What follows belongs to an exercise in optimizing a design on an open flow for small area and a short achievable clock period; a production flow would make more cautious choices.
Where RTL was checked, it was by simulation tests only, not by an equivalence proof against the original.
Not every run is shown, and edits may drop behaviour that the tests do not exercise.
The RTL of runs 1 and 3 to 7 was laid out without a check of its function.
Power is estimated from default activity; no workload was simulated.

==> run_1/pins.png <==
Drawn at 3 px/um. Pins as bars across the die edge, other pins in gray.
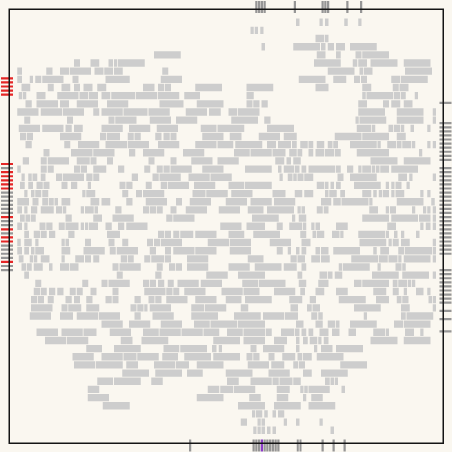
==> run_1/cell_classes.png <==
Drawn at 3 px/um. Fill, decap, tap and diode cells in gray.
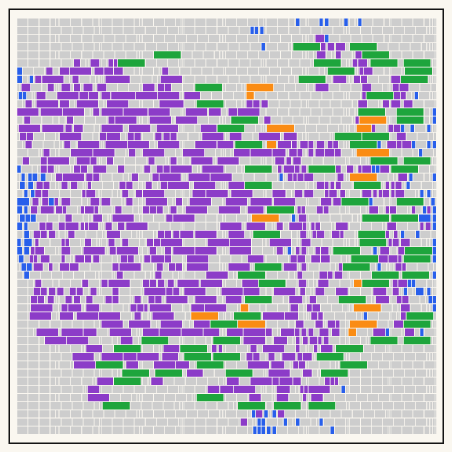
==> run_1/gate_families.png <==
Drawn at 6 px/um.
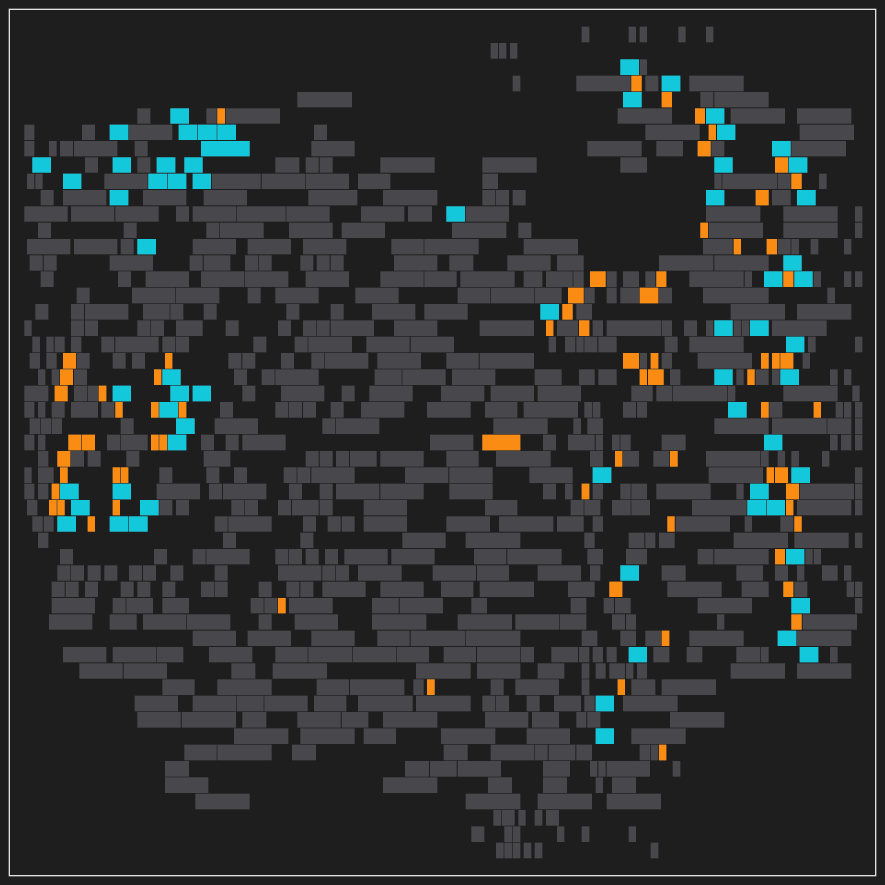
--- design/flow/flow/run.sh ---
#!/bin/bash
# Standard ORFS layout, with port buffers of the smallest buffer cell
# (instead of buffer_ports' default pick, clkdlybuf4s50_1).
set -euo pipefail
export BUFFER_PORTS_ARGS="-buffer_cell sky130_fd_sc_hd__buf_1"
bash standard.sh finish > standard_flow.log 2>&1
--- design/flow/standard.sh ---
#!/bin/bash
# synth_recipe.tcl (not shown) runs the flow's synth.tcl, then flattens the netlist and writes it again
# the make line also repeats each setting of config.mk as NAME=value (left out here)
make -C /OpenROAD-flow-scripts/flow DESIGN_CONFIG=/design/flow/config.mk WORK_HOME=/design/flow/orfs CLKGATE_MAP_FILE= SYNTH_SCRIPT=/design/flow/synth_recipe.tcl "${@:-finish}"
--- design/flow/config.mk ---
export PLATFORM = sky130hd
export DESIGN_NAME = PE
export DESIGN_NICKNAME = PE
export VERILOG_FILES = /design/flow/design.v
export SDC_FILE = /design/flow/constraint.sdc
export NUM_CORES = 4
export LEC_CHECK = 0
export CAP_MARGIN = 20
export CORE_MARGIN = 2
export CORE_UTILIZATION = 40
export PLACE_DENSITY = 0.6
export SETUP_SLACK_MARGIN = 3
export SLEW_MARGIN = 20
export SYNTH_HIERARCHICAL = 1
export SYNTH_MINIMUM_KEEP_SIZE = 0
--- design/flow/constraint.sdc ---
create_clock -name core_clock -period 8.0 [get_ports {clk}]
set_input_delay 1.6000 -clock core_clock [delete_from_list [all_inputs] [get_ports {clk}]]
set_output_delay 1.6000 -clock core_clock [all_outputs]
set_load 0.01 [all_outputs]
--- design/flow/design.v ---
module PE (
    input  wire               clk,
    input  wire               rst,
    input  wire               en,
    input  wire               mode_residual,
    input  wire signed [15:0] input_data,
    input  wire signed [15:0] weight_data,
    input  wire signed [15:0] residual_data,
    output reg  signed [15:0] output_data,
    output wire               input_sparse,
    output wire               weight_sparse,
    output wire               computation_skipped,
    output reg         [15:0] sparse_count,
    output reg         [15:0] total_count
);
    assign input_sparse  = (input_data[15:4] == 12'h000) |
                           ((input_data[15:4] == 12'hfff) & (input_data[3:0] != 4'h0));
    assign weight_sparse = (weight_data[15:4] == 12'h000) |
                           ((weight_data[15:4] == 12'hfff) & (weight_data[3:0] != 4'h0));
    assign computation_skipped = input_sparse | weight_sparse;
    wire mac = en & ~computation_skipped;
    reg  [15:0] acc_s;
    reg  [15:0] acc_c;    
    wire pp_0_0 = input_data[0] & weight_data[0];
    wire pp_0_1 = input_data[0] & weight_data[1];
    wire pp_0_2 = input_data[0] & weight_data[2];
    wire pp_0_3 = input_data[0] & weight_data[3];
    wire pp_0_4 = input_data[0] & weight_data[4];
    wire pp_0_5 = input_data[0] & weight_data[5];
    wire pp_0_6 = input_data[0] & weight_data[6];
    wire pp_0_7 = input_data[0] & weight_data[7];
    wire pp_0_8 = input_data[0] & weight_data[8];
    wire pp_0_9 = input_data[0] & weight_data[9];
    wire pp_0_10 = input_data[0] & weight_data[10];
    wire pp_0_11 = input_data[0] & weight_data[11];
    wire pp_0_12 = input_data[0] & weight_data[12];
    wire pp_0_13 = input_data[0] & weight_data[13];
    wire pp_0_14 = input_data[0] & weight_data[14];
    wire pp_0_15 = input_data[0] & weight_data[15];
    wire pp_1_0 = input_data[1] & weight_data[0];
    wire pp_1_1 = input_data[1] & weight_data[1];
    wire pp_1_2 = input_data[1] & weight_data[2];
    wire pp_1_3 = input_data[1] & weight_data[3];
    wire pp_1_4 = input_data[1] & weight_data[4];
    wire pp_1_5 = input_data[1] & weight_data[5];
    wire pp_1_6 = input_data[1] & weight_data[6];
    wire pp_1_7 = input_data[1] & weight_data[7];
    wire pp_1_8 = input_data[1] & weight_data[8];
    wire pp_1_9 = input_data[1] & weight_data[9];
    wire pp_1_10 = input_data[1] & weight_data[10];
    wire pp_1_11 = input_data[1] & weight_data[11];
    wire pp_1_12 = input_data[1] & weight_data[12];
    wire pp_1_13 = input_data[1] & weight_data[13];
    wire pp_1_14 = input_data[1] & weight_data[14];
    wire pp_2_0 = input_data[2] & weight_data[0];
    wire pp_2_1 = input_data[2] & weight_data[1];
    wire pp_2_2 = input_data[2] & weight_data[2];
    wire pp_2_3 = input_data[2] & weight_data[3];
    wire pp_2_4 = input_data[2] & weight_data[4];
    wire pp_2_5 = input_data[2] & weight_data[5];
    wire pp_2_6 = input_data[2] & weight_data[6];
    wire pp_2_7 = input_data[2] & weight_data[7];
    wire pp_2_8 = input_data[2] & weight_data[8];
    wire pp_2_9 = input_data[2] & weight_data[9];
    wire pp_2_10 = input_data[2] & weight_data[10];
    wire pp_2_11 = input_data[2] & weight_data[11];
    wire pp_2_12 = input_data[2] & weight_data[12];
    wire pp_2_13 = input_data[2] & weight_data[13];
    wire pp_3_0 = input_data[3] & weight_data[0];
    wire pp_3_1 = input_data[3] & weight_data[1];
    wire pp_3_2 = input_data[3] & weight_data[2];
    wire pp_3_3 = input_data[3] & weight_data[3];
    wire pp_3_4 = input_data[3] & weight_data[4];
    wire pp_3_5 = input_data[3] & weight_data[5];
    wire pp_3_6 = input_data[3] & weight_data[6];
    wire pp_3_7 = input_data[3] & weight_data[7];
    wire pp_3_8 = input_data[3] & weight_data[8];
    wire pp_3_9 = input_data[3] & weight_data[9];
    wire pp_3_10 = input_data[3] & weight_data[10];
    wire pp_3_11 = input_data[3] & weight_data[11];
    wire pp_3_12 = input_data[3] & weight_data[12];
    wire pp_4_0 = input_data[4] & weight_data[0];
    wire pp_4_1 = input_data[4] & weight_data[1];
    wire pp_4_2 = input_data[4] & weight_data[2];
    wire pp_4_3 = input_data[4] & weight_data[3];
    wire pp_4_4 = input_data[4] & weight_data[4];
    wire pp_4_5 = input_data[4] & weight_data[5];
    wire pp_4_6 = input_data[4] & weight_data[6];
    wire pp_4_7 = input_data[4] & weight_data[7];
    wire pp_4_8 = input_data[4] & weight_data[8];
    wire pp_4_9 = input_data[4] & weight_data[9];
    wire pp_4_10 = input_data[4] & weight_data[10];
    wire pp_4_11 = input_data[4] & weight_data[11];
    wire pp_5_0 = input_data[5] & weight_data[0];
    wire pp_5_1 = input_data[5] & weight_data[1];
    wire pp_5_2 = input_data[5] & weight_data[2];
    wire pp_5_3 = input_data[5] & weight_data[3];
    wire pp_5_4 = input_data[5] & weight_data[4];
    wire pp_5_5 = input_data[5] & weight_data[5];
    wire pp_5_6 = input_data[5] & weight_data[6];
    wire pp_5_7 = input_data[5] & weight_data[7];
    wire pp_5_8 = input_data[5] & weight_data[8];
    wire pp_5_9 = input_data[5] & weight_data[9];
    wire pp_5_10 = input_data[5] & weight_data[10];
    wire pp_6_0 = input_data[6] & weight_data[0];
    wire pp_6_1 = input_data[6] & weight_data[1];
    wire pp_6_2 = input_data[6] & weight_data[2];
    wire pp_6_3 = input_data[6] & weight_data[3];
    wire pp_6_4 = input_data[6] & weight_data[4];
    wire pp_6_5 = input_data[6] & weight_data[5];
    wire pp_6_6 = input_data[6] & weight_data[6];
    wire pp_6_7 = input_data[6] & weight_data[7];
    wire pp_6_8 = input_data[6] & weight_data[8];
    wire pp_6_9 = input_data[6] & weight_data[9];
    wire pp_7_0 = input_data[7] & weight_data[0];
    wire pp_7_1 = input_data[7] & weight_data[1];
    wire pp_7_2 = input_data[7] & weight_data[2];
    wire pp_7_3 = input_data[7] & weight_data[3];
    wire pp_7_4 = input_data[7] & weight_data[4];
    wire pp_7_5 = input_data[7] & weight_data[5];
    wire pp_7_6 = input_data[7] & weight_data[6];
    wire pp_7_7 = input_data[7] & weight_data[7];
    wire pp_7_8 = input_data[7] & weight_data[8];
    wire pp_8_0 = input_data[8] & weight_data[0];
    wire pp_8_1 = input_data[8] & weight_data[1];
    wire pp_8_2 = input_data[8] & weight_data[2];
    wire pp_8_3 = input_data[8] & weight_data[3];
    wire pp_8_4 = input_data[8] & weight_data[4];
    wire pp_8_5 = input_data[8] & weight_data[5];
    wire pp_8_6 = input_data[8] & weight_data[6];
    wire pp_8_7 = input_data[8] & weight_data[7];
    wire pp_9_0 = input_data[9] & weight_data[0];
    wire pp_9_1 = input_data[9] & weight_data[1];
    wire pp_9_2 = input_data[9] & weight_data[2];
    wire pp_9_3 = input_data[9] & weight_data[3];
    wire pp_9_4 = input_data[9] & weight_data[4];
    wire pp_9_5 = input_data[9] & weight_data[5];
    wire pp_9_6 = input_data[9] & weight_data[6];
    wire pp_10_0 = input_data[10] & weight_data[0];
    wire pp_10_1 = input_data[10] & weight_data[1];
    wire pp_10_2 = input_data[10] & weight_data[2];
    wire pp_10_3 = input_data[10] & weight_data[3];
    wire pp_10_4 = input_data[10] & weight_data[4];
    wire pp_10_5 = input_data[10] & weight_data[5];
    wire pp_11_0 = input_data[11] & weight_data[0];
    wire pp_11_1 = input_data[11] & weight_data[1];
    wire pp_11_2 = input_data[11] & weight_data[2];
    wire pp_11_3 = input_data[11] & weight_data[3];
    wire pp_11_4 = input_data[11] & weight_data[4];
    wire pp_12_0 = input_data[12] & weight_data[0];
    wire pp_12_1 = input_data[12] & weight_data[1];
    wire pp_12_2 = input_data[12] & weight_data[2];
    wire pp_12_3 = input_data[12] & weight_data[3];
    wire pp_13_0 = input_data[13] & weight_data[0];
    wire pp_13_1 = input_data[13] & weight_data[1];
    wire pp_13_2 = input_data[13] & weight_data[2];
    wire pp_14_0 = input_data[14] & weight_data[0];
    wire pp_14_1 = input_data[14] & weight_data[1];
    wire pp_15_0 = input_data[15] & weight_data[0];
    wire hs0, hc0;
    ha u_ha0 (.a(acc_c[11]), .b(acc_s[11]), .s(hs0), .co(hc0));
    wire fs0, fc0;
    fa u_fa0 (.a(acc_c[12]), .b(acc_s[12]), .c(pp_0_12), .s(fs0), .co(fc0));
    wire hs1, hc1;
    ha u_ha1 (.a(pp_10_2), .b(pp_11_1), .s(hs1), .co(hc1));
    wire fs1, fc1;
    fa u_fa1 (.a(acc_c[13]), .b(acc_s[13]), .c(pp_0_13), .s(fs1), .co(fc1));
    wire fs2, fc2;
    fa u_fa2 (.a(pp_10_3), .b(pp_11_2), .c(pp_12_1), .s(fs2), .co(fc2));
    wire hs2, hc2;
    ha u_ha2 (.a(pp_13_0), .b(pp_1_12), .s(hs2), .co(hc2));
    wire fs3, fc3;
    fa u_fa3 (.a(acc_c[14]), .b(acc_s[14]), .c(pp_0_14), .s(fs3), .co(fc3));
    wire fs4, fc4;
    fa u_fa4 (.a(pp_10_4), .b(pp_11_3), .c(pp_12_2), .s(fs4), .co(fc4));
    wire fs5, fc5;
    fa u_fa5 (.a(pp_13_1), .b(pp_14_0), .c(pp_1_13), .s(fs5), .co(fc5));
    wire hs3, hc3;
    ha u_ha3 (.a(pp_2_12), .b(pp_3_11), .s(hs3), .co(hc3));
    wire hs4, hc4;
    ha u_ha4 (.a(acc_c[7]), .b(acc_s[7]), .s(hs4), .co(hc4));
    wire fs6, fc6;
    fa u_fa6 (.a(acc_c[8]), .b(acc_s[8]), .c(pp_0_8), .s(fs6), .co(fc6));
    wire hs5, hc5;
    ha u_ha5 (.a(pp_1_7), .b(pp_2_6), .s(hs5), .co(hc5));
    wire fs7, fc7;
    fa u_fa7 (.a(acc_c[9]), .b(acc_s[9]), .c(pp_0_9), .s(fs7), .co(fc7));
    wire fs8, fc8;
    fa u_fa8 (.a(pp_1_8), .b(pp_2_7), .c(pp_3_6), .s(fs8), .co(fc8));
    wire hs6, hc6;
    ha u_ha6 (.a(pp_4_5), .b(pp_5_4), .s(hs6), .co(hc6));
    wire fs9, fc9;
    fa u_fa9 (.a(acc_c[10]), .b(acc_s[10]), .c(pp_0_10), .s(fs9), .co(fc9));
    wire fs10, fc10;
    fa u_fa10 (.a(pp_10_0), .b(pp_1_9), .c(pp_2_8), .s(fs10), .co(fc10));
    wire fs11, fc11;
    fa u_fa11 (.a(pp_3_7), .b(pp_4_6), .c(pp_5_5), .s(fs11), .co(fc11));
    wire hs7, hc7;
    ha u_ha7 (.a(pp_6_4), .b(pp_7_3), .s(hs7), .co(hc7));
    wire fs12, fc12;
    fa u_fa12 (.a(hs0), .b(pp_0_11), .c(pp_10_1), .s(fs12), .co(fc12));
    wire fs13, fc13;
    fa u_fa13 (.a(pp_11_0), .b(pp_1_10), .c(pp_2_9), .s(fs13), .co(fc13));
    wire fs14, fc14;
    fa u_fa14 (.a(pp_3_8), .b(pp_4_7), .c(pp_5_6), .s(fs14), .co(fc14));
    wire fs15, fc15;
    fa u_fa15 (.a(pp_6_5), .b(pp_7_4), .c(pp_8_3), .s(fs15), .co(fc15));
    wire fs16, fc16;
    fa u_fa16 (.a(hc0), .b(pp_12_0), .c(pp_1_11), .s(fs16), .co(fc16));
    wire fs17, fc17;
    fa u_fa17 (.a(pp_2_10), .b(pp_3_9), .c(pp_4_8), .s(fs17), .co(fc17));
    wire fs18, fc18;
    fa u_fa18 (.a(pp_5_7), .b(pp_6_6), .c(pp_7_5), .s(fs18), .co(fc18));
    wire fs19, fc19;
    fa u_fa19 (.a(pp_8_4), .b(pp_9_3), .c(hs1), .s(fs19), .co(fc19));
    wire fs20, fc20;
    fa u_fa20 (.a(pp_2_11), .b(pp_3_10), .c(pp_4_9), .s(fs20), .co(fc20));
    wire fs21, fc21;
    fa u_fa21 (.a(pp_5_8), .b(pp_6_7), .c(pp_7_6), .s(fs21), .co(fc21));
    wire fs22, fc22;
    fa u_fa22 (.a(pp_8_5), .b(pp_9_4), .c(hc1), .s(fs22), .co(fc22));
    wire fs23, fc23;
    fa u_fa23 (.a(hs2), .b(fc0), .c(fs1), .s(fs23), .co(fc23));
    wire fs24, fc24;
    fa u_fa24 (.a(pp_4_10), .b(pp_5_9), .c(pp_6_8), .s(fs24), .co(fc24));
    wire fs25, fc25;
    fa u_fa25 (.a(pp_7_7), .b(pp_8_6), .c(pp_9_5), .s(fs25), .co(fc25));
    wire fs26, fc26;
    fa u_fa26 (.a(hc2), .b(hs3), .c(fc1), .s(fs26), .co(fc26));
    wire fs27, fc27;
    fa u_fa27 (.a(fc2), .b(fs3), .c(fs4), .s(fs27), .co(fc27));
    wire hs8, hc8;
    ha u_ha8 (.a(acc_c[4]), .b(acc_s[4]), .s(hs8), .co(hc8));
    wire fs28, fc28;
    fa u_fa28 (.a(acc_c[5]), .b(acc_s[5]), .c(pp_0_5), .s(fs28), .co(fc28));
    wire hs9, hc9;
    ha u_ha9 (.a(pp_1_4), .b(pp_2_3), .s(hs9), .co(hc9));
    wire fs29, fc29;
    fa u_fa29 (.a(acc_c[6]), .b(acc_s[6]), .c(pp_0_6), .s(fs29), .co(fc29));
    wire fs30, fc30;
    fa u_fa30 (.a(pp_1_5), .b(pp_2_4), .c(pp_3_3), .s(fs30), .co(fc30));
    wire hs10, hc10;
    ha u_ha10 (.a(pp_4_2), .b(pp_5_1), .s(hs10), .co(hc10));
    wire fs31, fc31;
    fa u_fa31 (.a(hs4), .b(pp_0_7), .c(pp_1_6), .s(fs31), .co(fc31));
    wire fs32, fc32;
    fa u_fa32 (.a(pp_2_5), .b(pp_3_4), .c(pp_4_3), .s(fs32), .co(fc32));
    wire fs33, fc33;
    fa u_fa33 (.a(pp_5_2), .b(pp_6_1), .c(pp_7_0), .s(fs33), .co(fc33));
    wire fs34, fc34;
    fa u_fa34 (.a(hc4), .b(pp_3_5), .c(pp_4_4), .s(fs34), .co(fc34));
    wire fs35, fc35;
    fa u_fa35 (.a(pp_5_3), .b(pp_6_2), .c(pp_7_1), .s(fs35), .co(fc35));
    wire fs36, fc36;
    fa u_fa36 (.a(pp_8_0), .b(hs5), .c(fs6), .s(fs36), .co(fc36));
    wire fs37, fc37;
    fa u_fa37 (.a(pp_6_3), .b(pp_7_2), .c(pp_8_1), .s(fs37), .co(fc37));
    wire fs38, fc38;
    fa u_fa38 (.a(pp_9_0), .b(hc5), .c(hs6), .s(fs38), .co(fc38));
    wire fs39, fc39;
    fa u_fa39 (.a(fc6), .b(fs7), .c(fs8), .s(fs39), .co(fc39));
    wire fs40, fc40;
    fa u_fa40 (.a(pp_8_2), .b(pp_9_1), .c(hc6), .s(fs40), .co(fc40));
    wire fs41, fc41;
    fa u_fa41 (.a(hs7), .b(fc7), .c(fc8), .s(fs41), .co(fc41));
    wire fs42, fc42;
    fa u_fa42 (.a(fs10), .b(fs11), .c(fs9), .s(fs42), .co(fc42));
    wire fs43, fc43;
    fa u_fa43 (.a(pp_9_2), .b(hc7), .c(fc10), .s(fs43), .co(fc43));
    wire fs44, fc44;
    fa u_fa44 (.a(fc11), .b(fc9), .c(fs12), .s(fs44), .co(fc44));
    wire fs45, fc45;
    fa u_fa45 (.a(fs13), .b(fs14), .c(fs15), .s(fs45), .co(fc45));
    wire fs46, fc46;
    fa u_fa46 (.a(fc12), .b(fc13), .c(fc14), .s(fs46), .co(fc46));
    wire fs47, fc47;
    fa u_fa47 (.a(fc15), .b(fs0), .c(fs16), .s(fs47), .co(fc47));
    wire fs48, fc48;
    fa u_fa48 (.a(fs17), .b(fs18), .c(fs19), .s(fs48), .co(fc48));
    wire fs49, fc49;
    fa u_fa49 (.a(fc16), .b(fc17), .c(fc18), .s(fs49), .co(fc49));
    wire fs50, fc50;
    fa u_fa50 (.a(fs2), .b(fs20), .c(fs21), .s(fs50), .co(fc50));
    wire fs51, fc51;
    fa u_fa51 (.a(fc19), .b(fs22), .c(fs23), .s(fs51), .co(fc51));
    wire fs52, fc52;
    fa u_fa52 (.a(fc20), .b(fc21), .c(fs24), .s(fs52), .co(fc52));
    wire fs53, fc53;
    fa u_fa53 (.a(fs25), .b(fs5), .c(fc22), .s(fs53), .co(fc53));
    wire fs54, fc54;
    fa u_fa54 (.a(fc23), .b(fs26), .c(fs27), .s(fs54), .co(fc54));
    wire hs11, hc11;
    ha u_ha11 (.a(acc_c[2]), .b(acc_s[2]), .s(hs11), .co(hc11));
    wire fs55, fc55;
    fa u_fa55 (.a(acc_c[3]), .b(acc_s[3]), .c(pp_0_3), .s(fs55), .co(fc55));
    wire hs12, hc12;
    ha u_ha12 (.a(pp_1_2), .b(pp_2_1), .s(hs12), .co(hc12));
    wire fs56, fc56;
    fa u_fa56 (.a(hs8), .b(pp_0_4), .c(pp_1_3), .s(fs56), .co(fc56));
    wire fs57, fc57;
    fa u_fa57 (.a(pp_2_2), .b(pp_3_1), .c(pp_4_0), .s(fs57), .co(fc57));
    wire fs58, fc58;
    fa u_fa58 (.a(hc8), .b(pp_3_2), .c(pp_4_1), .s(fs58), .co(fc58));
    wire fs59, fc59;
    fa u_fa59 (.a(pp_5_0), .b(hs9), .c(fs28), .s(fs59), .co(fc59));
    wire fs60, fc60;
    fa u_fa60 (.a(pp_6_0), .b(hc9), .c(hs10), .s(fs60), .co(fc60));
    wire fs61, fc61;
    fa u_fa61 (.a(fc28), .b(fs29), .c(fs30), .s(fs61), .co(fc61));
    wire fs62, fc62;
    fa u_fa62 (.a(hc10), .b(fc29), .c(fc30), .s(fs62), .co(fc62));
    wire fs63, fc63;
    fa u_fa63 (.a(fs31), .b(fs32), .c(fs33), .s(fs63), .co(fc63));
    wire fs64, fc64;
    fa u_fa64 (.a(fc31), .b(fc32), .c(fc33), .s(fs64), .co(fc64));
    wire fs65, fc65;
    fa u_fa65 (.a(fs34), .b(fs35), .c(fs36), .s(fs65), .co(fc65));
    wire fs66, fc66;
    fa u_fa66 (.a(fc34), .b(fc35), .c(fs37), .s(fs66), .co(fc66));
    wire fs67, fc67;
    fa u_fa67 (.a(fs38), .b(fc36), .c(fs39), .s(fs67), .co(fc67));
    wire fs68, fc68;
    fa u_fa68 (.a(fc37), .b(fc38), .c(fs40), .s(fs68), .co(fc68));
    wire fs69, fc69;
    fa u_fa69 (.a(fc39), .b(fs41), .c(fs42), .s(fs69), .co(fc69));
    wire fs70, fc70;
    fa u_fa70 (.a(fc40), .b(fc41), .c(fc42), .s(fs70), .co(fc70));
    wire fs71, fc71;
    fa u_fa71 (.a(fs43), .b(fs44), .c(fs45), .s(fs71), .co(fc71));
    wire fs72, fc72;
    fa u_fa72 (.a(fc43), .b(fc44), .c(fc45), .s(fs72), .co(fc72));
    wire fs73, fc73;
    fa u_fa73 (.a(fs46), .b(fs47), .c(fs48), .s(fs73), .co(fc73));
    wire fs74, fc74;
    fa u_fa74 (.a(fc46), .b(fc47), .c(fs49), .s(fs74), .co(fc74));
    wire fs75, fc75;
    fa u_fa75 (.a(fs50), .b(fc48), .c(fs51), .s(fs75), .co(fc75));
    wire fs76, fc76;
    fa u_fa76 (.a(fc49), .b(fc50), .c(fs52), .s(fs76), .co(fc76));
    wire fs77, fc77;
    fa u_fa77 (.a(fs53), .b(fc51), .c(fs54), .s(fs77), .co(fc77));
    wire hs13, hc13;
    ha u_ha13 (.a(acc_c[1]), .b(acc_s[1]), .s(hs13), .co(hc13));
    wire fs78, fc78;
    fa u_fa78 (.a(hs11), .b(pp_0_2), .c(pp_1_1), .s(fs78), .co(fc78));
    wire fs79, fc79;
    fa u_fa79 (.a(hc11), .b(pp_3_0), .c(hs12), .s(fs79), .co(fc79));
    wire fs80, fc80;
    fa u_fa80 (.a(hc12), .b(fc55), .c(fs56), .s(fs80), .co(fc80));
    wire fs81, fc81;
    fa u_fa81 (.a(fc56), .b(fc57), .c(fs58), .s(fs81), .co(fc81));
    wire fs82, fc82;
    fa u_fa82 (.a(fc58), .b(fs60), .c(fc59), .s(fs82), .co(fc82));
    wire fs83, fc83;
    fa u_fa83 (.a(fc60), .b(fc61), .c(fs62), .s(fs83), .co(fc83));
    wire fs84, fc84;
    fa u_fa84 (.a(fc62), .b(fc63), .c(fs64), .s(fs84), .co(fc84));
    wire fs85, fc85;
    fa u_fa85 (.a(fc64), .b(fs66), .c(fc65), .s(fs85), .co(fc85));
    wire fs86, fc86;
    fa u_fa86 (.a(fc66), .b(fs68), .c(fc67), .s(fs86), .co(fc86));
    wire fs87, fc87;
    fa u_fa87 (.a(fc68), .b(fc69), .c(fs70), .s(fs87), .co(fc87));
    wire fs88, fc88;
    fa u_fa88 (.a(fc70), .b(fc71), .c(fs72), .s(fs88), .co(fc88));
    wire fs89, fc89;
    fa u_fa89 (.a(fc72), .b(fs74), .c(fc73), .s(fs89), .co(fc89));
    wire fs90, fc90;
    fa u_fa90 (.a(fc74), .b(fs76), .c(fc75), .s(fs90), .co(fc90));
    wire hs14, hc14;
    ha u_ha14 (.a(acc_c[0]), .b(acc_s[0]), .s(hs14), .co(hc14));
    wire fs91, fc91;
    fa u_fa91 (.a(hs13), .b(pp_0_1), .c(pp_1_0), .s(fs91), .co(fc91));
    wire fs92, fc92;
    fa u_fa92 (.a(hc13), .b(pp_2_0), .c(fs78), .s(fs92), .co(fc92));
    wire fs93, fc93;
    fa u_fa93 (.a(fc78), .b(fs55), .c(fs79), .s(fs93), .co(fc93));
    wire fs94, fc94;
    fa u_fa94 (.a(fs57), .b(fc79), .c(fs80), .s(fs94), .co(fc94));
    wire fs95, fc95;
    fa u_fa95 (.a(fc80), .b(fs59), .c(fs81), .s(fs95), .co(fc95));
    wire fs96, fc96;
    fa u_fa96 (.a(fc81), .b(fs61), .c(fs82), .s(fs96), .co(fc96));
    wire fs97, fc97;
    fa u_fa97 (.a(fs63), .b(fc82), .c(fs83), .s(fs97), .co(fc97));
    wire fs98, fc98;
    fa u_fa98 (.a(fc83), .b(fs84), .c(fs65), .s(fs98), .co(fc98));
    wire fs99, fc99;
    fa u_fa99 (.a(fc84), .b(fs67), .c(fs85), .s(fs99), .co(fc99));
    wire fs100, fc100;
    fa u_fa100 (.a(fs69), .b(fc85), .c(fs86), .s(fs100), .co(fc100));
    wire fs101, fc101;
    fa u_fa101 (.a(fs71), .b(fc86), .c(fs87), .s(fs101), .co(fc101));
    wire fs102, fc102;
    fa u_fa102 (.a(fs73), .b(fc87), .c(fs88), .s(fs102), .co(fc102));
    wire fs103, fc103;
    fa u_fa103 (.a(fc88), .b(fs75), .c(fs89), .s(fs103), .co(fc103));
    wire fs104, fc104;
    fa u_fa104 (.a(fs77), .b(fc89), .c(fs90), .s(fs104), .co(fc104));
    wire x15_0 = acc_s[15] ^ pp_0_15;
    wire x15_1 = pp_10_5 ^ pp_11_4;
    wire x15_2 = pp_12_3 ^ pp_13_2;
    wire x15_3 = pp_14_1 ^ pp_15_0;
    wire x15_4 = pp_1_14 ^ pp_2_13;
    wire x15_5 = pp_3_12 ^ pp_4_11;
    wire x15_6 = pp_5_10 ^ pp_6_9;
    wire x15_7 = pp_7_8 ^ pp_8_7;
    wire x15_8 = pp_9_6 ^ x15_0;
    wire x15_9 = x15_1 ^ x15_2;
    wire x15_10 = x15_3 ^ x15_4;
    wire x15_11 = x15_5 ^ x15_6;
    wire x15_12 = x15_7 ^ hc3;
    wire x15_13 = fc24 ^ fc25;
    wire x15_14 = fc3 ^ fc4;
    wire x15_15 = fc5 ^ x15_10;
    wire x15_16 = x15_11 ^ x15_8;
    wire x15_17 = x15_9 ^ x15_12;
    wire x15_18 = x15_13 ^ x15_14;
    wire x15_19 = x15_15 ^ x15_16;
    wire x15_20 = x15_17 ^ fc26;
    wire x15_21 = x15_18 ^ x15_19;
    wire x15_22 = fc27 ^ fc52;
    wire x15_23 = x15_20 ^ x15_21;
    wire x15_24 = x15_22 ^ fc53;
    wire x15_25 = x15_23 ^ x15_24;
    wire x15_26 = fc54 ^ fc76;
    wire x15_27 = x15_25 ^ x15_26;
    wire x15_28 = x15_27 ^ fc77;
    wire x15_29 = x15_28 ^ fc90;
    wire x15_30 = x15_29 ^ fc104;
    wire [15:0] row0 = {x15_30, fc103, fc102, fc101, fc100, fc99, fc98, fc97, fc96, fc95, fc94, fc93, fc92, fc91, hc14, hs14};
    wire [15:0] row1 = {1'b0, fs104, fs103, fs102, fs101, fs100, fs99, fs98, fs97, fs96, fs95, fs94, fs93, fs92, fs91, pp_0_0};
    wire [15:0] res_g = residual_data & {16{mode_residual}};
    wire [15:0] out_s, out_c;
    assign out_c[0] = 1'b0;
    fa u_ofa0 (.a(acc_s[0]), .b(acc_c[0]), .c(res_g[0]), .s(out_s[0]), .co(out_c[1]));
    fa u_ofa1 (.a(acc_s[1]), .b(acc_c[1]), .c(res_g[1]), .s(out_s[1]), .co(out_c[2]));
    fa u_ofa2 (.a(acc_s[2]), .b(acc_c[2]), .c(res_g[2]), .s(out_s[2]), .co(out_c[3]));
    fa u_ofa3 (.a(acc_s[3]), .b(acc_c[3]), .c(res_g[3]), .s(out_s[3]), .co(out_c[4]));
    fa u_ofa4 (.a(acc_s[4]), .b(acc_c[4]), .c(res_g[4]), .s(out_s[4]), .co(out_c[5]));
    fa u_ofa5 (.a(acc_s[5]), .b(acc_c[5]), .c(res_g[5]), .s(out_s[5]), .co(out_c[6]));
    fa u_ofa6 (.a(acc_s[6]), .b(acc_c[6]), .c(res_g[6]), .s(out_s[6]), .co(out_c[7]));
    fa u_ofa7 (.a(acc_s[7]), .b(acc_c[7]), .c(res_g[7]), .s(out_s[7]), .co(out_c[8]));
    fa u_ofa8 (.a(acc_s[8]), .b(acc_c[8]), .c(res_g[8]), .s(out_s[8]), .co(out_c[9]));
    fa u_ofa9 (.a(acc_s[9]), .b(acc_c[9]), .c(res_g[9]), .s(out_s[9]), .co(out_c[10]));
    fa u_ofa10 (.a(acc_s[10]), .b(acc_c[10]), .c(res_g[10]), .s(out_s[10]), .co(out_c[11]));
    fa u_ofa11 (.a(acc_s[11]), .b(acc_c[11]), .c(res_g[11]), .s(out_s[11]), .co(out_c[12]));
    fa u_ofa12 (.a(acc_s[12]), .b(acc_c[12]), .c(res_g[12]), .s(out_s[12]), .co(out_c[13]));
    fa u_ofa13 (.a(acc_s[13]), .b(acc_c[13]), .c(res_g[13]), .s(out_s[13]), .co(out_c[14]));
    fa u_ofa14 (.a(acc_s[14]), .b(acc_c[14]), .c(res_g[14]), .s(out_s[14]), .co(out_c[15]));
    assign out_s[15] = acc_s[15] ^ res_g[15];
    wire [15:0] out_nx = out_s + out_c;
    always @(posedge clk or posedge rst) begin
        if (rst) begin
            acc_s <= 16'd0;
            acc_c <= 16'd0;
            output_data <= 16'd0;
            sparse_count <= 16'd0;
            total_count <= 16'd0;
        end else begin
            total_count  <= total_count + {15'd0, en};
            sparse_count <= sparse_count + {15'd0, en & computation_skipped};
            if (mac) begin
                acc_s <= row0;
                acc_c[0] <= row1[0];
                acc_c[1] <= row1[1];
                acc_c[2] <= row1[2];
                acc_c[3] <= row1[3];
                acc_c[4] <= row1[4];
                acc_c[5] <= row1[5];
                acc_c[6] <= row1[6];
                acc_c[7] <= row1[7];
                acc_c[8] <= row1[8];
                acc_c[9] <= row1[9];
                acc_c[10] <= row1[10];
                acc_c[11] <= row1[11];
                acc_c[12] <= row1[12];
                acc_c[13] <= row1[13];
                acc_c[14] <= row1[14];
            end
            if (en) output_data <= out_nx;
        end
    end
endmodule
module fa (input wire a, input wire b, input wire c, output wire s, output wire co);
    assign s = a ^ b ^ c;
    assign co = (a & b) | (a & c) | (b & c);
endmodule
module ha (input wire a, input wire b, output wire s, output wire co);
    assign s = a ^ b;
    assign co = a & b;
endmodule
==> impl_metrics.tcl, run 1 <==
set metrics [dict create \
    finClkSkew_ns 0.00725 \
    drtIter0Drc 200 \
    first_global_vias 5595 \
    final-hold-violation-count 0 \
    synth_area_sq_um 7860 \
    endpoint_kind "flip-flop" \
    yosysTopAreaCell "fa_1" \
    cp_common_cell "fa_1" \
    setup_ws_ns 2.85 \
    synth_area_per_cell_sq_um 11.6 \
    grt_usage 0.191 \
    insertion_delay_ns 0.34 \
    io_pins 103 \
    clk_pin_slew_ns 0.06 \
    critPathMaxFanout 5 \
    period_needed_ns 5.15 \
    ys_warn_count 7 \
    slew_headroom 0.521 \
    n_fill_cell 1849 \
    hold_path.class "flip-flop to flip-flop" \
    via_per_inst 5.04 \
    grt.overflow.total 0 \
    yosysUniqueCellTypes 44 \
    peakVddDrop_mv 0.169 \
    path_buf_inv 1 \
    finalPower_mw 3.62 \
    status "finished clean" \
    netlist.area_leader.share 0.308 \
    h-tree-depth 3 \
    crit_chain "buf_2, and2_1, fa_1, fa_1, fa_1, fa_2, fa_1, fa_2, xor2_1, xnor2_1, xnor2_1, xnor2_1, xnor3_1, o21ai_1" \
    crit_type "primary input to flip-flop" \
    die-area_sq_um 20800 \
    cts_tree "done" \
    final_max_slew_viol_count 0 \
    cts_num_sinks 79 \
    drcViolationCount 0 \
    final_nets 972 \
    dp.final_hpwl_um 14200 \
    ant_nets 0 \
    async_flop_share 1.00 \
    antenna_found_initial 0 \
    yosys-top-cells-area "fa_1 (31%), dfrtp_1 (25%), and2_1 (11%), xnor2_1 (5.6%), ha_1 (5.3%)" \
    cp_data_required_time_ns 8.26 \
    totalWireLength_um 18300 \
    tns_ns 0 \
    synth_edf_count 0 \
    synth-seq-cells 79 \
    fin_crit_sh 0.644 \
    synth_fp_nets 883 \
    grt_max_degree 80 \
    synthToLayoutAreaGrowth_pct 12.2 \
    tightest_slew_ns 0.719 \
    grt_pass1_wl_um 30300 \
    ys.flop_type "dfrtp_1" \
    rsz0062_at_grt "true" \
    dp.cells 1020 \
    wl_per_cell_um 17.7 \
    cts_root_buf "clkbuf_16" \
    first_pass_iters 4 \
    r2r_setup_slack_ns 3.88 \
    dpl_worst_slack_ns 2.05 \
    ys_seq_area_frac 0.252 \
    path_delay_family "adder cells" \
    p_per_area_nw_per_um2 411 \
    cp.arrival_ns 5.40 \
    cap_violations 0 \
    diodes 0 \
    critPathSlowestCell "fa_1" \
    synth_cells 677 \
    dr_total_vias 5222 \
    max_stage_delay_ns 0.51 \
    gp_congestion 0.867 \
    drive_gt1_frac 0.0947 \
    clock_path_buffers 2 \
    setup_viol 0 \
    p_leak_nw 3.86 \
    maxClockFrequency_mhz 194 \
    tritoncts.num_buffers 9 \
    start_kind "primary input" \
    initial_core_util 0.405 \
]
## Picture notes: pins.png
legend:
  mode_residual:
    color: purple
    pins: 1
    direction: input
    edge: south
  input_data:
    color: red
    pins: 16
    direction: input
    edge: west
die height: 144 um
chip width: 144 um
port buffer count: 102

## Picture notes: cell_classes.png
legend:
  other buffers and delay cells:
    color: blue
    cells: 104
  clock drivers and dummy loads:
    color: orange
    cells: 16
  all other logic:
    color: purple
    cells: 572
  flip-flops:
    color: green
    cells: 79
fin util: 0.455
sequential fraction of total cell area: 0.224
final instance area: 8820 sq um
Core Area: 19400 sq um
FP Rows: 51

## Picture notes: gate_families.png
legend:
  XOR/XNOR gates:
    color: cyan
    cells: 65
  NAND gates:
    color: orange
    cells: 71
multi-input combinational area share: 0.649
final cell count without fillers: 1036
commonest non-fill, non-tap cell in the layout: and2_1

-- run 1: registers in the layout, summed over array words and instances (netlist names) --
name          flops
acc_c            15
output_data      16
total_count      16
acc_s            16
sparse_count     16
-- run 1: logic make-up after synthesis --
logic type,after synthesis,synth area share
xor gates and xnor gates,65,0.0742
and+or+nand+nor,251,0.184
muxes,36,0.0611
buffers and inverters,36,0.0205
AOI/OAI and AO/OA,56,0.0481
adders and majority gates,154,0.361
DFF,79,0.252
-- run 1: cells in the final DEF (no fill, tap or decap), types with 4 or more instances in the layout --
cell type,count
o21a_1,8
clkinvlp_4,4
nand2_1,40
o21ai_1,6
nand3b_1,4
nor2_1,12
ha_1,33
and2_1,136
mux2_1,9
o2111ai_1,4
nor4_1,10
buf_1,81
mux2_4,20
mux2_2,7
and3_1,7
buf_2,16
o21ai_0,8
inv_1,9
xor2_1,14
a21oi_1,11
nand4_1,11
clkbuf_16,9
nand3_1,12
nor3_1,5
fa_1,118
xnor2_1,50
dfrtp_1,79
-- run 1: final timing paths --
kind	startpoint	endpoint	depth (start not counted)
worst max-delay path	weight_data[13]	acc_s[15]	14
worst min-delay path	total_count[15]	total_count[15]	1
worst max register to register	acc_c[13]	acc_s[15]	12
worst min register to register	total_count[15]	total_count[15]	1
max in group asynchronous	rst	acc_s[7]	3
min in group asynchronous	rst	total_count[11]	3
-- run 1: Yosys cell counts (9+ instances only) --
master / instances
mux2_1: 9
nand2_1: 40
inv_1: 10
fa_1: 121
mux2_4: 20
nor4_1: 10
nor2_1: 12
nand3_1: 12
and2_1: 136
xnor2_1: 50
dfrtp_1: 79
xor2_1: 14
clkbuf_1: 20
ha_1: 33
nand4_1: 11
a21oi_1: 11
-- run 1: layer usage --
metal  GRT usage  vias to the layer above  part of all wire
li1            -                     2433                 -
met1       0.282                     2630              0.49
met2       0.303                      140              0.45
met3      0.0192                       19             0.038
met4      0.0547                        0             0.018
met5           0                        -                 0
-- run 1: per-module statistics from Yosys, one instance, submodules excluded --
module / copies in the design / cells inside / cell area [sq um]
fa: 120 / 1 / 20.0
ha: 15 / 1 / 12.5
PE: 1 / 542 / 5270
-- run 1: power by group --
| group | internal [mW] | switching, mW | leakage (nW) | total, mW |
|---|---|---|---|---|
| Clock | 0.251 | 0.165 | 0.137 | 0.416 |
| Combinational | 1.30 | 1.19 | 2.72 | 2.49 |
| Sequential | 0.556 | 0.163 | 1.00 | 0.719 |
-- run 1: per-stage QoR --
| stage | area, sq um | hold slack, ns |
|---|---|---|
| after floorplan | 7860 | 0.508 |
| after global placement | 8470 | 0.460 |
| after global routing | 8820 | 0.505 |
| final | 8820 | 0.478 |
| after detailed placement | 8470 | 0.476 |
| after CTS | 8800 | 0.484 |
-- run 1: what timing repair did --
item | in CTS | in global routing
resized for setup | 19 | 7
pin swaps | 0 | 1
setup endpoints to repair | 2 | 1
hold buffers | 0 | 0
buffers inserted | 0 | 0
-- run 1: cell type report --
class                   count  area, sq um  area share
multi-input cells         562         5730       0.649
flip-flops and latches     79         1980       0.224
repair buffers            104          437      0.0495
well taps                 265          332      0.0376
clock buffers              10          239      0.0271
clock inverters             6         68.8     0.00780
inverters                  10         38.8     0.00440
## Run 2: what changed since run 1
--- a/design/flow/design.v
+++ b/design/flow/design.v
@@ -397,37 +397,68 @@
     fa u_fa103 (.a(fc88), .b(fs75), .c(fs89), .s(fs103), .co(fc103));
     wire fs104, fc104;
     fa u_fa104 (.a(fs77), .b(fc89), .c(fs90), .s(fs104), .co(fc104));
-    wire x15_0 = acc_s[15] ^ pp_0_15;
-    wire x15_1 = pp_10_5 ^ pp_11_4;
-    wire x15_2 = pp_12_3 ^ pp_13_2;
-    wire x15_3 = pp_14_1 ^ pp_15_0;
-    wire x15_4 = pp_1_14 ^ pp_2_13;
-    wire x15_5 = pp_3_12 ^ pp_4_11;
-    wire x15_6 = pp_5_10 ^ pp_6_9;
-    wire x15_7 = pp_7_8 ^ pp_8_7;
-    wire x15_8 = pp_9_6 ^ x15_0;
-    wire x15_9 = x15_1 ^ x15_2;
-    wire x15_10 = x15_3 ^ x15_4;
-    wire x15_11 = x15_5 ^ x15_6;
-    wire x15_12 = x15_7 ^ hc3;
-    wire x15_13 = fc24 ^ fc25;
-    wire x15_14 = fc3 ^ fc4;
-    wire x15_15 = fc5 ^ x15_10;
-    wire x15_16 = x15_11 ^ x15_8;
-    wire x15_17 = x15_9 ^ x15_12;
-    wire x15_18 = x15_13 ^ x15_14;
-    wire x15_19 = x15_15 ^ x15_16;
-    wire x15_20 = x15_17 ^ fc26;
-    wire x15_21 = x15_18 ^ x15_19;
-    wire x15_22 = fc27 ^ fc52;
-    wire x15_23 = x15_20 ^ x15_21;
-    wire x15_24 = x15_22 ^ fc53;
-    wire x15_25 = x15_23 ^ x15_24;
-    wire x15_26 = fc54 ^ fc76;
-    wire x15_27 = x15_25 ^ x15_26;
-    wire x15_28 = x15_27 ^ fc77;
-    wire x15_29 = x15_28 ^ fc90;
-    wire x15_30 = x15_29 ^ fc104;
+    wire x15_0;
+    xo2 u_x0 (.a(acc_s[15]), .b(pp_0_15), .y(x15_0));
+    wire x15_1;
+    xo2 u_x1 (.a(pp_10_5), .b(pp_11_4), .y(x15_1));
+    wire x15_2;
+    xo2 u_x2 (.a(pp_12_3), .b(pp_13_2), .y(x15_2));
+    wire x15_3;
+    xo2 u_x3 (.a(pp_14_1), .b(pp_15_0), .y(x15_3));
+    wire x15_4;
+    xo2 u_x4 (.a(pp_1_14), .b(pp_2_13), .y(x15_4));
+    wire x15_5;
+    xo2 u_x5 (.a(pp_3_12), .b(pp_4_11), .y(x15_5));
+    wire x15_6;
+    xo2 u_x6 (.a(pp_5_10), .b(pp_6_9), .y(x15_6));
+    wire x15_7;
+    xo2 u_x7 (.a(pp_7_8), .b(pp_8_7), .y(x15_7));
+    wire x15_8;
+    xo2 u_x8 (.a(pp_9_6), .b(x15_0), .y(x15_8));
+    wire x15_9;
+    xo2 u_x9 (.a(x15_1), .b(x15_2), .y(x15_9));
+    wire x15_10;
+    xo2 u_x10 (.a(x15_3), .b(x15_4), .y(x15_10));
+    wire x15_11;
+    xo2 u_x11 (.a(x15_5), .b(x15_6), .y(x15_11));
+    wire x15_12;
+    xo2 u_x12 (.a(x15_7), .b(hc3), .y(x15_12));
+    wire x15_13;
+    xo2 u_x13 (.a(fc24), .b(fc25), .y(x15_13));
+    wire x15_14;
+    xo2 u_x14 (.a(fc3), .b(fc4), .y(x15_14));
+    wire x15_15;
+    xo2 u_x15 (.a(fc5), .b(x15_10), .y(x15_15));
+    wire x15_16;
+    xo2 u_x16 (.a(x15_11), .b(x15_8), .y(x15_16));
+    wire x15_17;
+    xo2 u_x17 (.a(x15_9), .b(x15_12), .y(x15_17));
+    wire x15_18;
+    xo2 u_x18 (.a(x15_13), .b(x15_14), .y(x15_18));
+    wire x15_19;
+    xo2 u_x19 (.a(x15_15), .b(x15_16), .y(x15_19));
+    wire x15_20;
+    xo2 u_x20 (.a(x15_17), .b(fc26), .y(x15_20));
+    wire x15_21;
+    xo2 u_x21 (.a(x15_18), .b(x15_19), .y(x15_21));
+    wire x15_22;
+    xo2 u_x22 (.a(fc27), .b(fc52), .y(x15_22));
+    wire x15_23;
+    xo2 u_x23 (.a(x15_20), .b(x15_21), .y(x15_23));
+    wire x15_24;
+    xo2 u_x24 (.a(x15_22), .b(fc53), .y(x15_24));
+    wire x15_25;
+    xo2 u_x25 (.a(x15_23), .b(x15_24), .y(x15_25));
+    wire x15_26;
+    xo2 u_x26 (.a(fc54), .b(fc76), .y(x15_26));
+    wire x15_27;
+    xo2 u_x27 (.a(x15_25), .b(x15_26), .y(x15_27));
+    wire x15_28;
+    xo2 u_x28 (.a(x15_27), .b(fc77), .y(x15_28));
+    wire x15_29;
+    xo2 u_x29 (.a(x15_28), .b(fc90), .y(x15_29));
+    wire x15_30;
+    xo2 u_x30 (.a(x15_29), .b(fc104), .y(x15_30));
     wire [15:0] row0 = {x15_30, fc103, fc102, fc101, fc100, fc99, fc98, fc97, fc96, fc95, fc94, fc93, fc92, fc91, hc14, hs14};
     wire [15:0] row1 = {1'b0, fs104, fs103, fs102, fs101, fs100, fs99, fs98, fs97, fs96, fs95, fs94, fs93, fs92, fs91, pp_0_0};
     wire [15:0] res_g = residual_data & {16{mode_residual}};
@@ -486,6 +517,9 @@
     assign s = a ^ b ^ c;
     assign co = (a & b) | (a & c) | (b & c);
 endmodule
+module xo2 (input wire a, input wire b, output wire y);
+    assign y = a ^ b;
+endmodule
 module ha (input wire a, input wire b, output wire s, output wire co);
     assign s = a ^ b;
     assign co = a & b;
==> impl_metrics.tcl, run 2 <==
set metrics [dict create \
    gp_congestion 0.851 \
    synth.area.mux_share 0.0692 \
    ys_warn_count 7 \
    path_buf_inv 1 \
    synth_area_per_cell_sq_um 11.8 \
    dp.final_hpwl_um 13800 \
    tightest_slew_ns 0.962 \
    drcViolationCount 0 \
    cts_tree "done" \
    synth_xor_area_frac 0.0785 \
    synth_fp_nets 868 \
    crit_type "primary input to flip-flop" \
    antenna_found_initial 1 \
    io_pins 103 \
    peakVddDrop_mv 0.188 \
    critPathMaxFanout 13 \
    async_flop_share 1.00 \
    path_delay_family "adder cells" \
    final-hold-violation-count 0 \
    synth-seq-cells 79 \
    synthAdderAreaFrac 0.363 \
    yosysUniqueCellTypes 39 \
    yosys-top-cells-area "fa_1 (31%), dfrtp_1 (25%), and2_1 (12%), ha_1 (5.3%), xor2_1 (4.7%)" \
    grt_usage 0.183 \
    multi_input_area_sq_um 5680 \
    synth_compound_area_frac 0.0386 \
    cp.arrival_ns 5.11 \
    critPathSlowestCell "buf_1" \
    cts_root_buf "clkbuf_16" \
    yosysTopAreaCell "fa_1" \
    synthToLayoutAreaGrowth_pct 12.2 \
    dr_total_vias 5051 \
    via_per_inst 4.92 \
    cp_data_required_time_ns 8.21 \
    ys.flop_type "dfrtp_1" \
    endpoint_kind "flip-flop" \
    setup_viol 0 \
    cap_violations 0 \
    rsz0062_at_grt "false" \
    period_needed_ns 4.89 \
    synth_cells 662 \
    finClkSkew_ns 0.00860 \
    drive_gt1_frac 0.0749 \
    synth_edf_count 0 \
    final_max_slew_viol_count 0 \
    p_leak_nw 3.92 \
    fin_crit_sh 0.612 \
    grt_max_degree 80 \
    tritoncts.num_buffers 9 \
    p_per_area_nw_per_um2 393 \
    slew_headroom 0.358 \
    ant_nets 0 \
    status "finished clean" \
    h-tree-depth 3 \
    clk_pin_slew_ns 0.06 \
    first_global_vias 5339 \
    mostFrequentLayoutCells "and2_1 (151), fa_1 (121), buf_1 (96)" \
    io_buffers 102 \
    max_stage_delay_ns 0.54 \
    ys_seq_area_frac 0.253 \
    maxClockFrequency_mhz 204 \
    yosysMostFrequentCell "and2_1" \
    synth_top_family_by_area "adder cells" \
    diodes 0 \
    final_nets 962 \
    insertion_delay_ns 0.33 \
    core_area_sq_um 19300 \
    start_kind "primary input" \
    cts_num_sinks 79 \
    grt.overflow.total 0 \
    first_pass_iters 4 \
    netlist.area_leader.share 0.310 \
    final_common_cell "and2_1" \
    rows 51 \
    dp.cells 1010 \
    yosys.area_share.simple 0.178 \
    hold_path.class "flip-flop to flip-flop" \
    die-area_sq_um 20600 \
    drtIter0Drc 331 \
]
## run 2: cell types whose count changed in the layout (fill, tap and decap cells not counted), moves of 5 or more
cell / previous run / this run
buf_1: 81 / 96
nand3_1: 12 / 17
nand2_1: 40 / 17
o21a_1: 8 / 3
xor2_1: 14 / 42
and2_1: 136 / 151
mux2_1: 9 / 14
xnor2_1: 50 / 28
nor2_1: 12 / 20
nor3_1: 5 / 0
buf_2: 16 / 1
## run 2: area by class of cell
cell class / instances / area share
Clock buffer: 11 / 0.0288
Sequential cell: 79 / 0.226
Tap cell: 265 / 0.0378
Inverter: 11 / 0.00486
Multi-Input combinational cell: 550 / 0.649
Timing Repair Buffer: 105 / 0.0478
Clock inverter: 5 / 0.00643
## run 2: logic make-up after synthesis
logic type,count (synthesis)
adders and majority gates,154
and+or+nand+nor,240
buffers and inverters,33
AOI/OAI and AO/OA,45
muxes,41
xor gates and xnor gates,70
DFF,79
## run 2: worst register-to-register path, stage by stage, from the launching register on
cell	delay (ns)
dfrtp_1	0.46
fa_1	0.58
fa_1	0.43
fa_1	0.46
fa_1	0.39
fa_1	0.46
fa_1	0.38
xor2_1	0.16
mux2_1	0.28
## run 2: path summary, 6_finish.rpt
check,start,endpoint,slack (ns),depth (start not counted)
min in group asynchronous,rst,sparse_count[15],1.42,3
max in group asynchronous,rst,acc_c[4],6.08,3
worst max register to register,acc_c[13],acc_s[15],4.28,8
worst max-delay path,input_data[5],acc_s[15],3.11,9
worst min-delay path,total_count[15],total_count[15],0.47,1
worst min register to register,total_count[15],total_count[15],0.47,1
## run 2: metrics by stage
step                      setup slack, ns  hold WS (ns)  cell area [sq um]  power, mW
after global routing                 3.00         0.511               8760       3.87
after floorplan                      3.07         0.507               7810       2.55
after detailed placement             2.49         0.464               8440       3.08
after CTS                            3.05         0.472               8750       3.51
final                                3.11         0.467               8760       3.44
after global placement               2.51         0.459               8440       3.04
## run 2: metal layers
layer  vias to the layer above  GRT usage  wire length, um
met4                         2     0.0501              199
met1                      2510      0.271             8510
met3                        19     0.0270             1000
met2                       144      0.282             7950
li1                       2376          -                -
met5                         -          0                8
## run 2: modules after synthesis, one instance, submodules excluded
module	flip-flops and latches	copies in the design	area [sq um]	cells inside
ha	0	15	12.5	1
fa	0	120	20.0	1
xo2	0	31	8.76	1
PE	79	1	4940	496
## run 2: report_power, final
part / internal [mW] / total (mW) / switching (mW) / leakage, nW
Clock: 0.258 / 0.416 / 0.158 / 0.152
Combinational: 1.20 / 2.31 / 1.12 / 2.78
Sequential: 0.558 / 0.712 / 0.154 / 0.988
Total: 2.01 / 3.44 / 1.43 / 3.92
## run 2: repair_timing
| action | in CTS | in global routing |
|---|---|---|
| setup endpoints to repair | 2 | 3 |
| resized for setup | 2 | 6 |
| buffers inserted | 0 | 0 |
==> run_2/pins.png <==
Drawn at 3 px/um. Pins as bars across the die edge, other pins in gray.
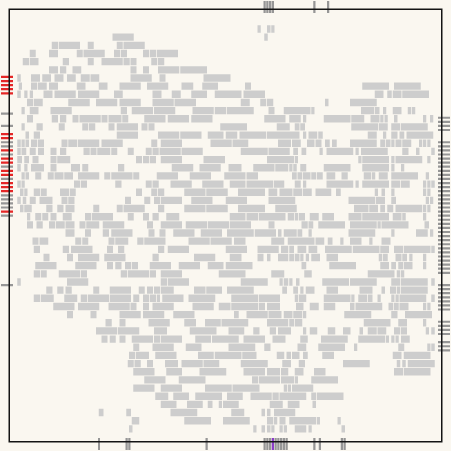
legend:
  mode_residual:
    color: purple
    pins: 1
    direction: input
    edge: south
  input_data:
    color: red
    pins: 16
    direction: input
    edge: west
die height: 144 um
chip width: 144 um

==> run_2/gate_families.png <==
Drawn at 6 px/um.
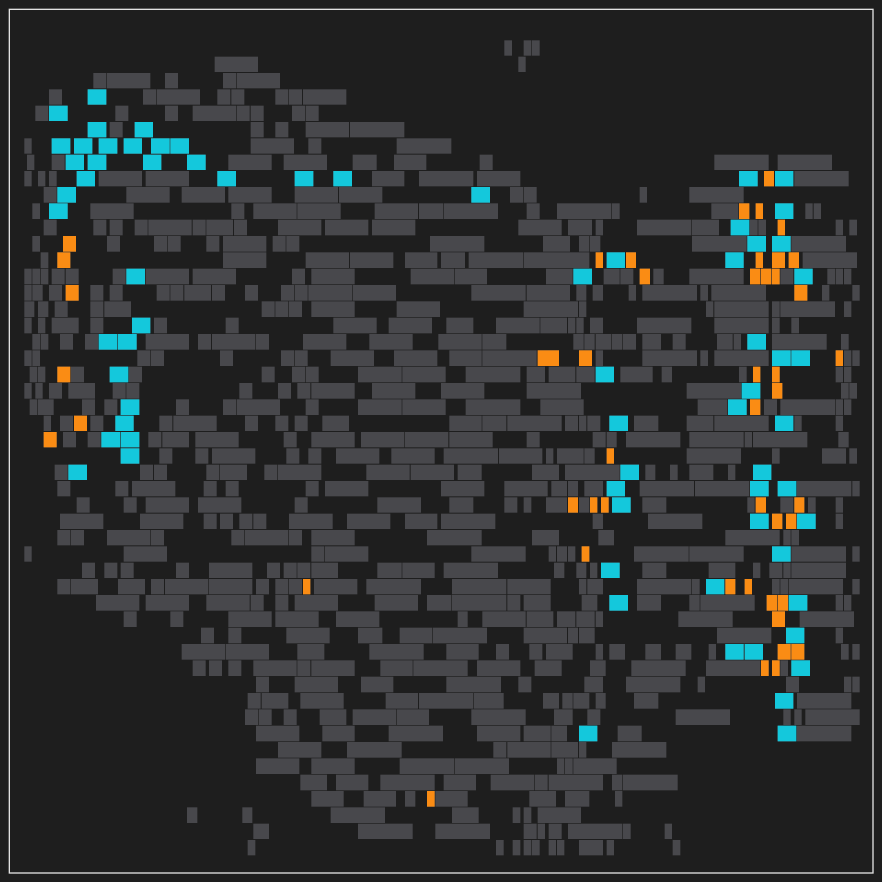
legend:
  XOR/XNOR gates:
    color: cyan
    cells: 70
  NAND gates:
    color: orange
    cells: 47
final cell count without fillers: 1026
multi-input combinational area share: 0.649

==> run_2/met2.png <==
Drawn at 4 px/um. Cells faint in the background.
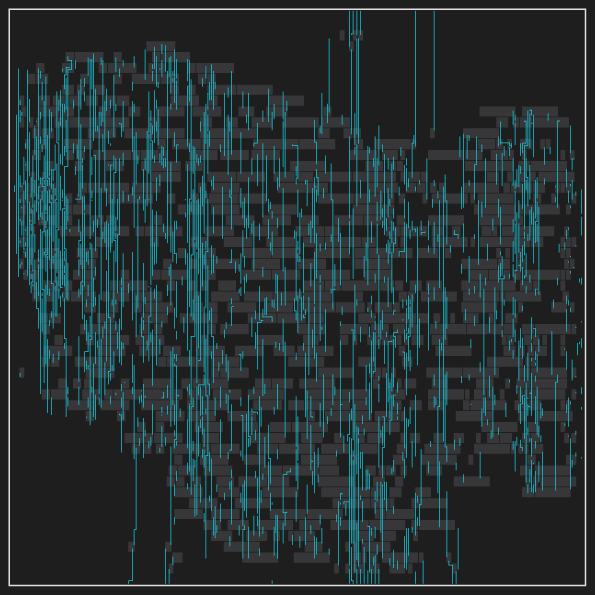
nets with wire on the layer: 799
longest straight run: 63.6 um
main direction: vertical
DRT Wirelength: 17700 um
grt met2 use: 0.282

## Run 3: what changed since run 2
--- a/design/flow/design.v
+++ b/design/flow/design.v
@@ -20,143 +20,143 @@
     assign computation_skipped = input_sparse | weight_sparse;
     wire mac = en & ~computation_skipped;
     reg  [15:0] acc_s;
-    reg  [15:0] acc_c;    
-    wire pp_0_0 = input_data[0] & weight_data[0];
-    wire pp_0_1 = input_data[0] & weight_data[1];
-    wire pp_0_2 = input_data[0] & weight_data[2];
-    wire pp_0_3 = input_data[0] & weight_data[3];
-    wire pp_0_4 = input_data[0] & weight_data[4];
-    wire pp_0_5 = input_data[0] & weight_data[5];
-    wire pp_0_6 = input_data[0] & weight_data[6];
-    wire pp_0_7 = input_data[0] & weight_data[7];
-    wire pp_0_8 = input_data[0] & weight_data[8];
-    wire pp_0_9 = input_data[0] & weight_data[9];
-    wire pp_0_10 = input_data[0] & weight_data[10];
-    wire pp_0_11 = input_data[0] & weight_data[11];
-    wire pp_0_12 = input_data[0] & weight_data[12];
-    wire pp_0_13 = input_data[0] & weight_data[13];
-    wire pp_0_14 = input_data[0] & weight_data[14];
-    wire pp_0_15 = input_data[0] & weight_data[15];
-    wire pp_1_0 = input_data[1] & weight_data[0];
-    wire pp_1_1 = input_data[1] & weight_data[1];
-    wire pp_1_2 = input_data[1] & weight_data[2];
-    wire pp_1_3 = input_data[1] & weight_data[3];
-    wire pp_1_4 = input_data[1] & weight_data[4];
-    wire pp_1_5 = input_data[1] & weight_data[5];
-    wire pp_1_6 = input_data[1] & weight_data[6];
-    wire pp_1_7 = input_data[1] & weight_data[7];
-    wire pp_1_8 = input_data[1] & weight_data[8];
-    wire pp_1_9 = input_data[1] & weight_data[9];
-    wire pp_1_10 = input_data[1] & weight_data[10];
-    wire pp_1_11 = input_data[1] & weight_data[11];
-    wire pp_1_12 = input_data[1] & weight_data[12];
-    wire pp_1_13 = input_data[1] & weight_data[13];
-    wire pp_1_14 = input_data[1] & weight_data[14];
-    wire pp_2_0 = input_data[2] & weight_data[0];
-    wire pp_2_1 = input_data[2] & weight_data[1];
-    wire pp_2_2 = input_data[2] & weight_data[2];
-    wire pp_2_3 = input_data[2] & weight_data[3];
-    wire pp_2_4 = input_data[2] & weight_data[4];
-    wire pp_2_5 = input_data[2] & weight_data[5];
-    wire pp_2_6 = input_data[2] & weight_data[6];
-    wire pp_2_7 = input_data[2] & weight_data[7];
-    wire pp_2_8 = input_data[2] & weight_data[8];
-    wire pp_2_9 = input_data[2] & weight_data[9];
-    wire pp_2_10 = input_data[2] & weight_data[10];
-    wire pp_2_11 = input_data[2] & weight_data[11];
-    wire pp_2_12 = input_data[2] & weight_data[12];
-    wire pp_2_13 = input_data[2] & weight_data[13];
-    wire pp_3_0 = input_data[3] & weight_data[0];
-    wire pp_3_1 = input_data[3] & weight_data[1];
-    wire pp_3_2 = input_data[3] & weight_data[2];
-    wire pp_3_3 = input_data[3] & weight_data[3];
-    wire pp_3_4 = input_data[3] & weight_data[4];
-    wire pp_3_5 = input_data[3] & weight_data[5];
-    wire pp_3_6 = input_data[3] & weight_data[6];
-    wire pp_3_7 = input_data[3] & weight_data[7];
-    wire pp_3_8 = input_data[3] & weight_data[8];
-    wire pp_3_9 = input_data[3] & weight_data[9];
-    wire pp_3_10 = input_data[3] & weight_data[10];
-    wire pp_3_11 = input_data[3] & weight_data[11];
-    wire pp_3_12 = input_data[3] & weight_data[12];
-    wire pp_4_0 = input_data[4] & weight_data[0];
-    wire pp_4_1 = input_data[4] & weight_data[1];
-    wire pp_4_2 = input_data[4] & weight_data[2];
-    wire pp_4_3 = input_data[4] & weight_data[3];
-    wire pp_4_4 = input_data[4] & weight_data[4];
-    wire pp_4_5 = input_data[4] & weight_data[5];
-    wire pp_4_6 = input_data[4] & weight_data[6];
-    wire pp_4_7 = input_data[4] & weight_data[7];
-    wire pp_4_8 = input_data[4] & weight_data[8];
-    wire pp_4_9 = input_data[4] & weight_data[9];
-    wire pp_4_10 = input_data[4] & weight_data[10];
-    wire pp_4_11 = input_data[4] & weight_data[11];
-    wire pp_5_0 = input_data[5] & weight_data[0];
-    wire pp_5_1 = input_data[5] & weight_data[1];
-    wire pp_5_2 = input_data[5] & weight_data[2];
-    wire pp_5_3 = input_data[5] & weight_data[3];
-    wire pp_5_4 = input_data[5] & weight_data[4];
-    wire pp_5_5 = input_data[5] & weight_data[5];
-    wire pp_5_6 = input_data[5] & weight_data[6];
-    wire pp_5_7 = input_data[5] & weight_data[7];
-    wire pp_5_8 = input_data[5] & weight_data[8];
-    wire pp_5_9 = input_data[5] & weight_data[9];
-    wire pp_5_10 = input_data[5] & weight_data[10];
-    wire pp_6_0 = input_data[6] & weight_data[0];
-    wire pp_6_1 = input_data[6] & weight_data[1];
-    wire pp_6_2 = input_data[6] & weight_data[2];
-    wire pp_6_3 = input_data[6] & weight_data[3];
-    wire pp_6_4 = input_data[6] & weight_data[4];
-    wire pp_6_5 = input_data[6] & weight_data[5];
-    wire pp_6_6 = input_data[6] & weight_data[6];
-    wire pp_6_7 = input_data[6] & weight_data[7];
-    wire pp_6_8 = input_data[6] & weight_data[8];
-    wire pp_6_9 = input_data[6] & weight_data[9];
-    wire pp_7_0 = input_data[7] & weight_data[0];
-    wire pp_7_1 = input_data[7] & weight_data[1];
-    wire pp_7_2 = input_data[7] & weight_data[2];
-    wire pp_7_3 = input_data[7] & weight_data[3];
-    wire pp_7_4 = input_data[7] & weight_data[4];
-    wire pp_7_5 = input_data[7] & weight_data[5];
-    wire pp_7_6 = input_data[7] & weight_data[6];
-    wire pp_7_7 = input_data[7] & weight_data[7];
-    wire pp_7_8 = input_data[7] & weight_data[8];
-    wire pp_8_0 = input_data[8] & weight_data[0];
-    wire pp_8_1 = input_data[8] & weight_data[1];
-    wire pp_8_2 = input_data[8] & weight_data[2];
-    wire pp_8_3 = input_data[8] & weight_data[3];
-    wire pp_8_4 = input_data[8] & weight_data[4];
-    wire pp_8_5 = input_data[8] & weight_data[5];
-    wire pp_8_6 = input_data[8] & weight_data[6];
-    wire pp_8_7 = input_data[8] & weight_data[7];
-    wire pp_9_0 = input_data[9] & weight_data[0];
-    wire pp_9_1 = input_data[9] & weight_data[1];
-    wire pp_9_2 = input_data[9] & weight_data[2];
-    wire pp_9_3 = input_data[9] & weight_data[3];
-    wire pp_9_4 = input_data[9] & weight_data[4];
-    wire pp_9_5 = input_data[9] & weight_data[5];
-    wire pp_9_6 = input_data[9] & weight_data[6];
-    wire pp_10_0 = input_data[10] & weight_data[0];
-    wire pp_10_1 = input_data[10] & weight_data[1];
-    wire pp_10_2 = input_data[10] & weight_data[2];
-    wire pp_10_3 = input_data[10] & weight_data[3];
-    wire pp_10_4 = input_data[10] & weight_data[4];
-    wire pp_10_5 = input_data[10] & weight_data[5];
-    wire pp_11_0 = input_data[11] & weight_data[0];
-    wire pp_11_1 = input_data[11] & weight_data[1];
-    wire pp_11_2 = input_data[11] & weight_data[2];
-    wire pp_11_3 = input_data[11] & weight_data[3];
-    wire pp_11_4 = input_data[11] & weight_data[4];
-    wire pp_12_0 = input_data[12] & weight_data[0];
-    wire pp_12_1 = input_data[12] & weight_data[1];
-    wire pp_12_2 = input_data[12] & weight_data[2];
-    wire pp_12_3 = input_data[12] & weight_data[3];
-    wire pp_13_0 = input_data[13] & weight_data[0];
-    wire pp_13_1 = input_data[13] & weight_data[1];
-    wire pp_13_2 = input_data[13] & weight_data[2];
-    wire pp_14_0 = input_data[14] & weight_data[0];
-    wire pp_14_1 = input_data[14] & weight_data[1];
-    wire pp_15_0 = input_data[15] & weight_data[0];
+    reg  [15:0] acc_c;
+    wire pp_0_0 = (input_data[0] & weight_data[0]);
+    wire pp_0_1 = (input_data[0] & weight_data[1]);
+    wire pp_0_2 = (input_data[0] & weight_data[2]);
+    wire pp_0_3 = (input_data[0] & weight_data[3]);
+    wire pp_0_4 = (input_data[0] & weight_data[4]);
+    wire pp_0_5 = (input_data[0] & weight_data[5]);
+    wire pp_0_6 = (input_data[0] & weight_data[6]);
+    wire pp_0_7 = (input_data[0] & weight_data[7]);
+    wire pp_0_8 = (input_data[0] & weight_data[8]);
+    wire pp_0_9 = (input_data[0] & weight_data[9]);
+    wire pp_0_10 = (input_data[0] & weight_data[10]);
+    wire pp_0_11 = (input_data[0] & weight_data[11]);
+    wire pp_0_12 = (input_data[0] & weight_data[12]);
+    wire pp_0_13 = (input_data[0] & weight_data[13]);
+    wire pp_0_14 = (input_data[0] & weight_data[14]);
+    wire pp_0_15 = (input_data[0] & weight_data[15]);
+    wire pp_1_0 = (input_data[1] & weight_data[0]);
+    wire pp_1_1 = (input_data[1] & weight_data[1]);
+    wire pp_1_2 = (input_data[1] & weight_data[2]);
+    wire pp_1_3 = (input_data[1] & weight_data[3]);
+    wire pp_1_4 = (input_data[1] & weight_data[4]);
+    wire pp_1_5 = (input_data[1] & weight_data[5]);
+    wire pp_1_6 = (input_data[1] & weight_data[6]);
+    wire pp_1_7 = (input_data[1] & weight_data[7]);
+    wire pp_1_8 = (input_data[1] & weight_data[8]);
+    wire pp_1_9 = (input_data[1] & weight_data[9]);
+    wire pp_1_10 = (input_data[1] & weight_data[10]);
+    wire pp_1_11 = (input_data[1] & weight_data[11]);
+    wire pp_1_12 = (input_data[1] & weight_data[12]);
+    wire pp_1_13 = (input_data[1] & weight_data[13]);
+    wire pp_1_14 = (input_data[1] & weight_data[14]);
+    wire pp_2_0 = (input_data[2] & weight_data[0]);
+    wire pp_2_1 = (input_data[2] & weight_data[1]);
+    wire pp_2_2 = (input_data[2] & weight_data[2]);
+    wire pp_2_3 = (input_data[2] & weight_data[3]);
+    wire pp_2_4 = (input_data[2] & weight_data[4]);
+    wire pp_2_5 = (input_data[2] & weight_data[5]);
+    wire pp_2_6 = (input_data[2] & weight_data[6]);
+    wire pp_2_7 = (input_data[2] & weight_data[7]);
+    wire pp_2_8 = (input_data[2] & weight_data[8]);
+    wire pp_2_9 = (input_data[2] & weight_data[9]);
+    wire pp_2_10 = (input_data[2] & weight_data[10]);
+    wire pp_2_11 = (input_data[2] & weight_data[11]);
+    wire pp_2_12 = (input_data[2] & weight_data[12]);
+    wire pp_2_13 = (input_data[2] & weight_data[13]);
+    wire pp_3_0 = (input_data[3] & weight_data[0]);
+    wire pp_3_1 = (input_data[3] & weight_data[1]);
+    wire pp_3_2 = (input_data[3] & weight_data[2]);
+    wire pp_3_3 = (input_data[3] & weight_data[3]);
+    wire pp_3_4 = (input_data[3] & weight_data[4]);
+    wire pp_3_5 = (input_data[3] & weight_data[5]);
+    wire pp_3_6 = (input_data[3] & weight_data[6]);
+    wire pp_3_7 = (input_data[3] & weight_data[7]);
+    wire pp_3_8 = (input_data[3] & weight_data[8]);
+    wire pp_3_9 = (input_data[3] & weight_data[9]);
+    wire pp_3_10 = (input_data[3] & weight_data[10]);
+    wire pp_3_11 = (input_data[3] & weight_data[11]);
+    wire pp_3_12 = (input_data[3] & weight_data[12]);
+    wire pp_4_0 = (input_data[4] & weight_data[0]);
+    wire pp_4_1 = (input_data[4] & weight_data[1]);
+    wire pp_4_2 = (input_data[4] & weight_data[2]);
+    wire pp_4_3 = (input_data[4] & weight_data[3]);
+    wire pp_4_4 = (input_data[4] & weight_data[4]);
+    wire pp_4_5 = (input_data[4] & weight_data[5]);
+    wire pp_4_6 = (input_data[4] & weight_data[6]);
+    wire pp_4_7 = (input_data[4] & weight_data[7]);
+    wire pp_4_8 = (input_data[4] & weight_data[8]);
+    wire pp_4_9 = (input_data[4] & weight_data[9]);
+    wire pp_4_10 = (input_data[4] & weight_data[10]);
+    wire pp_4_11 = (input_data[4] & weight_data[11]);
+    wire pp_5_0 = (input_data[5] & weight_data[0]);
+    wire pp_5_1 = (input_data[5] & weight_data[1]);
+    wire pp_5_2 = (input_data[5] & weight_data[2]);
+    wire pp_5_3 = (input_data[5] & weight_data[3]);
+    wire pp_5_4 = (input_data[5] & weight_data[4]);
+    wire pp_5_5 = (input_data[5] & weight_data[5]);
+    wire pp_5_6 = (input_data[5] & weight_data[6]);
+    wire pp_5_7 = (input_data[5] & weight_data[7]);
+    wire pp_5_8 = (input_data[5] & weight_data[8]);
+    wire pp_5_9 = (input_data[5] & weight_data[9]);
+    wire pp_5_10 = (input_data[5] & weight_data[10]);
+    wire pp_6_0 = (input_data[6] & weight_data[0]);
+    wire pp_6_1 = (input_data[6] & weight_data[1]);
+    wire pp_6_2 = (input_data[6] & weight_data[2]);
+    wire pp_6_3 = (input_data[6] & weight_data[3]);
+    wire pp_6_4 = (input_data[6] & weight_data[4]);
+    wire pp_6_5 = (input_data[6] & weight_data[5]);
+    wire pp_6_6 = (input_data[6] & weight_data[6]);
+    wire pp_6_7 = (input_data[6] & weight_data[7]);
+    wire pp_6_8 = (input_data[6] & weight_data[8]);
+    wire pp_6_9 = (input_data[6] & weight_data[9]);
+    wire pp_7_0 = (input_data[7] & weight_data[0]);
+    wire pp_7_1 = (input_data[7] & weight_data[1]);
+    wire pp_7_2 = (input_data[7] & weight_data[2]);
+    wire pp_7_3 = (input_data[7] & weight_data[3]);
+    wire pp_7_4 = (input_data[7] & weight_data[4]);
+    wire pp_7_5 = (input_data[7] & weight_data[5]);
+    wire pp_7_6 = (input_data[7] & weight_data[6]);
+    wire pp_7_7 = (input_data[7] & weight_data[7]);
+    wire pp_7_8 = (input_data[7] & weight_data[8]);
+    wire pp_8_0 = (input_data[8] & weight_data[0]);
+    wire pp_8_1 = (input_data[8] & weight_data[1]);
+    wire pp_8_2 = (input_data[8] & weight_data[2]);
+    wire pp_8_3 = (input_data[8] & weight_data[3]);
+    wire pp_8_4 = (input_data[8] & weight_data[4]);
+    wire pp_8_5 = (input_data[8] & weight_data[5]);
+    wire pp_8_6 = (input_data[8] & weight_data[6]);
+    wire pp_8_7 = (input_data[8] & weight_data[7]);
+    wire pp_9_0 = (input_data[9] & weight_data[0]);
+    wire pp_9_1 = (input_data[9] & weight_data[1]);
+    wire pp_9_2 = (input_data[9] & weight_data[2]);
+    wire pp_9_3 = (input_data[9] & weight_data[3]);
+    wire pp_9_4 = (input_data[9] & weight_data[4]);
+    wire pp_9_5 = (input_data[9] & weight_data[5]);
+    wire pp_9_6 = (input_data[9] & weight_data[6]);
+    wire pp_10_0 = (input_data[10] & weight_data[0]);
+    wire pp_10_1 = (input_data[10] & weight_data[1]);
+    wire pp_10_2 = (input_data[10] & weight_data[2]);
+    wire pp_10_3 = (input_data[10] & weight_data[3]);
+    wire pp_10_4 = (input_data[10] & weight_data[4]);
+    wire pp_10_5 = (input_data[10] & weight_data[5]);
+    wire pp_11_0 = (input_data[11] & weight_data[0]);
+    wire pp_11_1 = (input_data[11] & weight_data[1]);
+    wire pp_11_2 = (input_data[11] & weight_data[2]);
+    wire pp_11_3 = (input_data[11] & weight_data[3]);
+    wire pp_11_4 = (input_data[11] & weight_data[4]);
+    wire pp_12_0 = (input_data[12] & weight_data[0]);
+    wire pp_12_1 = (input_data[12] & weight_data[1]);
+    wire pp_12_2 = (input_data[12] & weight_data[2]);
+    wire pp_12_3 = (input_data[12] & weight_data[3]);
+    wire pp_13_0 = (input_data[13] & weight_data[0]);
+    wire pp_13_1 = (input_data[13] & weight_data[1]);
+    wire pp_13_2 = (input_data[13] & weight_data[2]);
+    wire pp_14_0 = (input_data[14] & weight_data[0]);
+    wire pp_14_1 = (input_data[14] & weight_data[1]);
+    wire pp_15_0 = (input_data[15] & weight_data[0]);
     wire hs0, hc0;
     ha u_ha0 (.a(acc_c[11]), .b(acc_s[11]), .s(hs0), .co(hc0));
     wire fs0, fc0;
@@ -461,7 +461,7 @@
     xo2 u_x30 (.a(x15_29), .b(fc104), .y(x15_30));
     wire [15:0] row0 = {x15_30, fc103, fc102, fc101, fc100, fc99, fc98, fc97, fc96, fc95, fc94, fc93, fc92, fc91, hc14, hs14};
     wire [15:0] row1 = {1'b0, fs104, fs103, fs102, fs101, fs100, fs99, fs98, fs97, fs96, fs95, fs94, fs93, fs92, fs91, pp_0_0};
-    wire [15:0] res_g = residual_data & {16{mode_residual}};
+    wire [15:0] res_g = (residual_data & {16{mode_residual}});
     wire [15:0] out_s, out_c;
     assign out_c[0] = 1'b0;
     fa u_ofa0 (.a(acc_s[0]), .b(acc_c[0]), .c(res_g[0]), .s(out_s[0]), .co(out_c[1]));
@@ -479,7 +479,7 @@
     fa u_ofa12 (.a(acc_s[12]), .b(acc_c[12]), .c(res_g[12]), .s(out_s[12]), .co(out_c[13]));
     fa u_ofa13 (.a(acc_s[13]), .b(acc_c[13]), .c(res_g[13]), .s(out_s[13]), .co(out_c[14]));
     fa u_ofa14 (.a(acc_s[14]), .b(acc_c[14]), .c(res_g[14]), .s(out_s[14]), .co(out_c[15]));
-    assign out_s[15] = acc_s[15] ^ res_g[15];
+    assign out_s[15] = (acc_s[15] ^ res_g[15]);
     wire [15:0] out_nx = out_s + out_c;
     always @(posedge clk or posedge rst) begin
         if (rst) begin
@@ -517,10 +517,10 @@
     assign s = a ^ b ^ c;
     assign co = (a & b) | (a & c) | (b & c);
 endmodule
-module xo2 (input wire a, input wire b, output wire y);
-    assign y = a ^ b;
-endmodule
 module ha (input wire a, input wire b, output wire s, output wire co);
     assign s = a ^ b;
     assign co = a & b;
 endmodule
+module xo2 (input wire a, input wire b, output wire y);
+    assign y = a ^ b;
+endmodule
--- a/design/flow/config.mk
+++ b/design/flow/config.mk
@@ -9,7 +9,7 @@
 export CORE_MARGIN = 2
 export CORE_UTILIZATION = 40
 export PLACE_DENSITY = 0.6
-export SETUP_SLACK_MARGIN = 3
+export SETUP_SLACK_MARGIN = 4
 export SLEW_MARGIN = 20
 export SYNTH_HIERARCHICAL = 1
 export SYNTH_MINIMUM_KEEP_SIZE = 0
==> impl_metrics.tcl, run 3 <==
set metrics [dict create \
    status "finished clean" \
    reg2reg_from "acc_c[13]" \
    dp.final_hpwl_um 14400 \
    hold_path_depth 1 \
    rsz0062_at_grt "true" \
    via_per_inst 5.06 \
    netlist.area_leader.share 0.310 \
    dieWidth_um 144 \
    diodes 0 \
    r2r_setup_slack_ns 4.34 \
    slew_headroom 0.350 \
    path_delay_family "adder cells" \
    period_needed_ns 4.65 \
    r2r_cells 8 \
    p_per_area_nw_per_um2 376 \
    final_max_slew_viol_count 0 \
    ys_warn_count 7 \
    io_buffers 102 \
    yosys-top-cells-area "fa_1 (31%), dfrtp_1 (25%), and2_1 (12%), ha_1 (5.3%), xor2_1 (4.7%)" \
    first_global_vias 5926 \
    r2r-end "acc_s[15]" \
    dr_total_vias 5264 \
    finClkSkew_ns 0.00523 \
    p_switching_mw 1.48 \
    cts_num_sinks 79 \
    async_flop_share 1.00 \
    rows 51 \
    grt_pass1_wl_um 30900 \
    min_from "total_count[15]" \
    grt.overflow.total 0 \
    final-hold-violation-count 0 \
    critPathSlowestCell "fa_1" \
    path_buf_inv 1 \
    final_common_cell "and2_1" \
    drtIter0Drc 307 \
    antenna_found_initial 0 \
    placed_area_sq_um 8560 \
    synth_fp_nets 868 \
    tightest_slew_ns 0.974 \
    final_nets 979 \
    peakVddDrop_mv 0.163 \
    swShare 0.417 \
    clock_path_buffers 2 \
    crit_type "primary input to flip-flop" \
    synth_edf_count 0 \
    initial_core_util 0.404 \
    critPathMaxFanout 2 \
    yosysTopAreaCell "fa_1" \
    synthToLayoutAreaGrowth_pct 21.3 \
    endpoint_kind "flip-flop" \
    cp.arrival_ns 4.85 \
    synth_area_sq_um 7810 \
    p_clk_frac 0.101 \
    p_comb_frac 0.698 \
    tritoncts.num_buffers 9 \
    regArea_sq_um 1980 \
    insertion_delay_ns 0.33 \
    drcViolationCount 0 \
    hold_path.class "flip-flop to flip-flop" \
    wl_per_cell_um 18.1 \
    grt_max_degree 80 \
    synth_cells 662 \
    max_stage_delay_ns 0.52 \
    p_int_mw 2.07 \
    ys.flop_type "dfrtp_1" \
    finalPower_mw 3.56 \
    cts_tree "done" \
    first_pass_iters 6 \
    synth_area_per_cell_sq_um 11.8 \
]
## run 3: cell counts after synthesis
No cell type changed its count.
## run 3: repair_timing
| action | CTS | global route |
|---|---|---|
| gates resized for setup | 133 | 21 |
| pin swaps | 23 | 22 |
| setup endpoints to repair | 43 | 20 |
| buffers inserted | 10 | 7 |
## run 3: through the flow
step	util	hold WS (ns)	setup slack (ns)
detailed placement	0.443	0.467	2.49
global placement	0.443	0.459	2.55
CTS	0.482	0.478	3.37
global route	0.490	0.498	3.30
floorplan	-	0.507	3.22
finish	0.490	0.472	3.35
## run 3: how the worst max path moves through the flow
stage	from	to	slack (ns)	cells past startpoint
5_1_grt	weight_data[13]	acc_s[15]	3.30	10
2_1_floorplan	weight_data[13]	acc_s[15]	3.22	9
3_5_place_dp	input_data[0]	acc_s[15]	2.49	10
6_report	weight_data[13]	acc_s[15]	3.35	10
4_1_cts	weight_data[13]	acc_s[15]	3.37	10
3_3_place_gp	input_data[0]	acc_s[15]	2.55	10
## run 3: logic make-up after synthesis
| kind of cell | count (synthesis) | synth area share |
|---|---|---|
| DFF | 79 | 0.253 |
| xor gates and xnor gates | 70 | 0.0785 |
| adders and majority gates | 154 | 0.363 |
| and+or+nand+nor | 240 | 0.178 |
| AOI/OAI and AO/OA | 45 | 0.0386 |
| buffers and inverters | 33 | 0.0188 |
| muxes | 41 | 0.0692 |
## run 3: layout make-up
cell class              instances  share of cell area
clock buffers                  12              0.0260
clock inverters                 1            0.000793
inverters                      11             0.00449
multi-input cells             550               0.633
flip-flops and latches         79               0.209
well taps                     265              0.0350
repair buffers                122              0.0913
## run 3: metal layers
| metal | vias up | global-route usage | share of wire |
|---|---|---|---|
| met2 | 174 | 0.325 | 0.47 |
| li1 | 2404 | - | - |
| met4 | 0 | 0.0568 | 0.019 |
| met1 | 2658 | 0.263 | 0.46 |
| met3 | 28 | 0.0237 | 0.049 |
| met5 | - | 0 | 0 |
## run 3: per-module statistics from Yosys, one instance, submodules excluded
module,area (sq um),copies in the design
fa,20.0,120
xo2,8.76,31
PE,4940,1
ha,12.5,15
## run 3: power groups by stage
stage	sequential, mW	combinational, mW	clock (mW)
final	0.715	2.48	0.358
after global routing	0.740	2.84	0.389
after CTS	0.718	2.50	0.366
after detailed placement	0.725	2.44	0
after global placement	0.717	2.38	0
after floorplan	0.709	1.91	0
==> run_3/final_all.png <==
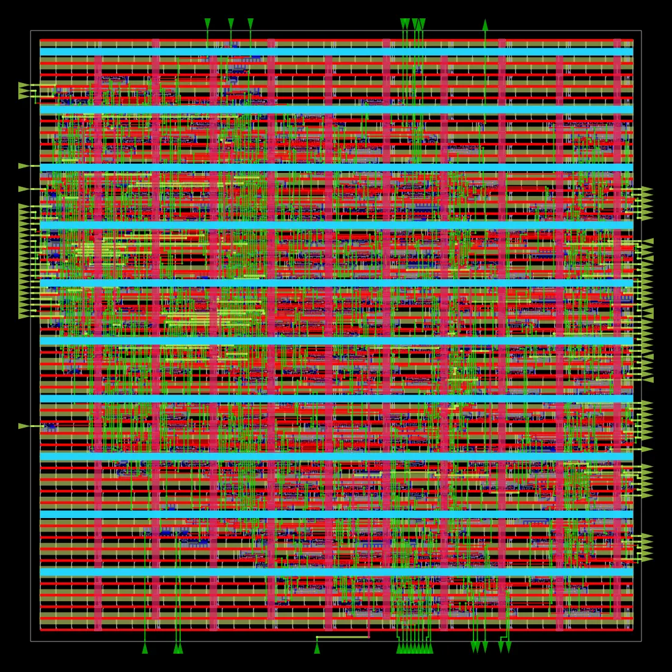
I/O pins: 103
fin util: 0.490
DRT Wirelength: 18800 um

==> run_3/cell_classes.png <==
Drawn at 3 px/um. Fill, decap, tap and diode cells in gray.
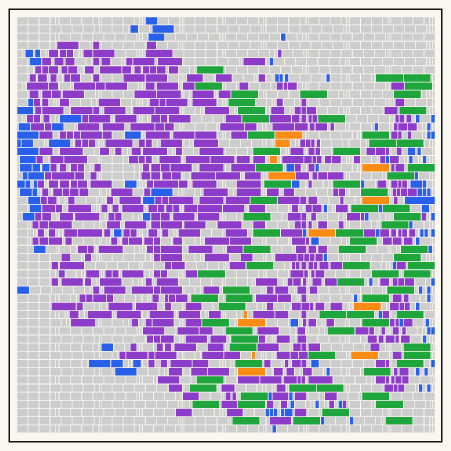
legend:
  flip-flops:
    color: green
    cells: 79
  all other logic:
    color: purple
    cells: 561
  other buffers and delay cells:
    color: blue
    cells: 122
  clock drivers and dummy loads:
    color: orange
    cells: 13
final instance area: 9470 sq um
sequential fraction of total cell area: 0.209

==> run_3/gate_families.png <==
Drawn at 6 px/um.
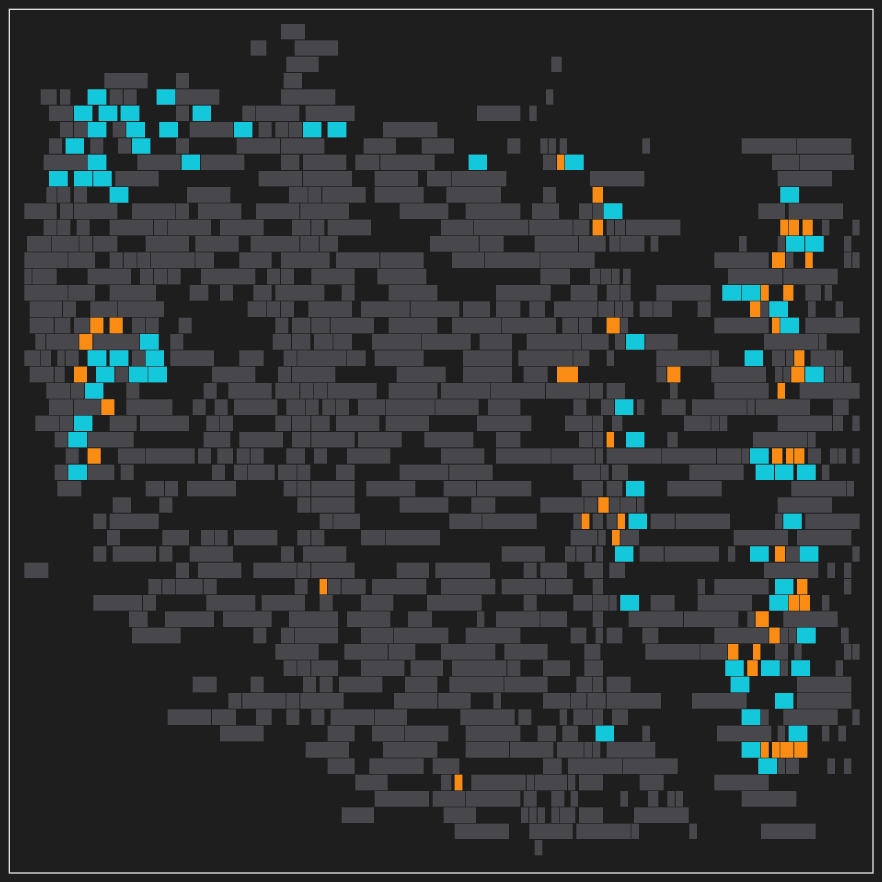
legend:
  NAND gates:
    color: orange
    cells: 47
  XOR/XNOR gates:
    color: cyan
    cells: 70
    where: widely spread
final cell count without fillers: 1040
multi-input combinational area share: 0.633

## Run 4: what changed since run 3
==> design/flow/flow/run.sh (replaced) <==
#!/bin/bash
# Standard ORFS layout with two changes:
#  - port buffers use the smallest buffer cell (buffer_ports' default pick is clkdlybuf4s50_1);
#  - after synthesis every combinational cell starts at drive strength 1 (flow/downsize.tcl),
#    and timing repair sizes up only what the timing needs.
set -euo pipefail
export BUFFER_PORTS_ARGS="-buffer_cell sky130_fd_sc_hd__buf_1"
export POST_SYNTH_TCL="$(pwd)/flow/downsize.tcl"
bash standard.sh finish > standard_flow.log 2>&1
==> design/flow/flow/downsize.tcl (new file) <==
# Sourced after the synthesized netlist is loaded (POST_SYNTH_TCL): set every
# combinational cell to its smallest (_1) drive strength; the later timing repair
# sizes up the cells that need it. Flip-flops are left as synthesis made them.
set db [ord::get_db]
set n 0
foreach inst [[ord::get_db_block] getInsts] {
  set m [[$inst getMaster] getName]
  if {[regexp {^(sky130_fd_sc_hd__[a-z0-9]+)_([0-9]+)$} $m -> base d]} {
    if {[string match "*__df*" $base] || [string match "*__dl*" $base] || [string match "*__sdf*" $base]} { continue }
    if {$d > 1} {
      set nm [$db findMaster ${base}_1]
      if {$nm ne "NULL" && $nm ne ""} { $inst swapMaster $nm; incr n }
    }
  }
}
puts "downsize.tcl: set $n cells to drive strength 1"
--- a/design/flow/config.mk
+++ b/design/flow/config.mk
@@ -9,7 +9,7 @@
 export CORE_MARGIN = 2
 export CORE_UTILIZATION = 40
 export PLACE_DENSITY = 0.6
-export SETUP_SLACK_MARGIN = 4
+export SETUP_SLACK_MARGIN = 3
 export SLEW_MARGIN = 20
 export SYNTH_HIERARCHICAL = 1
 export SYNTH_MINIMUM_KEEP_SIZE = 0
==> impl_metrics.tcl, run 4 <==
set metrics [dict create \
    final_nets 963 \
    synth_area_per_cell_sq_um 11.6 \
    finClkSkew_ns 0.00526 \
    initial_core_util 0.409 \
    cts_root_buf "clkbuf_16" \
    die-area_sq_um 20300 \
    status "finished clean" \
    rsz0062_at_grt "false" \
    post_cts_buffers 0 \
    dr_total_vias 5225 \
    cp_data_required_time_ns 6.40 \
    synth_fp_nets 868 \
    cp.arrival_ns 3.33 \
    antenna_found_initial 0 \
    gp_congestion 0.890 \
    cts_tree "done" \
    drive_gt1_frac 0.0367 \
    wl_per_cell_um 18.3 \
    grt_usage 0.194 \
    fin_crit_sh 0.616 \
    final_max_slew_viol_count 0 \
    p_per_area_nw_per_um2 394 \
    start_kind "primary input" \
    peakVddDrop_mv 0.155 \
    hold_path.class "flip-flop to flip-flop" \
    finalPower_mw 3.42 \
    grt_max_degree 80 \
    slew_headroom 0.408 \
    clk_pin_slew_ns 0.06 \
    tritoncts.num_buffers 9 \
    insertion_delay_ns 0.33 \
    endpoint_kind "output pin" \
    io_pins 103 \
    ant_nets 0 \
    grt_pass1_wl_um 30800 \
    crit_type "primary input to output pin" \
    cts_resized 3 \
    tns_ns 0 \
    synth_area_sq_um 7680 \
    mostFrequentLayoutCells "and2_1 (151), fa_1 (121), buf_1 (94)" \
    synthToLayoutAreaGrowth_pct 12.9 \
    cap_violations 0 \
    first_global_vias 5886 \
    holdBufCountCts 0 \
    tightest_slew_ns 0.884 \
    io_buffers 102 \
    critPathMaxFanout 14 \
    grt.overflow.total 0 \
    h-tree-depth 3 \
    setup_viol 0 \
    maxClockFrequency_mhz 203 \
    drtIter0Drc 233 \
    via_per_inst 5.25 \
    drcViolationCount 0 \
    synth_cells 662 \
    rows 50 \
    first_pass_iters 5 \
    final-hold-violation-count 0 \
    diodes 0 \
    ys_warn_count 7 \
    clock_path_buffers 2 \
    dp.final_hpwl_um 14300 \
    final_common_cell "and2_1" \
    cts_num_sinks 79 \
]
==> run 4: layout make-up <==
type | count | area [sq um]
sequential | 79 | 1980
inverter | 11 | 41.3
clock inverter | 5 | 104
clock buffer | 11 | 243
timing repair buffer | 106 | 438
tap | 234 | 293
multi-input combinational | 550 | 5580
fill | 1749 | 10100
==> run 4: path summary, 6_finish.rpt <==
check	from	to	slack [ns]	cells after the start
worst max register to register	acc_c[13]	acc_s[15]	4.25	8
min in group asynchronous	rst	output_data[9]	1.34	3
worst min-delay path	sparse_count[15]	sparse_count[15]	0.47	1
worst min register to register	sparse_count[15]	sparse_count[15]	0.47	1
worst max-delay path	input_data[3]	computation_skipped	3.07	6
max in group asynchronous	rst	sparse_count[6]	6.08	4
==> run 4: through the flow <==
step | setup WS, ns | area (sq um) | hold slack (ns)
after detailed placement | 2.46 | 8300 | 0.464
final | 3.07 | 8680 | 0.468
after global placement | 2.56 | 8300 | 0.461
after global routing | 3.01 | 8680 | 0.487
after CTS | 3.01 | 8650 | 0.476
after floorplan | 3.07 | 7680 | 0.507
==> run 4: per-layer routing <==
metal  track usage  up-vias  wire (um)
met5             0        -          0
met4        0.0646        0        324
met3        0.0229       33       1030
met2         0.314      188       8370
met1         0.273     2626       8530
li1              -     2378          -
==> run 4: critical path, cell delays in order <==
cell and delay, ns:
buf_1 0.30, nor4_1 0.39, nor4_1 0.11, a31oi_1 0.67, nand2_1 0.10, buf_1 0.16
==> run 4: power breakdown <==
group	internal, mW	switching (mW)	leakage [nW]
Combinational	1.10	1.14	2.72
Clock	0.314	0.157	0.170
Sequential	0.558	0.154	0.988
==> run_4/pins.png <==
Drawn at 3 px/um. Pins as bars across the die edge, other pins in gray.
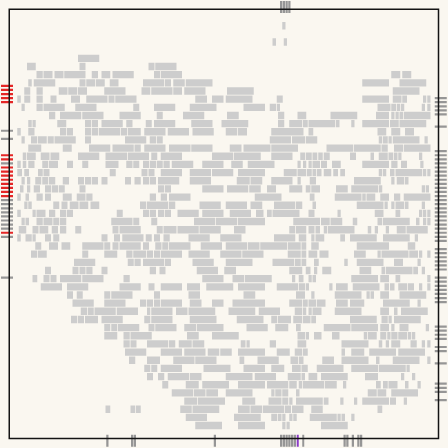
legend:
  mode_residual:
    color: purple
    pins: 1
    direction: input
    edge: south
  input_data:
    color: red
    pins: 16
    direction: input
    edge: west
all pins by edge: 53 east, 29 west, 17 south, 4 north
die height: 143 um
chip width: 143 um

==> run_4/cell_classes.png <==
Drawn at 3 px/um. Fill, decap, tap and diode cells in gray.
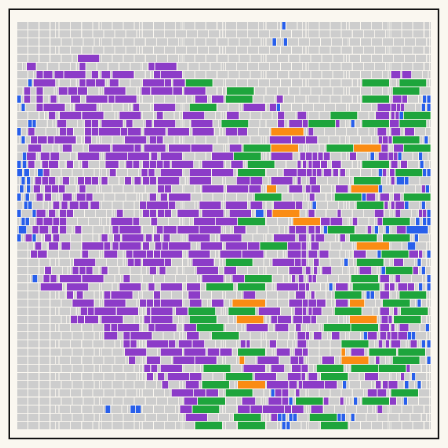
legend:
  flip-flops:
    color: green
    cells: 79
  other buffers and delay cells:
    color: blue
    cells: 106
  all other logic:
    color: purple
    cells: 561
  clock drivers and dummy loads:
    color: orange
    cells: 16
sequential fraction of total cell area: 0.228
fin util: 0.462
final instance area: 8680 sq um
Core Area: 18800 sq um

==> run_4/gate_families.png <==
Drawn at 6 px/um.
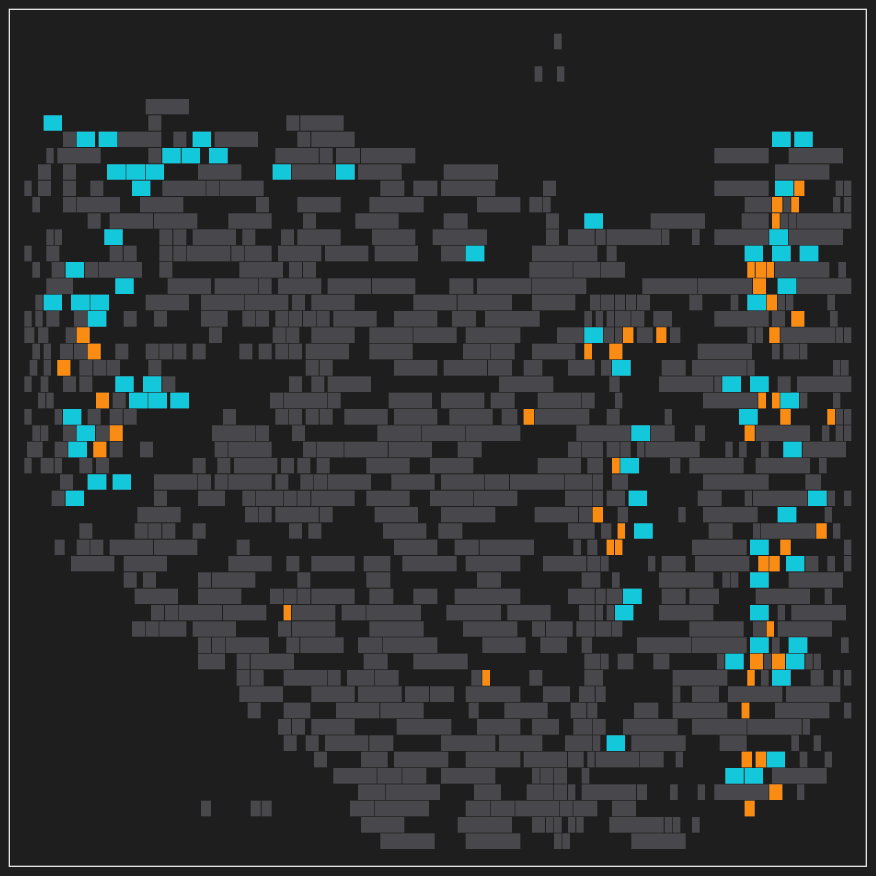
legend:
  XOR/XNOR gates:
    color: cyan
    cells: 70
  NAND gates:
    color: orange
    cells: 47
multi-input combinational area share: 0.643
final cell count without fillers: 996

## Run 5: what changed since run 4
--- a/design/flow/design.v
+++ b/design/flow/design.v
@@ -481,6 +481,54 @@
     fa u_ofa14 (.a(acc_s[14]), .b(acc_c[14]), .c(res_g[14]), .s(out_s[14]), .co(out_c[15]));
     assign out_s[15] = (acc_s[15] ^ res_g[15]);
     wire [15:0] out_nx = out_s + out_c;
+    wire [15:0] acc_s_d, acc_c_d, out_d;
+    mx2 u_ms0 (.s(mac), .a1(row0[0]), .a0(acc_s[0]), .y(acc_s_d[0]));
+    mx2 u_ms1 (.s(mac), .a1(row0[1]), .a0(acc_s[1]), .y(acc_s_d[1]));
+    mx2 u_ms2 (.s(mac), .a1(row0[2]), .a0(acc_s[2]), .y(acc_s_d[2]));
+    mx2 u_ms3 (.s(mac), .a1(row0[3]), .a0(acc_s[3]), .y(acc_s_d[3]));
+    mx2 u_ms4 (.s(mac), .a1(row0[4]), .a0(acc_s[4]), .y(acc_s_d[4]));
+    mx2 u_ms5 (.s(mac), .a1(row0[5]), .a0(acc_s[5]), .y(acc_s_d[5]));
+    mx2 u_ms6 (.s(mac), .a1(row0[6]), .a0(acc_s[6]), .y(acc_s_d[6]));
+    mx2 u_ms7 (.s(mac), .a1(row0[7]), .a0(acc_s[7]), .y(acc_s_d[7]));
+    mx2 u_ms8 (.s(mac), .a1(row0[8]), .a0(acc_s[8]), .y(acc_s_d[8]));
+    mx2 u_ms9 (.s(mac), .a1(row0[9]), .a0(acc_s[9]), .y(acc_s_d[9]));
+    mx2 u_ms10 (.s(mac), .a1(row0[10]), .a0(acc_s[10]), .y(acc_s_d[10]));
+    mx2 u_ms11 (.s(mac), .a1(row0[11]), .a0(acc_s[11]), .y(acc_s_d[11]));
+    mx2 u_ms12 (.s(mac), .a1(row0[12]), .a0(acc_s[12]), .y(acc_s_d[12]));
+    mx2 u_ms13 (.s(mac), .a1(row0[13]), .a0(acc_s[13]), .y(acc_s_d[13]));
+    mx2 u_ms14 (.s(mac), .a1(row0[14]), .a0(acc_s[14]), .y(acc_s_d[14]));
+    mx2 u_ms15 (.s(mac), .a1(row0[15]), .a0(acc_s[15]), .y(acc_s_d[15]));
+    mx2 u_mc0 (.s(mac), .a1(row1[0]), .a0(acc_c[0]), .y(acc_c_d[0]));
+    mx2 u_mc1 (.s(mac), .a1(row1[1]), .a0(acc_c[1]), .y(acc_c_d[1]));
+    mx2 u_mc2 (.s(mac), .a1(row1[2]), .a0(acc_c[2]), .y(acc_c_d[2]));
+    mx2 u_mc3 (.s(mac), .a1(row1[3]), .a0(acc_c[3]), .y(acc_c_d[3]));
+    mx2 u_mc4 (.s(mac), .a1(row1[4]), .a0(acc_c[4]), .y(acc_c_d[4]));
+    mx2 u_mc5 (.s(mac), .a1(row1[5]), .a0(acc_c[5]), .y(acc_c_d[5]));
+    mx2 u_mc6 (.s(mac), .a1(row1[6]), .a0(acc_c[6]), .y(acc_c_d[6]));
+    mx2 u_mc7 (.s(mac), .a1(row1[7]), .a0(acc_c[7]), .y(acc_c_d[7]));
+    mx2 u_mc8 (.s(mac), .a1(row1[8]), .a0(acc_c[8]), .y(acc_c_d[8]));
+    mx2 u_mc9 (.s(mac), .a1(row1[9]), .a0(acc_c[9]), .y(acc_c_d[9]));
+    mx2 u_mc10 (.s(mac), .a1(row1[10]), .a0(acc_c[10]), .y(acc_c_d[10]));
+    mx2 u_mc11 (.s(mac), .a1(row1[11]), .a0(acc_c[11]), .y(acc_c_d[11]));
+    mx2 u_mc12 (.s(mac), .a1(row1[12]), .a0(acc_c[12]), .y(acc_c_d[12]));
+    mx2 u_mc13 (.s(mac), .a1(row1[13]), .a0(acc_c[13]), .y(acc_c_d[13]));
+    mx2 u_mc14 (.s(mac), .a1(row1[14]), .a0(acc_c[14]), .y(acc_c_d[14]));
+    mx2 u_mo0 (.s(en), .a1(out_nx[0]), .a0(output_data[0]), .y(out_d[0]));
+    mx2 u_mo1 (.s(en), .a1(out_nx[1]), .a0(output_data[1]), .y(out_d[1]));
+    mx2 u_mo2 (.s(en), .a1(out_nx[2]), .a0(output_data[2]), .y(out_d[2]));
+    mx2 u_mo3 (.s(en), .a1(out_nx[3]), .a0(output_data[3]), .y(out_d[3]));
+    mx2 u_mo4 (.s(en), .a1(out_nx[4]), .a0(output_data[4]), .y(out_d[4]));
+    mx2 u_mo5 (.s(en), .a1(out_nx[5]), .a0(output_data[5]), .y(out_d[5]));
+    mx2 u_mo6 (.s(en), .a1(out_nx[6]), .a0(output_data[6]), .y(out_d[6]));
+    mx2 u_mo7 (.s(en), .a1(out_nx[7]), .a0(output_data[7]), .y(out_d[7]));
+    mx2 u_mo8 (.s(en), .a1(out_nx[8]), .a0(output_data[8]), .y(out_d[8]));
+    mx2 u_mo9 (.s(en), .a1(out_nx[9]), .a0(output_data[9]), .y(out_d[9]));
+    mx2 u_mo10 (.s(en), .a1(out_nx[10]), .a0(output_data[10]), .y(out_d[10]));
+    mx2 u_mo11 (.s(en), .a1(out_nx[11]), .a0(output_data[11]), .y(out_d[11]));
+    mx2 u_mo12 (.s(en), .a1(out_nx[12]), .a0(output_data[12]), .y(out_d[12]));
+    mx2 u_mo13 (.s(en), .a1(out_nx[13]), .a0(output_data[13]), .y(out_d[13]));
+    mx2 u_mo14 (.s(en), .a1(out_nx[14]), .a0(output_data[14]), .y(out_d[14]));
+    mx2 u_mo15 (.s(en), .a1(out_nx[15]), .a0(output_data[15]), .y(out_d[15]));
     always @(posedge clk or posedge rst) begin
         if (rst) begin
             acc_s <= 16'd0;
@@ -491,25 +539,23 @@
         end else begin
             total_count  <= total_count + {15'd0, en};
             sparse_count <= sparse_count + {15'd0, en & computation_skipped};
-            if (mac) begin
-                acc_s <= row0;
-                acc_c[0] <= row1[0];
-                acc_c[1] <= row1[1];
-                acc_c[2] <= row1[2];
-                acc_c[3] <= row1[3];
-                acc_c[4] <= row1[4];
-                acc_c[5] <= row1[5];
-                acc_c[6] <= row1[6];
-                acc_c[7] <= row1[7];
-                acc_c[8] <= row1[8];
-                acc_c[9] <= row1[9];
-                acc_c[10] <= row1[10];
-                acc_c[11] <= row1[11];
-                acc_c[12] <= row1[12];
-                acc_c[13] <= row1[13];
-                acc_c[14] <= row1[14];
-            end
-            if (en) output_data <= out_nx;
+            acc_s <= acc_s_d;
+            acc_c[0] <= acc_c_d[0];
+            acc_c[1] <= acc_c_d[1];
+            acc_c[2] <= acc_c_d[2];
+            acc_c[3] <= acc_c_d[3];
+            acc_c[4] <= acc_c_d[4];
+            acc_c[5] <= acc_c_d[5];
+            acc_c[6] <= acc_c_d[6];
+            acc_c[7] <= acc_c_d[7];
+            acc_c[8] <= acc_c_d[8];
+            acc_c[9] <= acc_c_d[9];
+            acc_c[10] <= acc_c_d[10];
+            acc_c[11] <= acc_c_d[11];
+            acc_c[12] <= acc_c_d[12];
+            acc_c[13] <= acc_c_d[13];
+            acc_c[14] <= acc_c_d[14];
+            output_data <= out_d;
         end
     end
 endmodule
@@ -524,3 +570,6 @@
 module xo2 (input wire a, input wire b, output wire y);
     assign y = a ^ b;
 endmodule
+module mx2 (input wire s, input wire a1, input wire a0, output wire y);
+    assign y = s ? a1 : a0;
+endmodule
==> impl_metrics.tcl, run 5 <==
set metrics [dict create \
    synth_area_per_cell_sq_um 11.7 \
    grt_max_degree 80 \
    cp_common_cell "fa_1" \
    p_leak_nw 3.89 \
    initial_core_util 0.410 \
    tritoncts.num_buffers 9 \
    grt_pass1_wl_um 30400 \
    crit_chain "clkbuf_4, and2_1, fa_1, fa_1, fa_1, fa_1, fa_1, fa_1, xor2_1, mux2_1" \
    cp.arrival_ns 5.10 \
    synthToLayoutAreaGrowth_pct 13.0 \
    regArea_sq_um 1980 \
    max_stage_delay_ns 0.52 \
    final-hold-violation-count 0 \
    first_pass_iters 5 \
    slew_headroom 0.361 \
    multi_input_area_sq_um 5650 \
    final_nets 963 \
    p_per_area_nw_per_um2 401 \
    start_kind "primary input" \
    dp.cells 1006 \
    critPathMaxFanout 17 \
    maxClockFrequency_mhz 205 \
    grt.overflow.total 0 \
    mostFrequentLayoutCells "and2_1 (154), fa_1 (121), buf_1 (92)" \
    clk_pin_slew_ns 0.06 \
    drcViolationCount 0 \
    clock_path_buffers 2 \
    wl_per_cell_um 18.1 \
    hold_path.class "flip-flop to flip-flop" \
    cap_violations 0 \
    antenna_found_initial 0 \
    cp_data_required_time_ns 8.22 \
    period_needed_ns 4.88 \
    gp_congestion 0.940 \
    tns_ns 0 \
    instances_no_fill 1023 \
    path_delay_family "adder cells" \
    ant_nets 0 \
    critPathSlowestCell "fa_1" \
    fin_crit_sh 0.610 \
    drive_gt1_frac 0.0394 \
    setup_ws_ns 3.12 \
    hold_slack_ns 0.461 \
    io_pins 103 \
    rsz0062_at_grt "false" \
    post_cts_buffers 0 \
    n_fill_cell 1754 \
    synth_fp_nets 865 \
    io_buffers 102 \
    tightest_slew_ns 0.958 \
    cts_num_sinks 79 \
    synth_area_sq_um 7720 \
    ys_warn_count 7 \
    insertion_delay_ns 0.34 \
    first_global_vias 5715 \
    grt_usage 0.193 \
    die-area_sq_um 20400 \
    finalPower_mw 3.50 \
    cts_tree "done" \
    h-tree-depth 3 \
    status "finished clean" \
    drtIter0Drc 247 \
    peakVddDrop_mv 0.225 \
    cts_root_buf "clkbuf_16" \
    path_buf_inv 1 \
    crit_type "primary input to flip-flop" \
    finClkSkew_ns 0.00800 \
    via_per_inst 5.13 \
    dpl_worst_slack_ns 2.48 \
    final_common_cell "and2_1" \
    endpoint_kind "flip-flop" \
    dp.final_hpwl_um 14500 \
    setup_viol 0 \
]
-- run 5: cell type report --
type                       count  share of cell area
inverter                      11             0.00473
clock buffer                  11              0.0267
clock inverter                 5             0.00931
timing repair buffer         105              0.0481
sequential                    79               0.226
tap                          260              0.0373
antenna                        1            0.000287
multi-input combinational    551               0.647
-- run 5: what timing repair did --
action	CTS	global route
pin swaps	0	0
hold buffers	0	0
endpoints found under the setup margin	3	2
gates resized for setup	5	8
-- run 5: power breakdown --
group	switching [mW]	total [mW]	internal, mW
Clock	0.159	0.433	0.274
Sequential	0.150	0.710	0.560
Combinational	1.23	2.36	1.13
Total	1.53	3.50	1.97
-- run 5: worst paths after layout --
kind,slack [ns],cells past startpoint,end,from
min,0.46,1,sparse_count[15],sparse_count[15]
min reg2reg,0.46,1,sparse_count[15],sparse_count[15]
max reg2reg,4.23,8,acc_s[15],acc_c[13]
max,3.12,10,acc_s[15],input_data[0]
min in group asynchronous,1.53,3,sparse_count[13],rst
max in group asynchronous,5.83,3,acc_c[11],rst
-- run 5: routing by layer --
layer / up-vias / routed length [um] / track usage
met5: - / 0 / 0
met4: 0 / 191 / 0.0547
met3: 17 / 1060 / 0.0292
met2: 193 / 8500 / 0.295
met1: 2668 / 8810 / 0.285
li1: 2370 / - / -
-- run 5: metrics by stage --
step / area [sq um] / util
finish: 8730 / 0.464
global route: 8730 / 0.464
CTS: 8710 / 0.462
detailed placement: 8390 / 0.445
global placement: 8390 / 0.445
floorplan: 7720 / -
==> run_5/cell_classes.png <==
Drawn at 3 px/um. Fill, decap, tap and diode cells in gray.
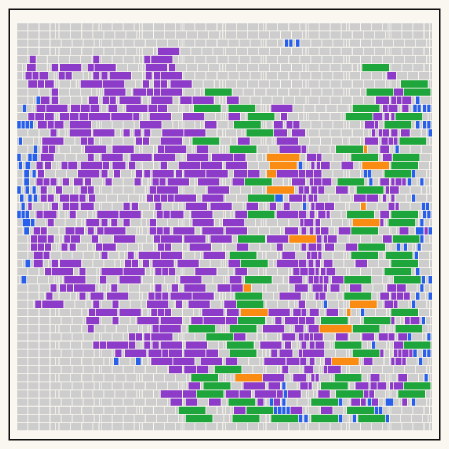
legend:
  all other logic:
    color: purple
    cells: 562
  flip-flops:
    color: green
    cells: 79
  other buffers and delay cells:
    color: blue
    cells: 105
  clock drivers and dummy loads:
    color: orange
    cells: 16
FP Rows: 50
Core Area: 18800 sq um
fin util: 0.464
sequential fraction of total cell area: 0.226
final instance area: 8730 sq um

==> run_5/pins.png <==
Drawn at 3 px/um. Pins as bars across the die edge, other pins in gray.
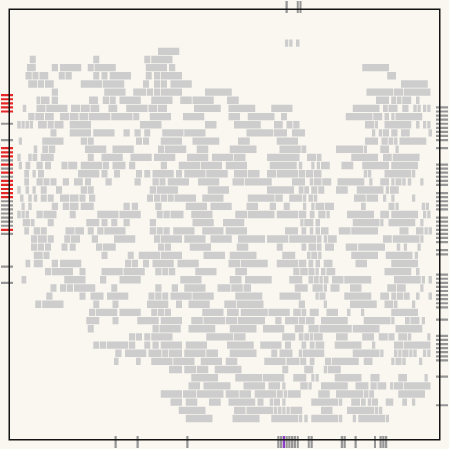
legend:
  mode_residual:
    color: purple
    pins: 1
    direction: input
    edge: south
  input_data:
    color: red
    pins: 16
    direction: input
    edge: west
chip width: 143 um
die height: 143 um

==> run_5/met2.png <==
Drawn at 4 px/um. Cells faint in the background.
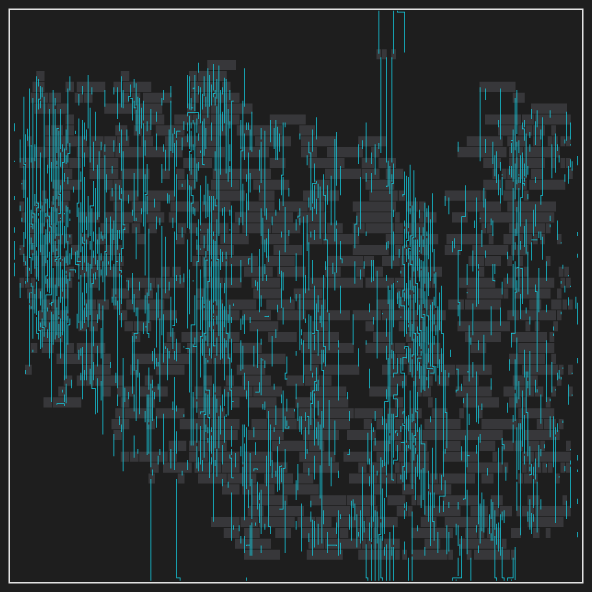
share of all routed wire: 46%
nets with wire on the layer: 844
main direction: vertical
grt met2 use: 0.295
DRT Wirelength: 18600 um
routed vias: 5248

## Run 6: what changed since run 5
--- a/design/flow/config.mk
+++ b/design/flow/config.mk
@@ -8,6 +8,7 @@
 export CAP_MARGIN = 20
 export CORE_MARGIN = 2
 export CORE_UTILIZATION = 40
+export CTS_BUF_LIST = sky130_fd_sc_hd__clkbuf_4 sky130_fd_sc_hd__clkbuf_8
 export PLACE_DENSITY = 0.6
 export SETUP_SLACK_MARGIN = 3
 export SLEW_MARGIN = 20
==> impl_metrics.tcl, run 6 <==
set metrics [dict create \
    dieWidth_um 143 \
    ant_nets 0 \
    rsz0062_at_grt "true" \
    wl_per_cell_um 18.1 \
    gp_congestion 0.940 \
    core_area_sq_um 18800 \
    cts_tree "done" \
    swShare 0.448 \
    critPathMaxFanout 14 \
    crit_type "primary input to flip-flop" \
    clk_pin_slew_ns 0.08 \
    ys_warn_count 7 \
    status "finished clean" \
    finClkSkew_ns 0.0104 \
    final_common_cell "and2_1" \
    n_fill_cell 1770 \
    crit_chain "buf_1, and2_1, fa_1, fa_1, fa_1, fa_1, fa_1, xor2_1, mux2_1" \
    p_clk_frac 0.097 \
    start_kind "primary input" \
    totalWireLength_um 18500 \
    dp.cells 1006 \
    diodes 0 \
    period_needed_ns 4.95 \
    p_comb_frac 0.694 \
    p_int_mw 1.87 \
    drcViolationCount 0 \
    first_pass_iters 5 \
    p_per_area_nw_per_um2 394 \
    cap_violations 0 \
    synth_area_per_cell_sq_um 11.7 \
    instances_no_fill 1022 \
    dp.final_hpwl_um 14500 \
    rows 50 \
    insertion_delay_ns 0.36 \
    busiest_layer "met2" \
    initial_core_util 0.410 \
    grt_usage 0.191 \
    antenna_found_initial 0 \
    h-tree-depth 3 \
    cts_root_buf "clkbuf_8" \
    cp.arrival_ns 5.19 \
    grt_pass1_wl_um 30300 \
    endpoint_kind "flip-flop" \
    path_delay_family "adder cells" \
    io_pins 103 \
]
==> run 6: cell type report <==
cell class | instances | area, sq um | area share
clock buffer | 11 | 139 | 0.0161
clock inverter | 5 | 81.3 | 0.00943
inverter | 11 | 41.3 | 0.00479
multi-input combinational | 551 | 5650 | 0.655
sequential | 79 | 1980 | 0.229
tap | 260 | 325 | 0.0377
timing repair buffer | 105 | 413 | 0.0479
==> run 6: path summary, 6_finish.rpt <==
path                             startpoint          endpoint  slack (ns)  cells after the start
max reg2reg                       acc_c[13]         acc_s[15]        4.22                      8
min                        sparse_count[15]  sparse_count[15]        0.46                      1
max                          weight_data[4]         acc_s[15]        3.05                      9
min in group asynchronous               rst   total_count[15]        1.49                      3
min reg2reg                sparse_count[15]  sparse_count[15]        0.46                      1
max in group asynchronous               rst         acc_c[11]        5.84                      3
==> run 6: per-layer routing <==
metal	wire length, um	up-vias
li1	-	2371
met1	8890	2657
met2	8390	192
met3	978	30
met4	258	0
met5	0	-
==> run 6: worst register-to-register path, stage by stage, from the launching register on <==
cell and delay [ns]:
dfrtp_1 0.47, fa_1 0.58, fa_1 0.44, fa_1 0.46
fa_1 0.40, fa_1 0.46, fa_1 0.38, xor2_1 0.18
mux2_1 0.30
==> run 6: stage by stage <==
stage,utilization,power [mW]
after floorplan,-,2.48
after global placement,0.445,3.00
after detailed placement,0.445,3.09
after CTS,0.458,3.43
after global routing,0.458,3.80
final,0.458,3.40
==> run 6: repair_timing <==
item	CTS	global route
hold endpoints to repair	0	0
resized for setup	4	4
endpoints found under the setup margin	3	4
==> run 6: power groups by stage <==
stage | Combinational [mW] | Sequential [mW] | Clock (mW)
global placement | 2.28 | 0.716 | 0
detailed placement | 2.36 | 0.723 | 0
CTS | 2.38 | 0.714 | 0.336
floorplan | 1.78 | 0.703 | 0
finish | 2.36 | 0.710 | 0.328
global route | 2.71 | 0.738 | 0.353
==> run_6/final_all.png <==
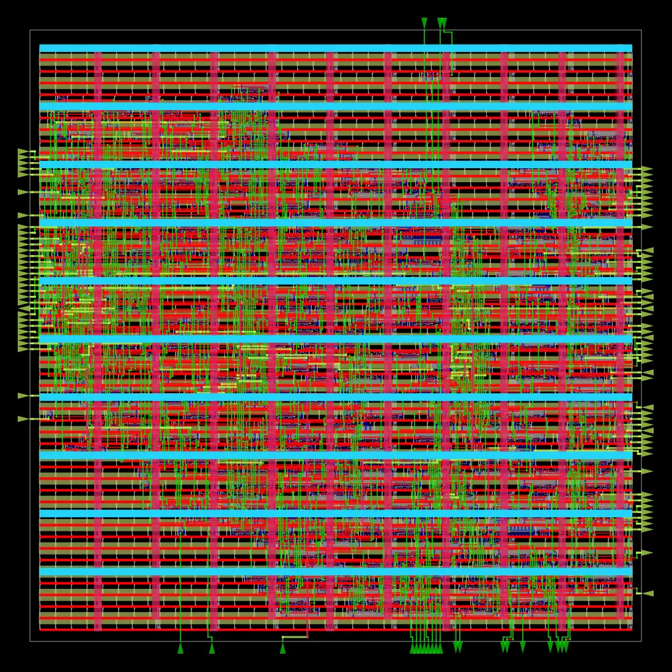
die area: 20400 sq um
fin util: 0.458
final instance area: 8630 sq um

==> run_6/cell_classes.png <==
Drawn at 3 px/um. Fill, decap, tap and diode cells in gray.
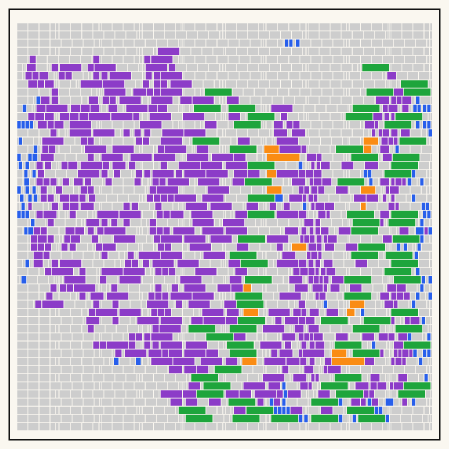
legend:
  other buffers and delay cells:
    color: blue
    cells: 105
  clock drivers and dummy loads:
    color: orange
    cells: 16
  all other logic:
    color: purple
    cells: 562
  flip-flops:
    color: green
    cells: 79
sequential fraction of total cell area: 0.229

==> run_6/pins.png <==
Drawn at 3 px/um. Pins as bars across the die edge, other pins in gray.
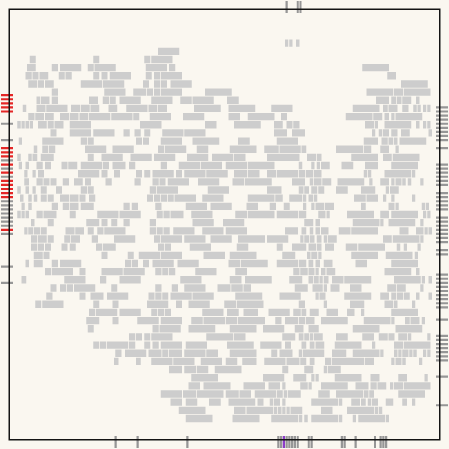
legend:
  input_data:
    color: red
    pins: 16
    direction: input
    edge: west
  mode_residual:
    color: purple
    pins: 1
    direction: input
    edge: south

## Run 7: what changed since run 6
--- a/design/flow/config.mk
+++ b/design/flow/config.mk
@@ -7,9 +7,8 @@
 export LEC_CHECK = 0
 export CAP_MARGIN = 20
 export CORE_MARGIN = 2
-export CORE_UTILIZATION = 40
-export CTS_BUF_LIST = sky130_fd_sc_hd__clkbuf_4 sky130_fd_sc_hd__clkbuf_8
-export PLACE_DENSITY = 0.6
+export CORE_UTILIZATION = 55
+export PLACE_DENSITY = 0.7
 export SETUP_SLACK_MARGIN = 3
 export SLEW_MARGIN = 20
 export SYNTH_HIERARCHICAL = 1
==> impl_metrics.tcl, run 7 <==
set metrics [dict create \
    status "finished clean" \
    antenna_found_initial 0 \
    totalWireLength_um 17800 \
    clk_pin_slew_ns 0.06 \
    tns_ns 0 \
    ys_warn_count 7 \
    dr_total_vias 5290 \
    p_per_area_nw_per_um2 398 \
    io_pins 103 \
    synth_cells 659 \
    hold_path.class "flip-flop to flip-flop" \
    critPathMaxFanout 17 \
    synth_fp_nets 865 \
    r2r_cells 8 \
    p_leak_nw 3.86 \
    slew_headroom 0.364 \
    cp_data_required_time_ns 8.21 \
    maxClockFrequency_mhz 205 \
    start_kind "primary input" \
    rsz0062_at_grt "false" \
    synthToLayoutAreaGrowth_pct 11.0 \
    drcViolationCount 0 \
    core_area_sq_um 13800 \
    via_per_inst 5.61 \
    setup_viol 0 \
    wl_per_cell_um 18.9 \
    critPathLaunch "input_data[0]" \
    crit_type "primary input to flip-flop" \
    drive_gt1_frac 0.0341 \
    final_nets 964 \
    grt_usage 0.259 \
    diodes 0 \
    grt_pass1_wl_um 29500 \
    tightest_slew_ns 0.954 \
    period_needed_ns 4.88 \
    dp.cells 927 \
    grt.overflow.total 0 \
    hold_path_depth 1 \
    first_pass_iters 4 \
    cap_violations 0 \
    finClkSkew_ns 0.0122 \
    fin_crit_sh 0.611 \
    insertion_delay_ns 0.34 \
    final_common_cell "and2_1" \
    mostFrequentLayoutCells "and2_1 (154), fa_1 (121), buf_1 (95)" \
    dp.final_hpwl_um 13900 \
    initial_core_util 0.561 \
    peakVddDrop_mv 0.165 \
    cts_tree "done" \
    synth_area_sq_um 7720 \
    gp_congestion 0.861 \
    first_global_vias 5823 \
    synth_area_per_cell_sq_um 11.7 \
    clock_path_buffers 2 \
    grt_max_degree 80 \
    ant_nets 0 \
    final-hold-violation-count 0 \
    tritoncts.num_buffers 9 \
    holdBufCountCts 0 \
    rows 43 \
    io_buffers 102 \
    endpoint_kind "flip-flop" \
    cp.arrival_ns 5.10 \
    drtIter0Drc 316 \
    crit_path_end "acc_s[15]" \
    r2r_setup_slack_ns 4.27 \
    final_max_slew_viol_count 0 \
    cts_num_sinks 79 \
    reg2reg_from "acc_c[13]" \
    r2r-end "acc_s[15]" \
    cts_root_buf "clkbuf_16" \
    h-tree-depth 3 \
]
-- run 7: worst max-delay path: stages --
cell,delay (ns)
clkbuf_4,0.24
and2_1,0.19
fa_1,0.43
fa_1,0.50
fa_1,0.43
fa_1,0.39
fa_1,0.47
fa_1,0.39
xor2_1,0.16
mux2_1,0.30
-- run 7: per-stage QoR --
step                total power, mW  setup slack (ns)  utilization  hold slack, ns  instance area, sq um
floorplan                      2.48              3.06            -           0.504                  7720
global placement               2.97              2.51        0.602           0.454                  8300
detailed placement             3.07              2.39        0.602           0.475                  8300
CTS                            3.45              3.00        0.622           0.488                  8570
global route                   3.82              3.00        0.623           0.500                  8580
finish                         3.41              3.12        0.623           0.481                  8580
-- run 7: report_power, final --
group | internal [mW] | switching [mW]
sequential | 0.560 | 0.151
combinational | 1.13 | 1.21
clock | 0.210 | 0.155
-- run 7: metal layers --
| layer | global-route usage | vias up | routed length [um] | share of wire |
|---|---|---|---|---|
| met2 | 0.432 | 183 | 8720 | 0.49 |
| met4 | 0.0955 | 0 | 490 | 0.027 |
| met3 | 0.0381 | 30 | 982 | 0.055 |
| met1 | 0.345 | 2711 | 7630 | 0.43 |
| met5 | 0 | - | 0 | 0 |
| li1 | - | 2366 | - | - |
-- run 7: timing repair --
action | in CTS | in global routing
resized for setup | 3 | 5
pin swaps | 0 | 0
setup buffers | 0 | 0
cloned | 0 | 0
setup endpoints to repair | 2 | 3
-- run 7: worst min path at each step --
| stage | start | to | slack [ns] |
|---|---|---|---|
| floorplan | sparse_count[15] | sparse_count[15] | 0.50 |
| global placement | sparse_count[15] | sparse_count[15] | 0.45 |
| detailed placement | output_data[12] | output_data[12] | 0.47 |
| CTS | output_data[0] | output_data[0] | 0.49 |
| global route | output_data[14] | output_data[14] | 0.50 |
| finish | output_data[12] | output_data[12] | 0.48 |
-- run 7: area by class of cell --
class,instances,area (sq um)
multi-input combinational,551,5640
fill,1158,5200
sequential,79,1980
timing repair buffer,106,424
clock buffer,11,233
tap,180,225
inverter,11,42.5
clock inverter,5,35.0
==> run_7/final_all.png <==
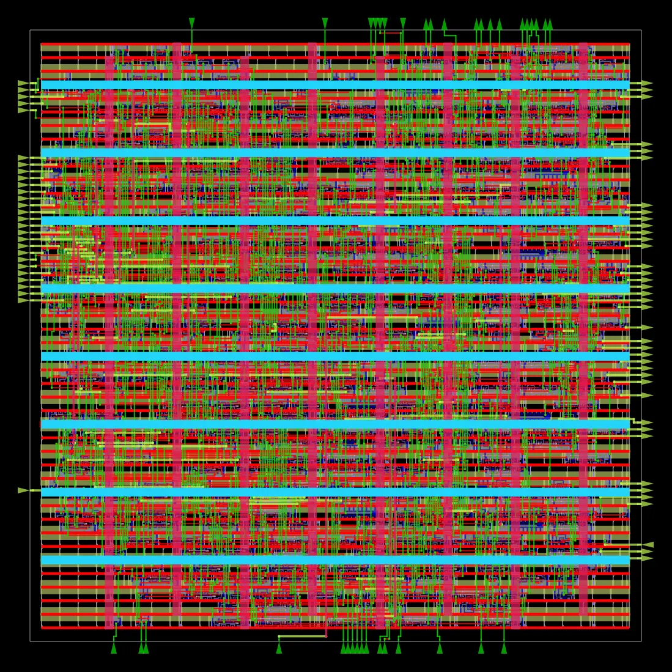
chip width: 123 um
die height: 123 um
die area: 15000 sq um

==> run_7/pins.png <==
Drawn at 4 px/um. Pins as bars across the die edge, other pins in gray.
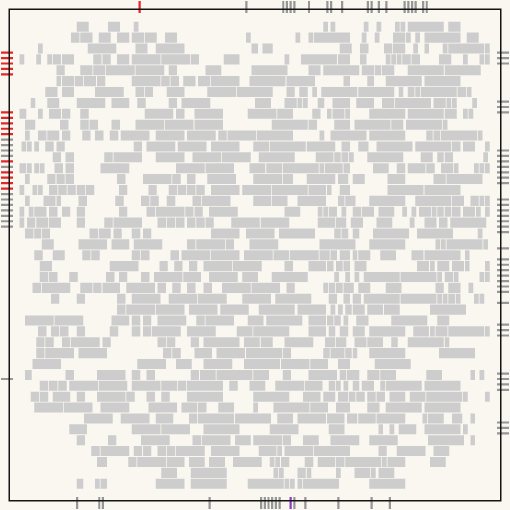
legend:
  mode_residual:
    color: purple
    pins: 1
    direction: input
    edge: south
  input_data:
    color: red
    pins: 16
    direction: input
    edge: 15 west, 1 north

==> run_7/gate_families.png <==
Drawn at 6 px/um.
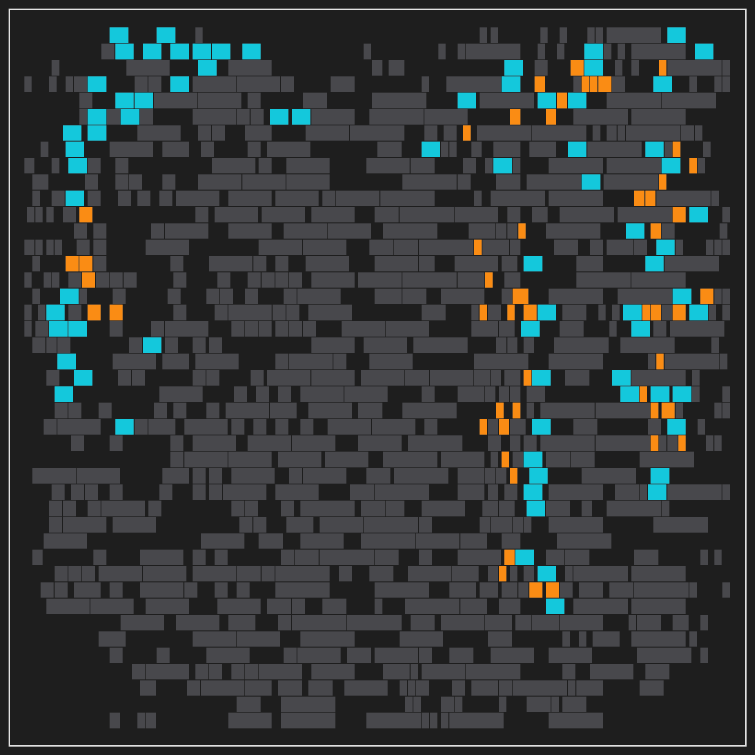
legend:
  NAND gates:
    color: orange
    cells: 51
  XOR/XNOR gates:
    color: cyan
    cells: 74
multi-input combinational area share: 0.658
final cell count without fillers: 943


==> screenshots <==
M2 wires.
Drawn at 4 px/um. Cells faint in the background.
shot_01.png
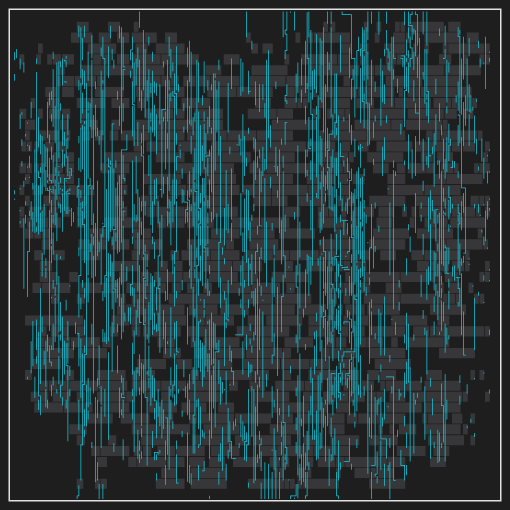
shot_02.png
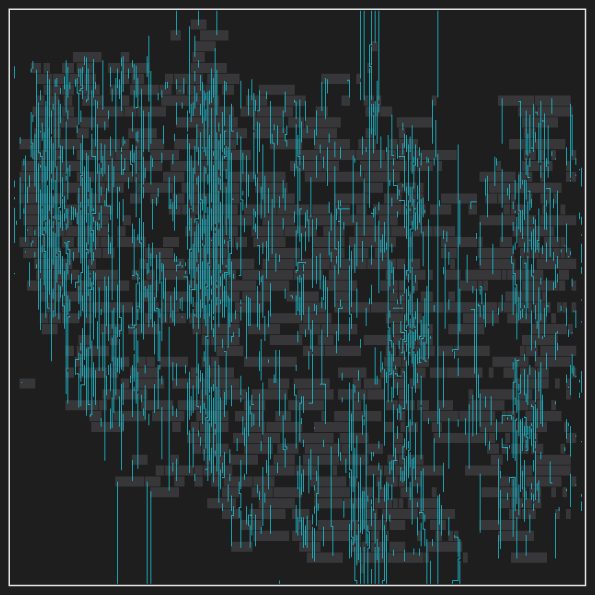
shot_03.png
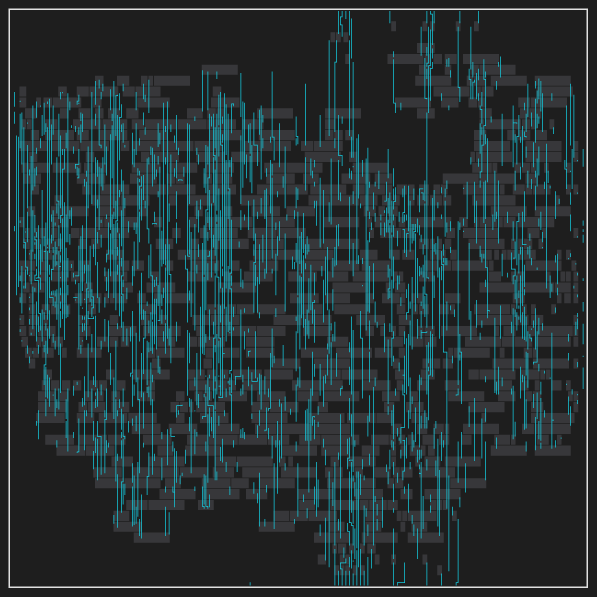
shot_04.png
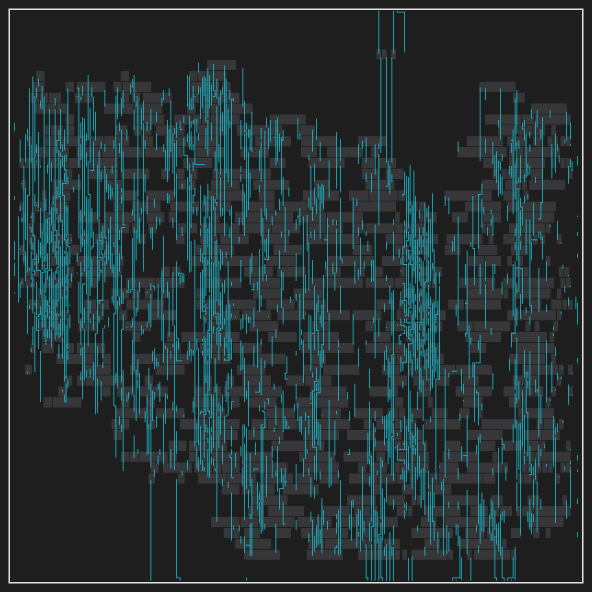
shot_01.png comes from run 7.
shot_02.png comes from run 3.
shot_04.png comes from run 6.
shot_03.png comes from run 1.
Of these, smallest die: shot_01.png

Key to shot_02.png:
wire length on this layer: 8910 um
share of all routed wire: 47%

-- port drivers added, routing unchanged --
The flow's constraints put no driver on any port. The routed layouts listed below were extracted and timed again, unchanged, in two steps.
Step 1: set_driving_cell puts a clkbuf_16 on clk and a buf_2 on each other input, an assumption about the parent block.
Step 2 moves the port delays by t, midway between the first and last clock arrival at a register: inputs arrive t later, outputs are due t later. That takes back most of the time a late clock gives input paths.
Slacks: no drivers / after step 1 / after step 2; pairs: no drivers / after step 1.
| run | t (ns) | slack for setup (ns) | latest minus earliest clock arrival (ns) | slew at the worst register clock pin (ns) |
|---|---|---|---|---|
| run 1 | 0.372 | 2.851 / 2.866 / 2.493 | 0.008 / 0.007 | 0.06 / 0.06 |
| run 2 | 0.363 | 3.106 / 3.116 / 2.752 | 0.009 / 0.009 | 0.06 / 0.06 |
| run 3 | 0.360 | 3.353 / 3.349 / 2.989 | 0.006 / 0.007 | 0.06 / 0.06 |
| run 4 | 0.366 | 3.069 / 3.048 / 2.740 | 0.005 / 0.005 | 0.06 / 0.06 |
| run 5 | 0.371 | 3.119 / 3.092 / 2.764 | 0.008 / 0.008 | 0.06 / 0.06 |
| run 6 | 0.384 | 3.049 / 3.056 / 2.672 | 0.011 / 0.010 | 0.08 / 0.08 |
| run 7 | 0.370 | 3.115 / 3.131 / 2.761 | 0.012 / 0.012 | 0.06 / 0.06 |
After both steps setup and hold are still met in every run listed. The setup slack of run 6, which loses most, moves by +0.007 ns with the drivers and by -0.377 ns with both steps.
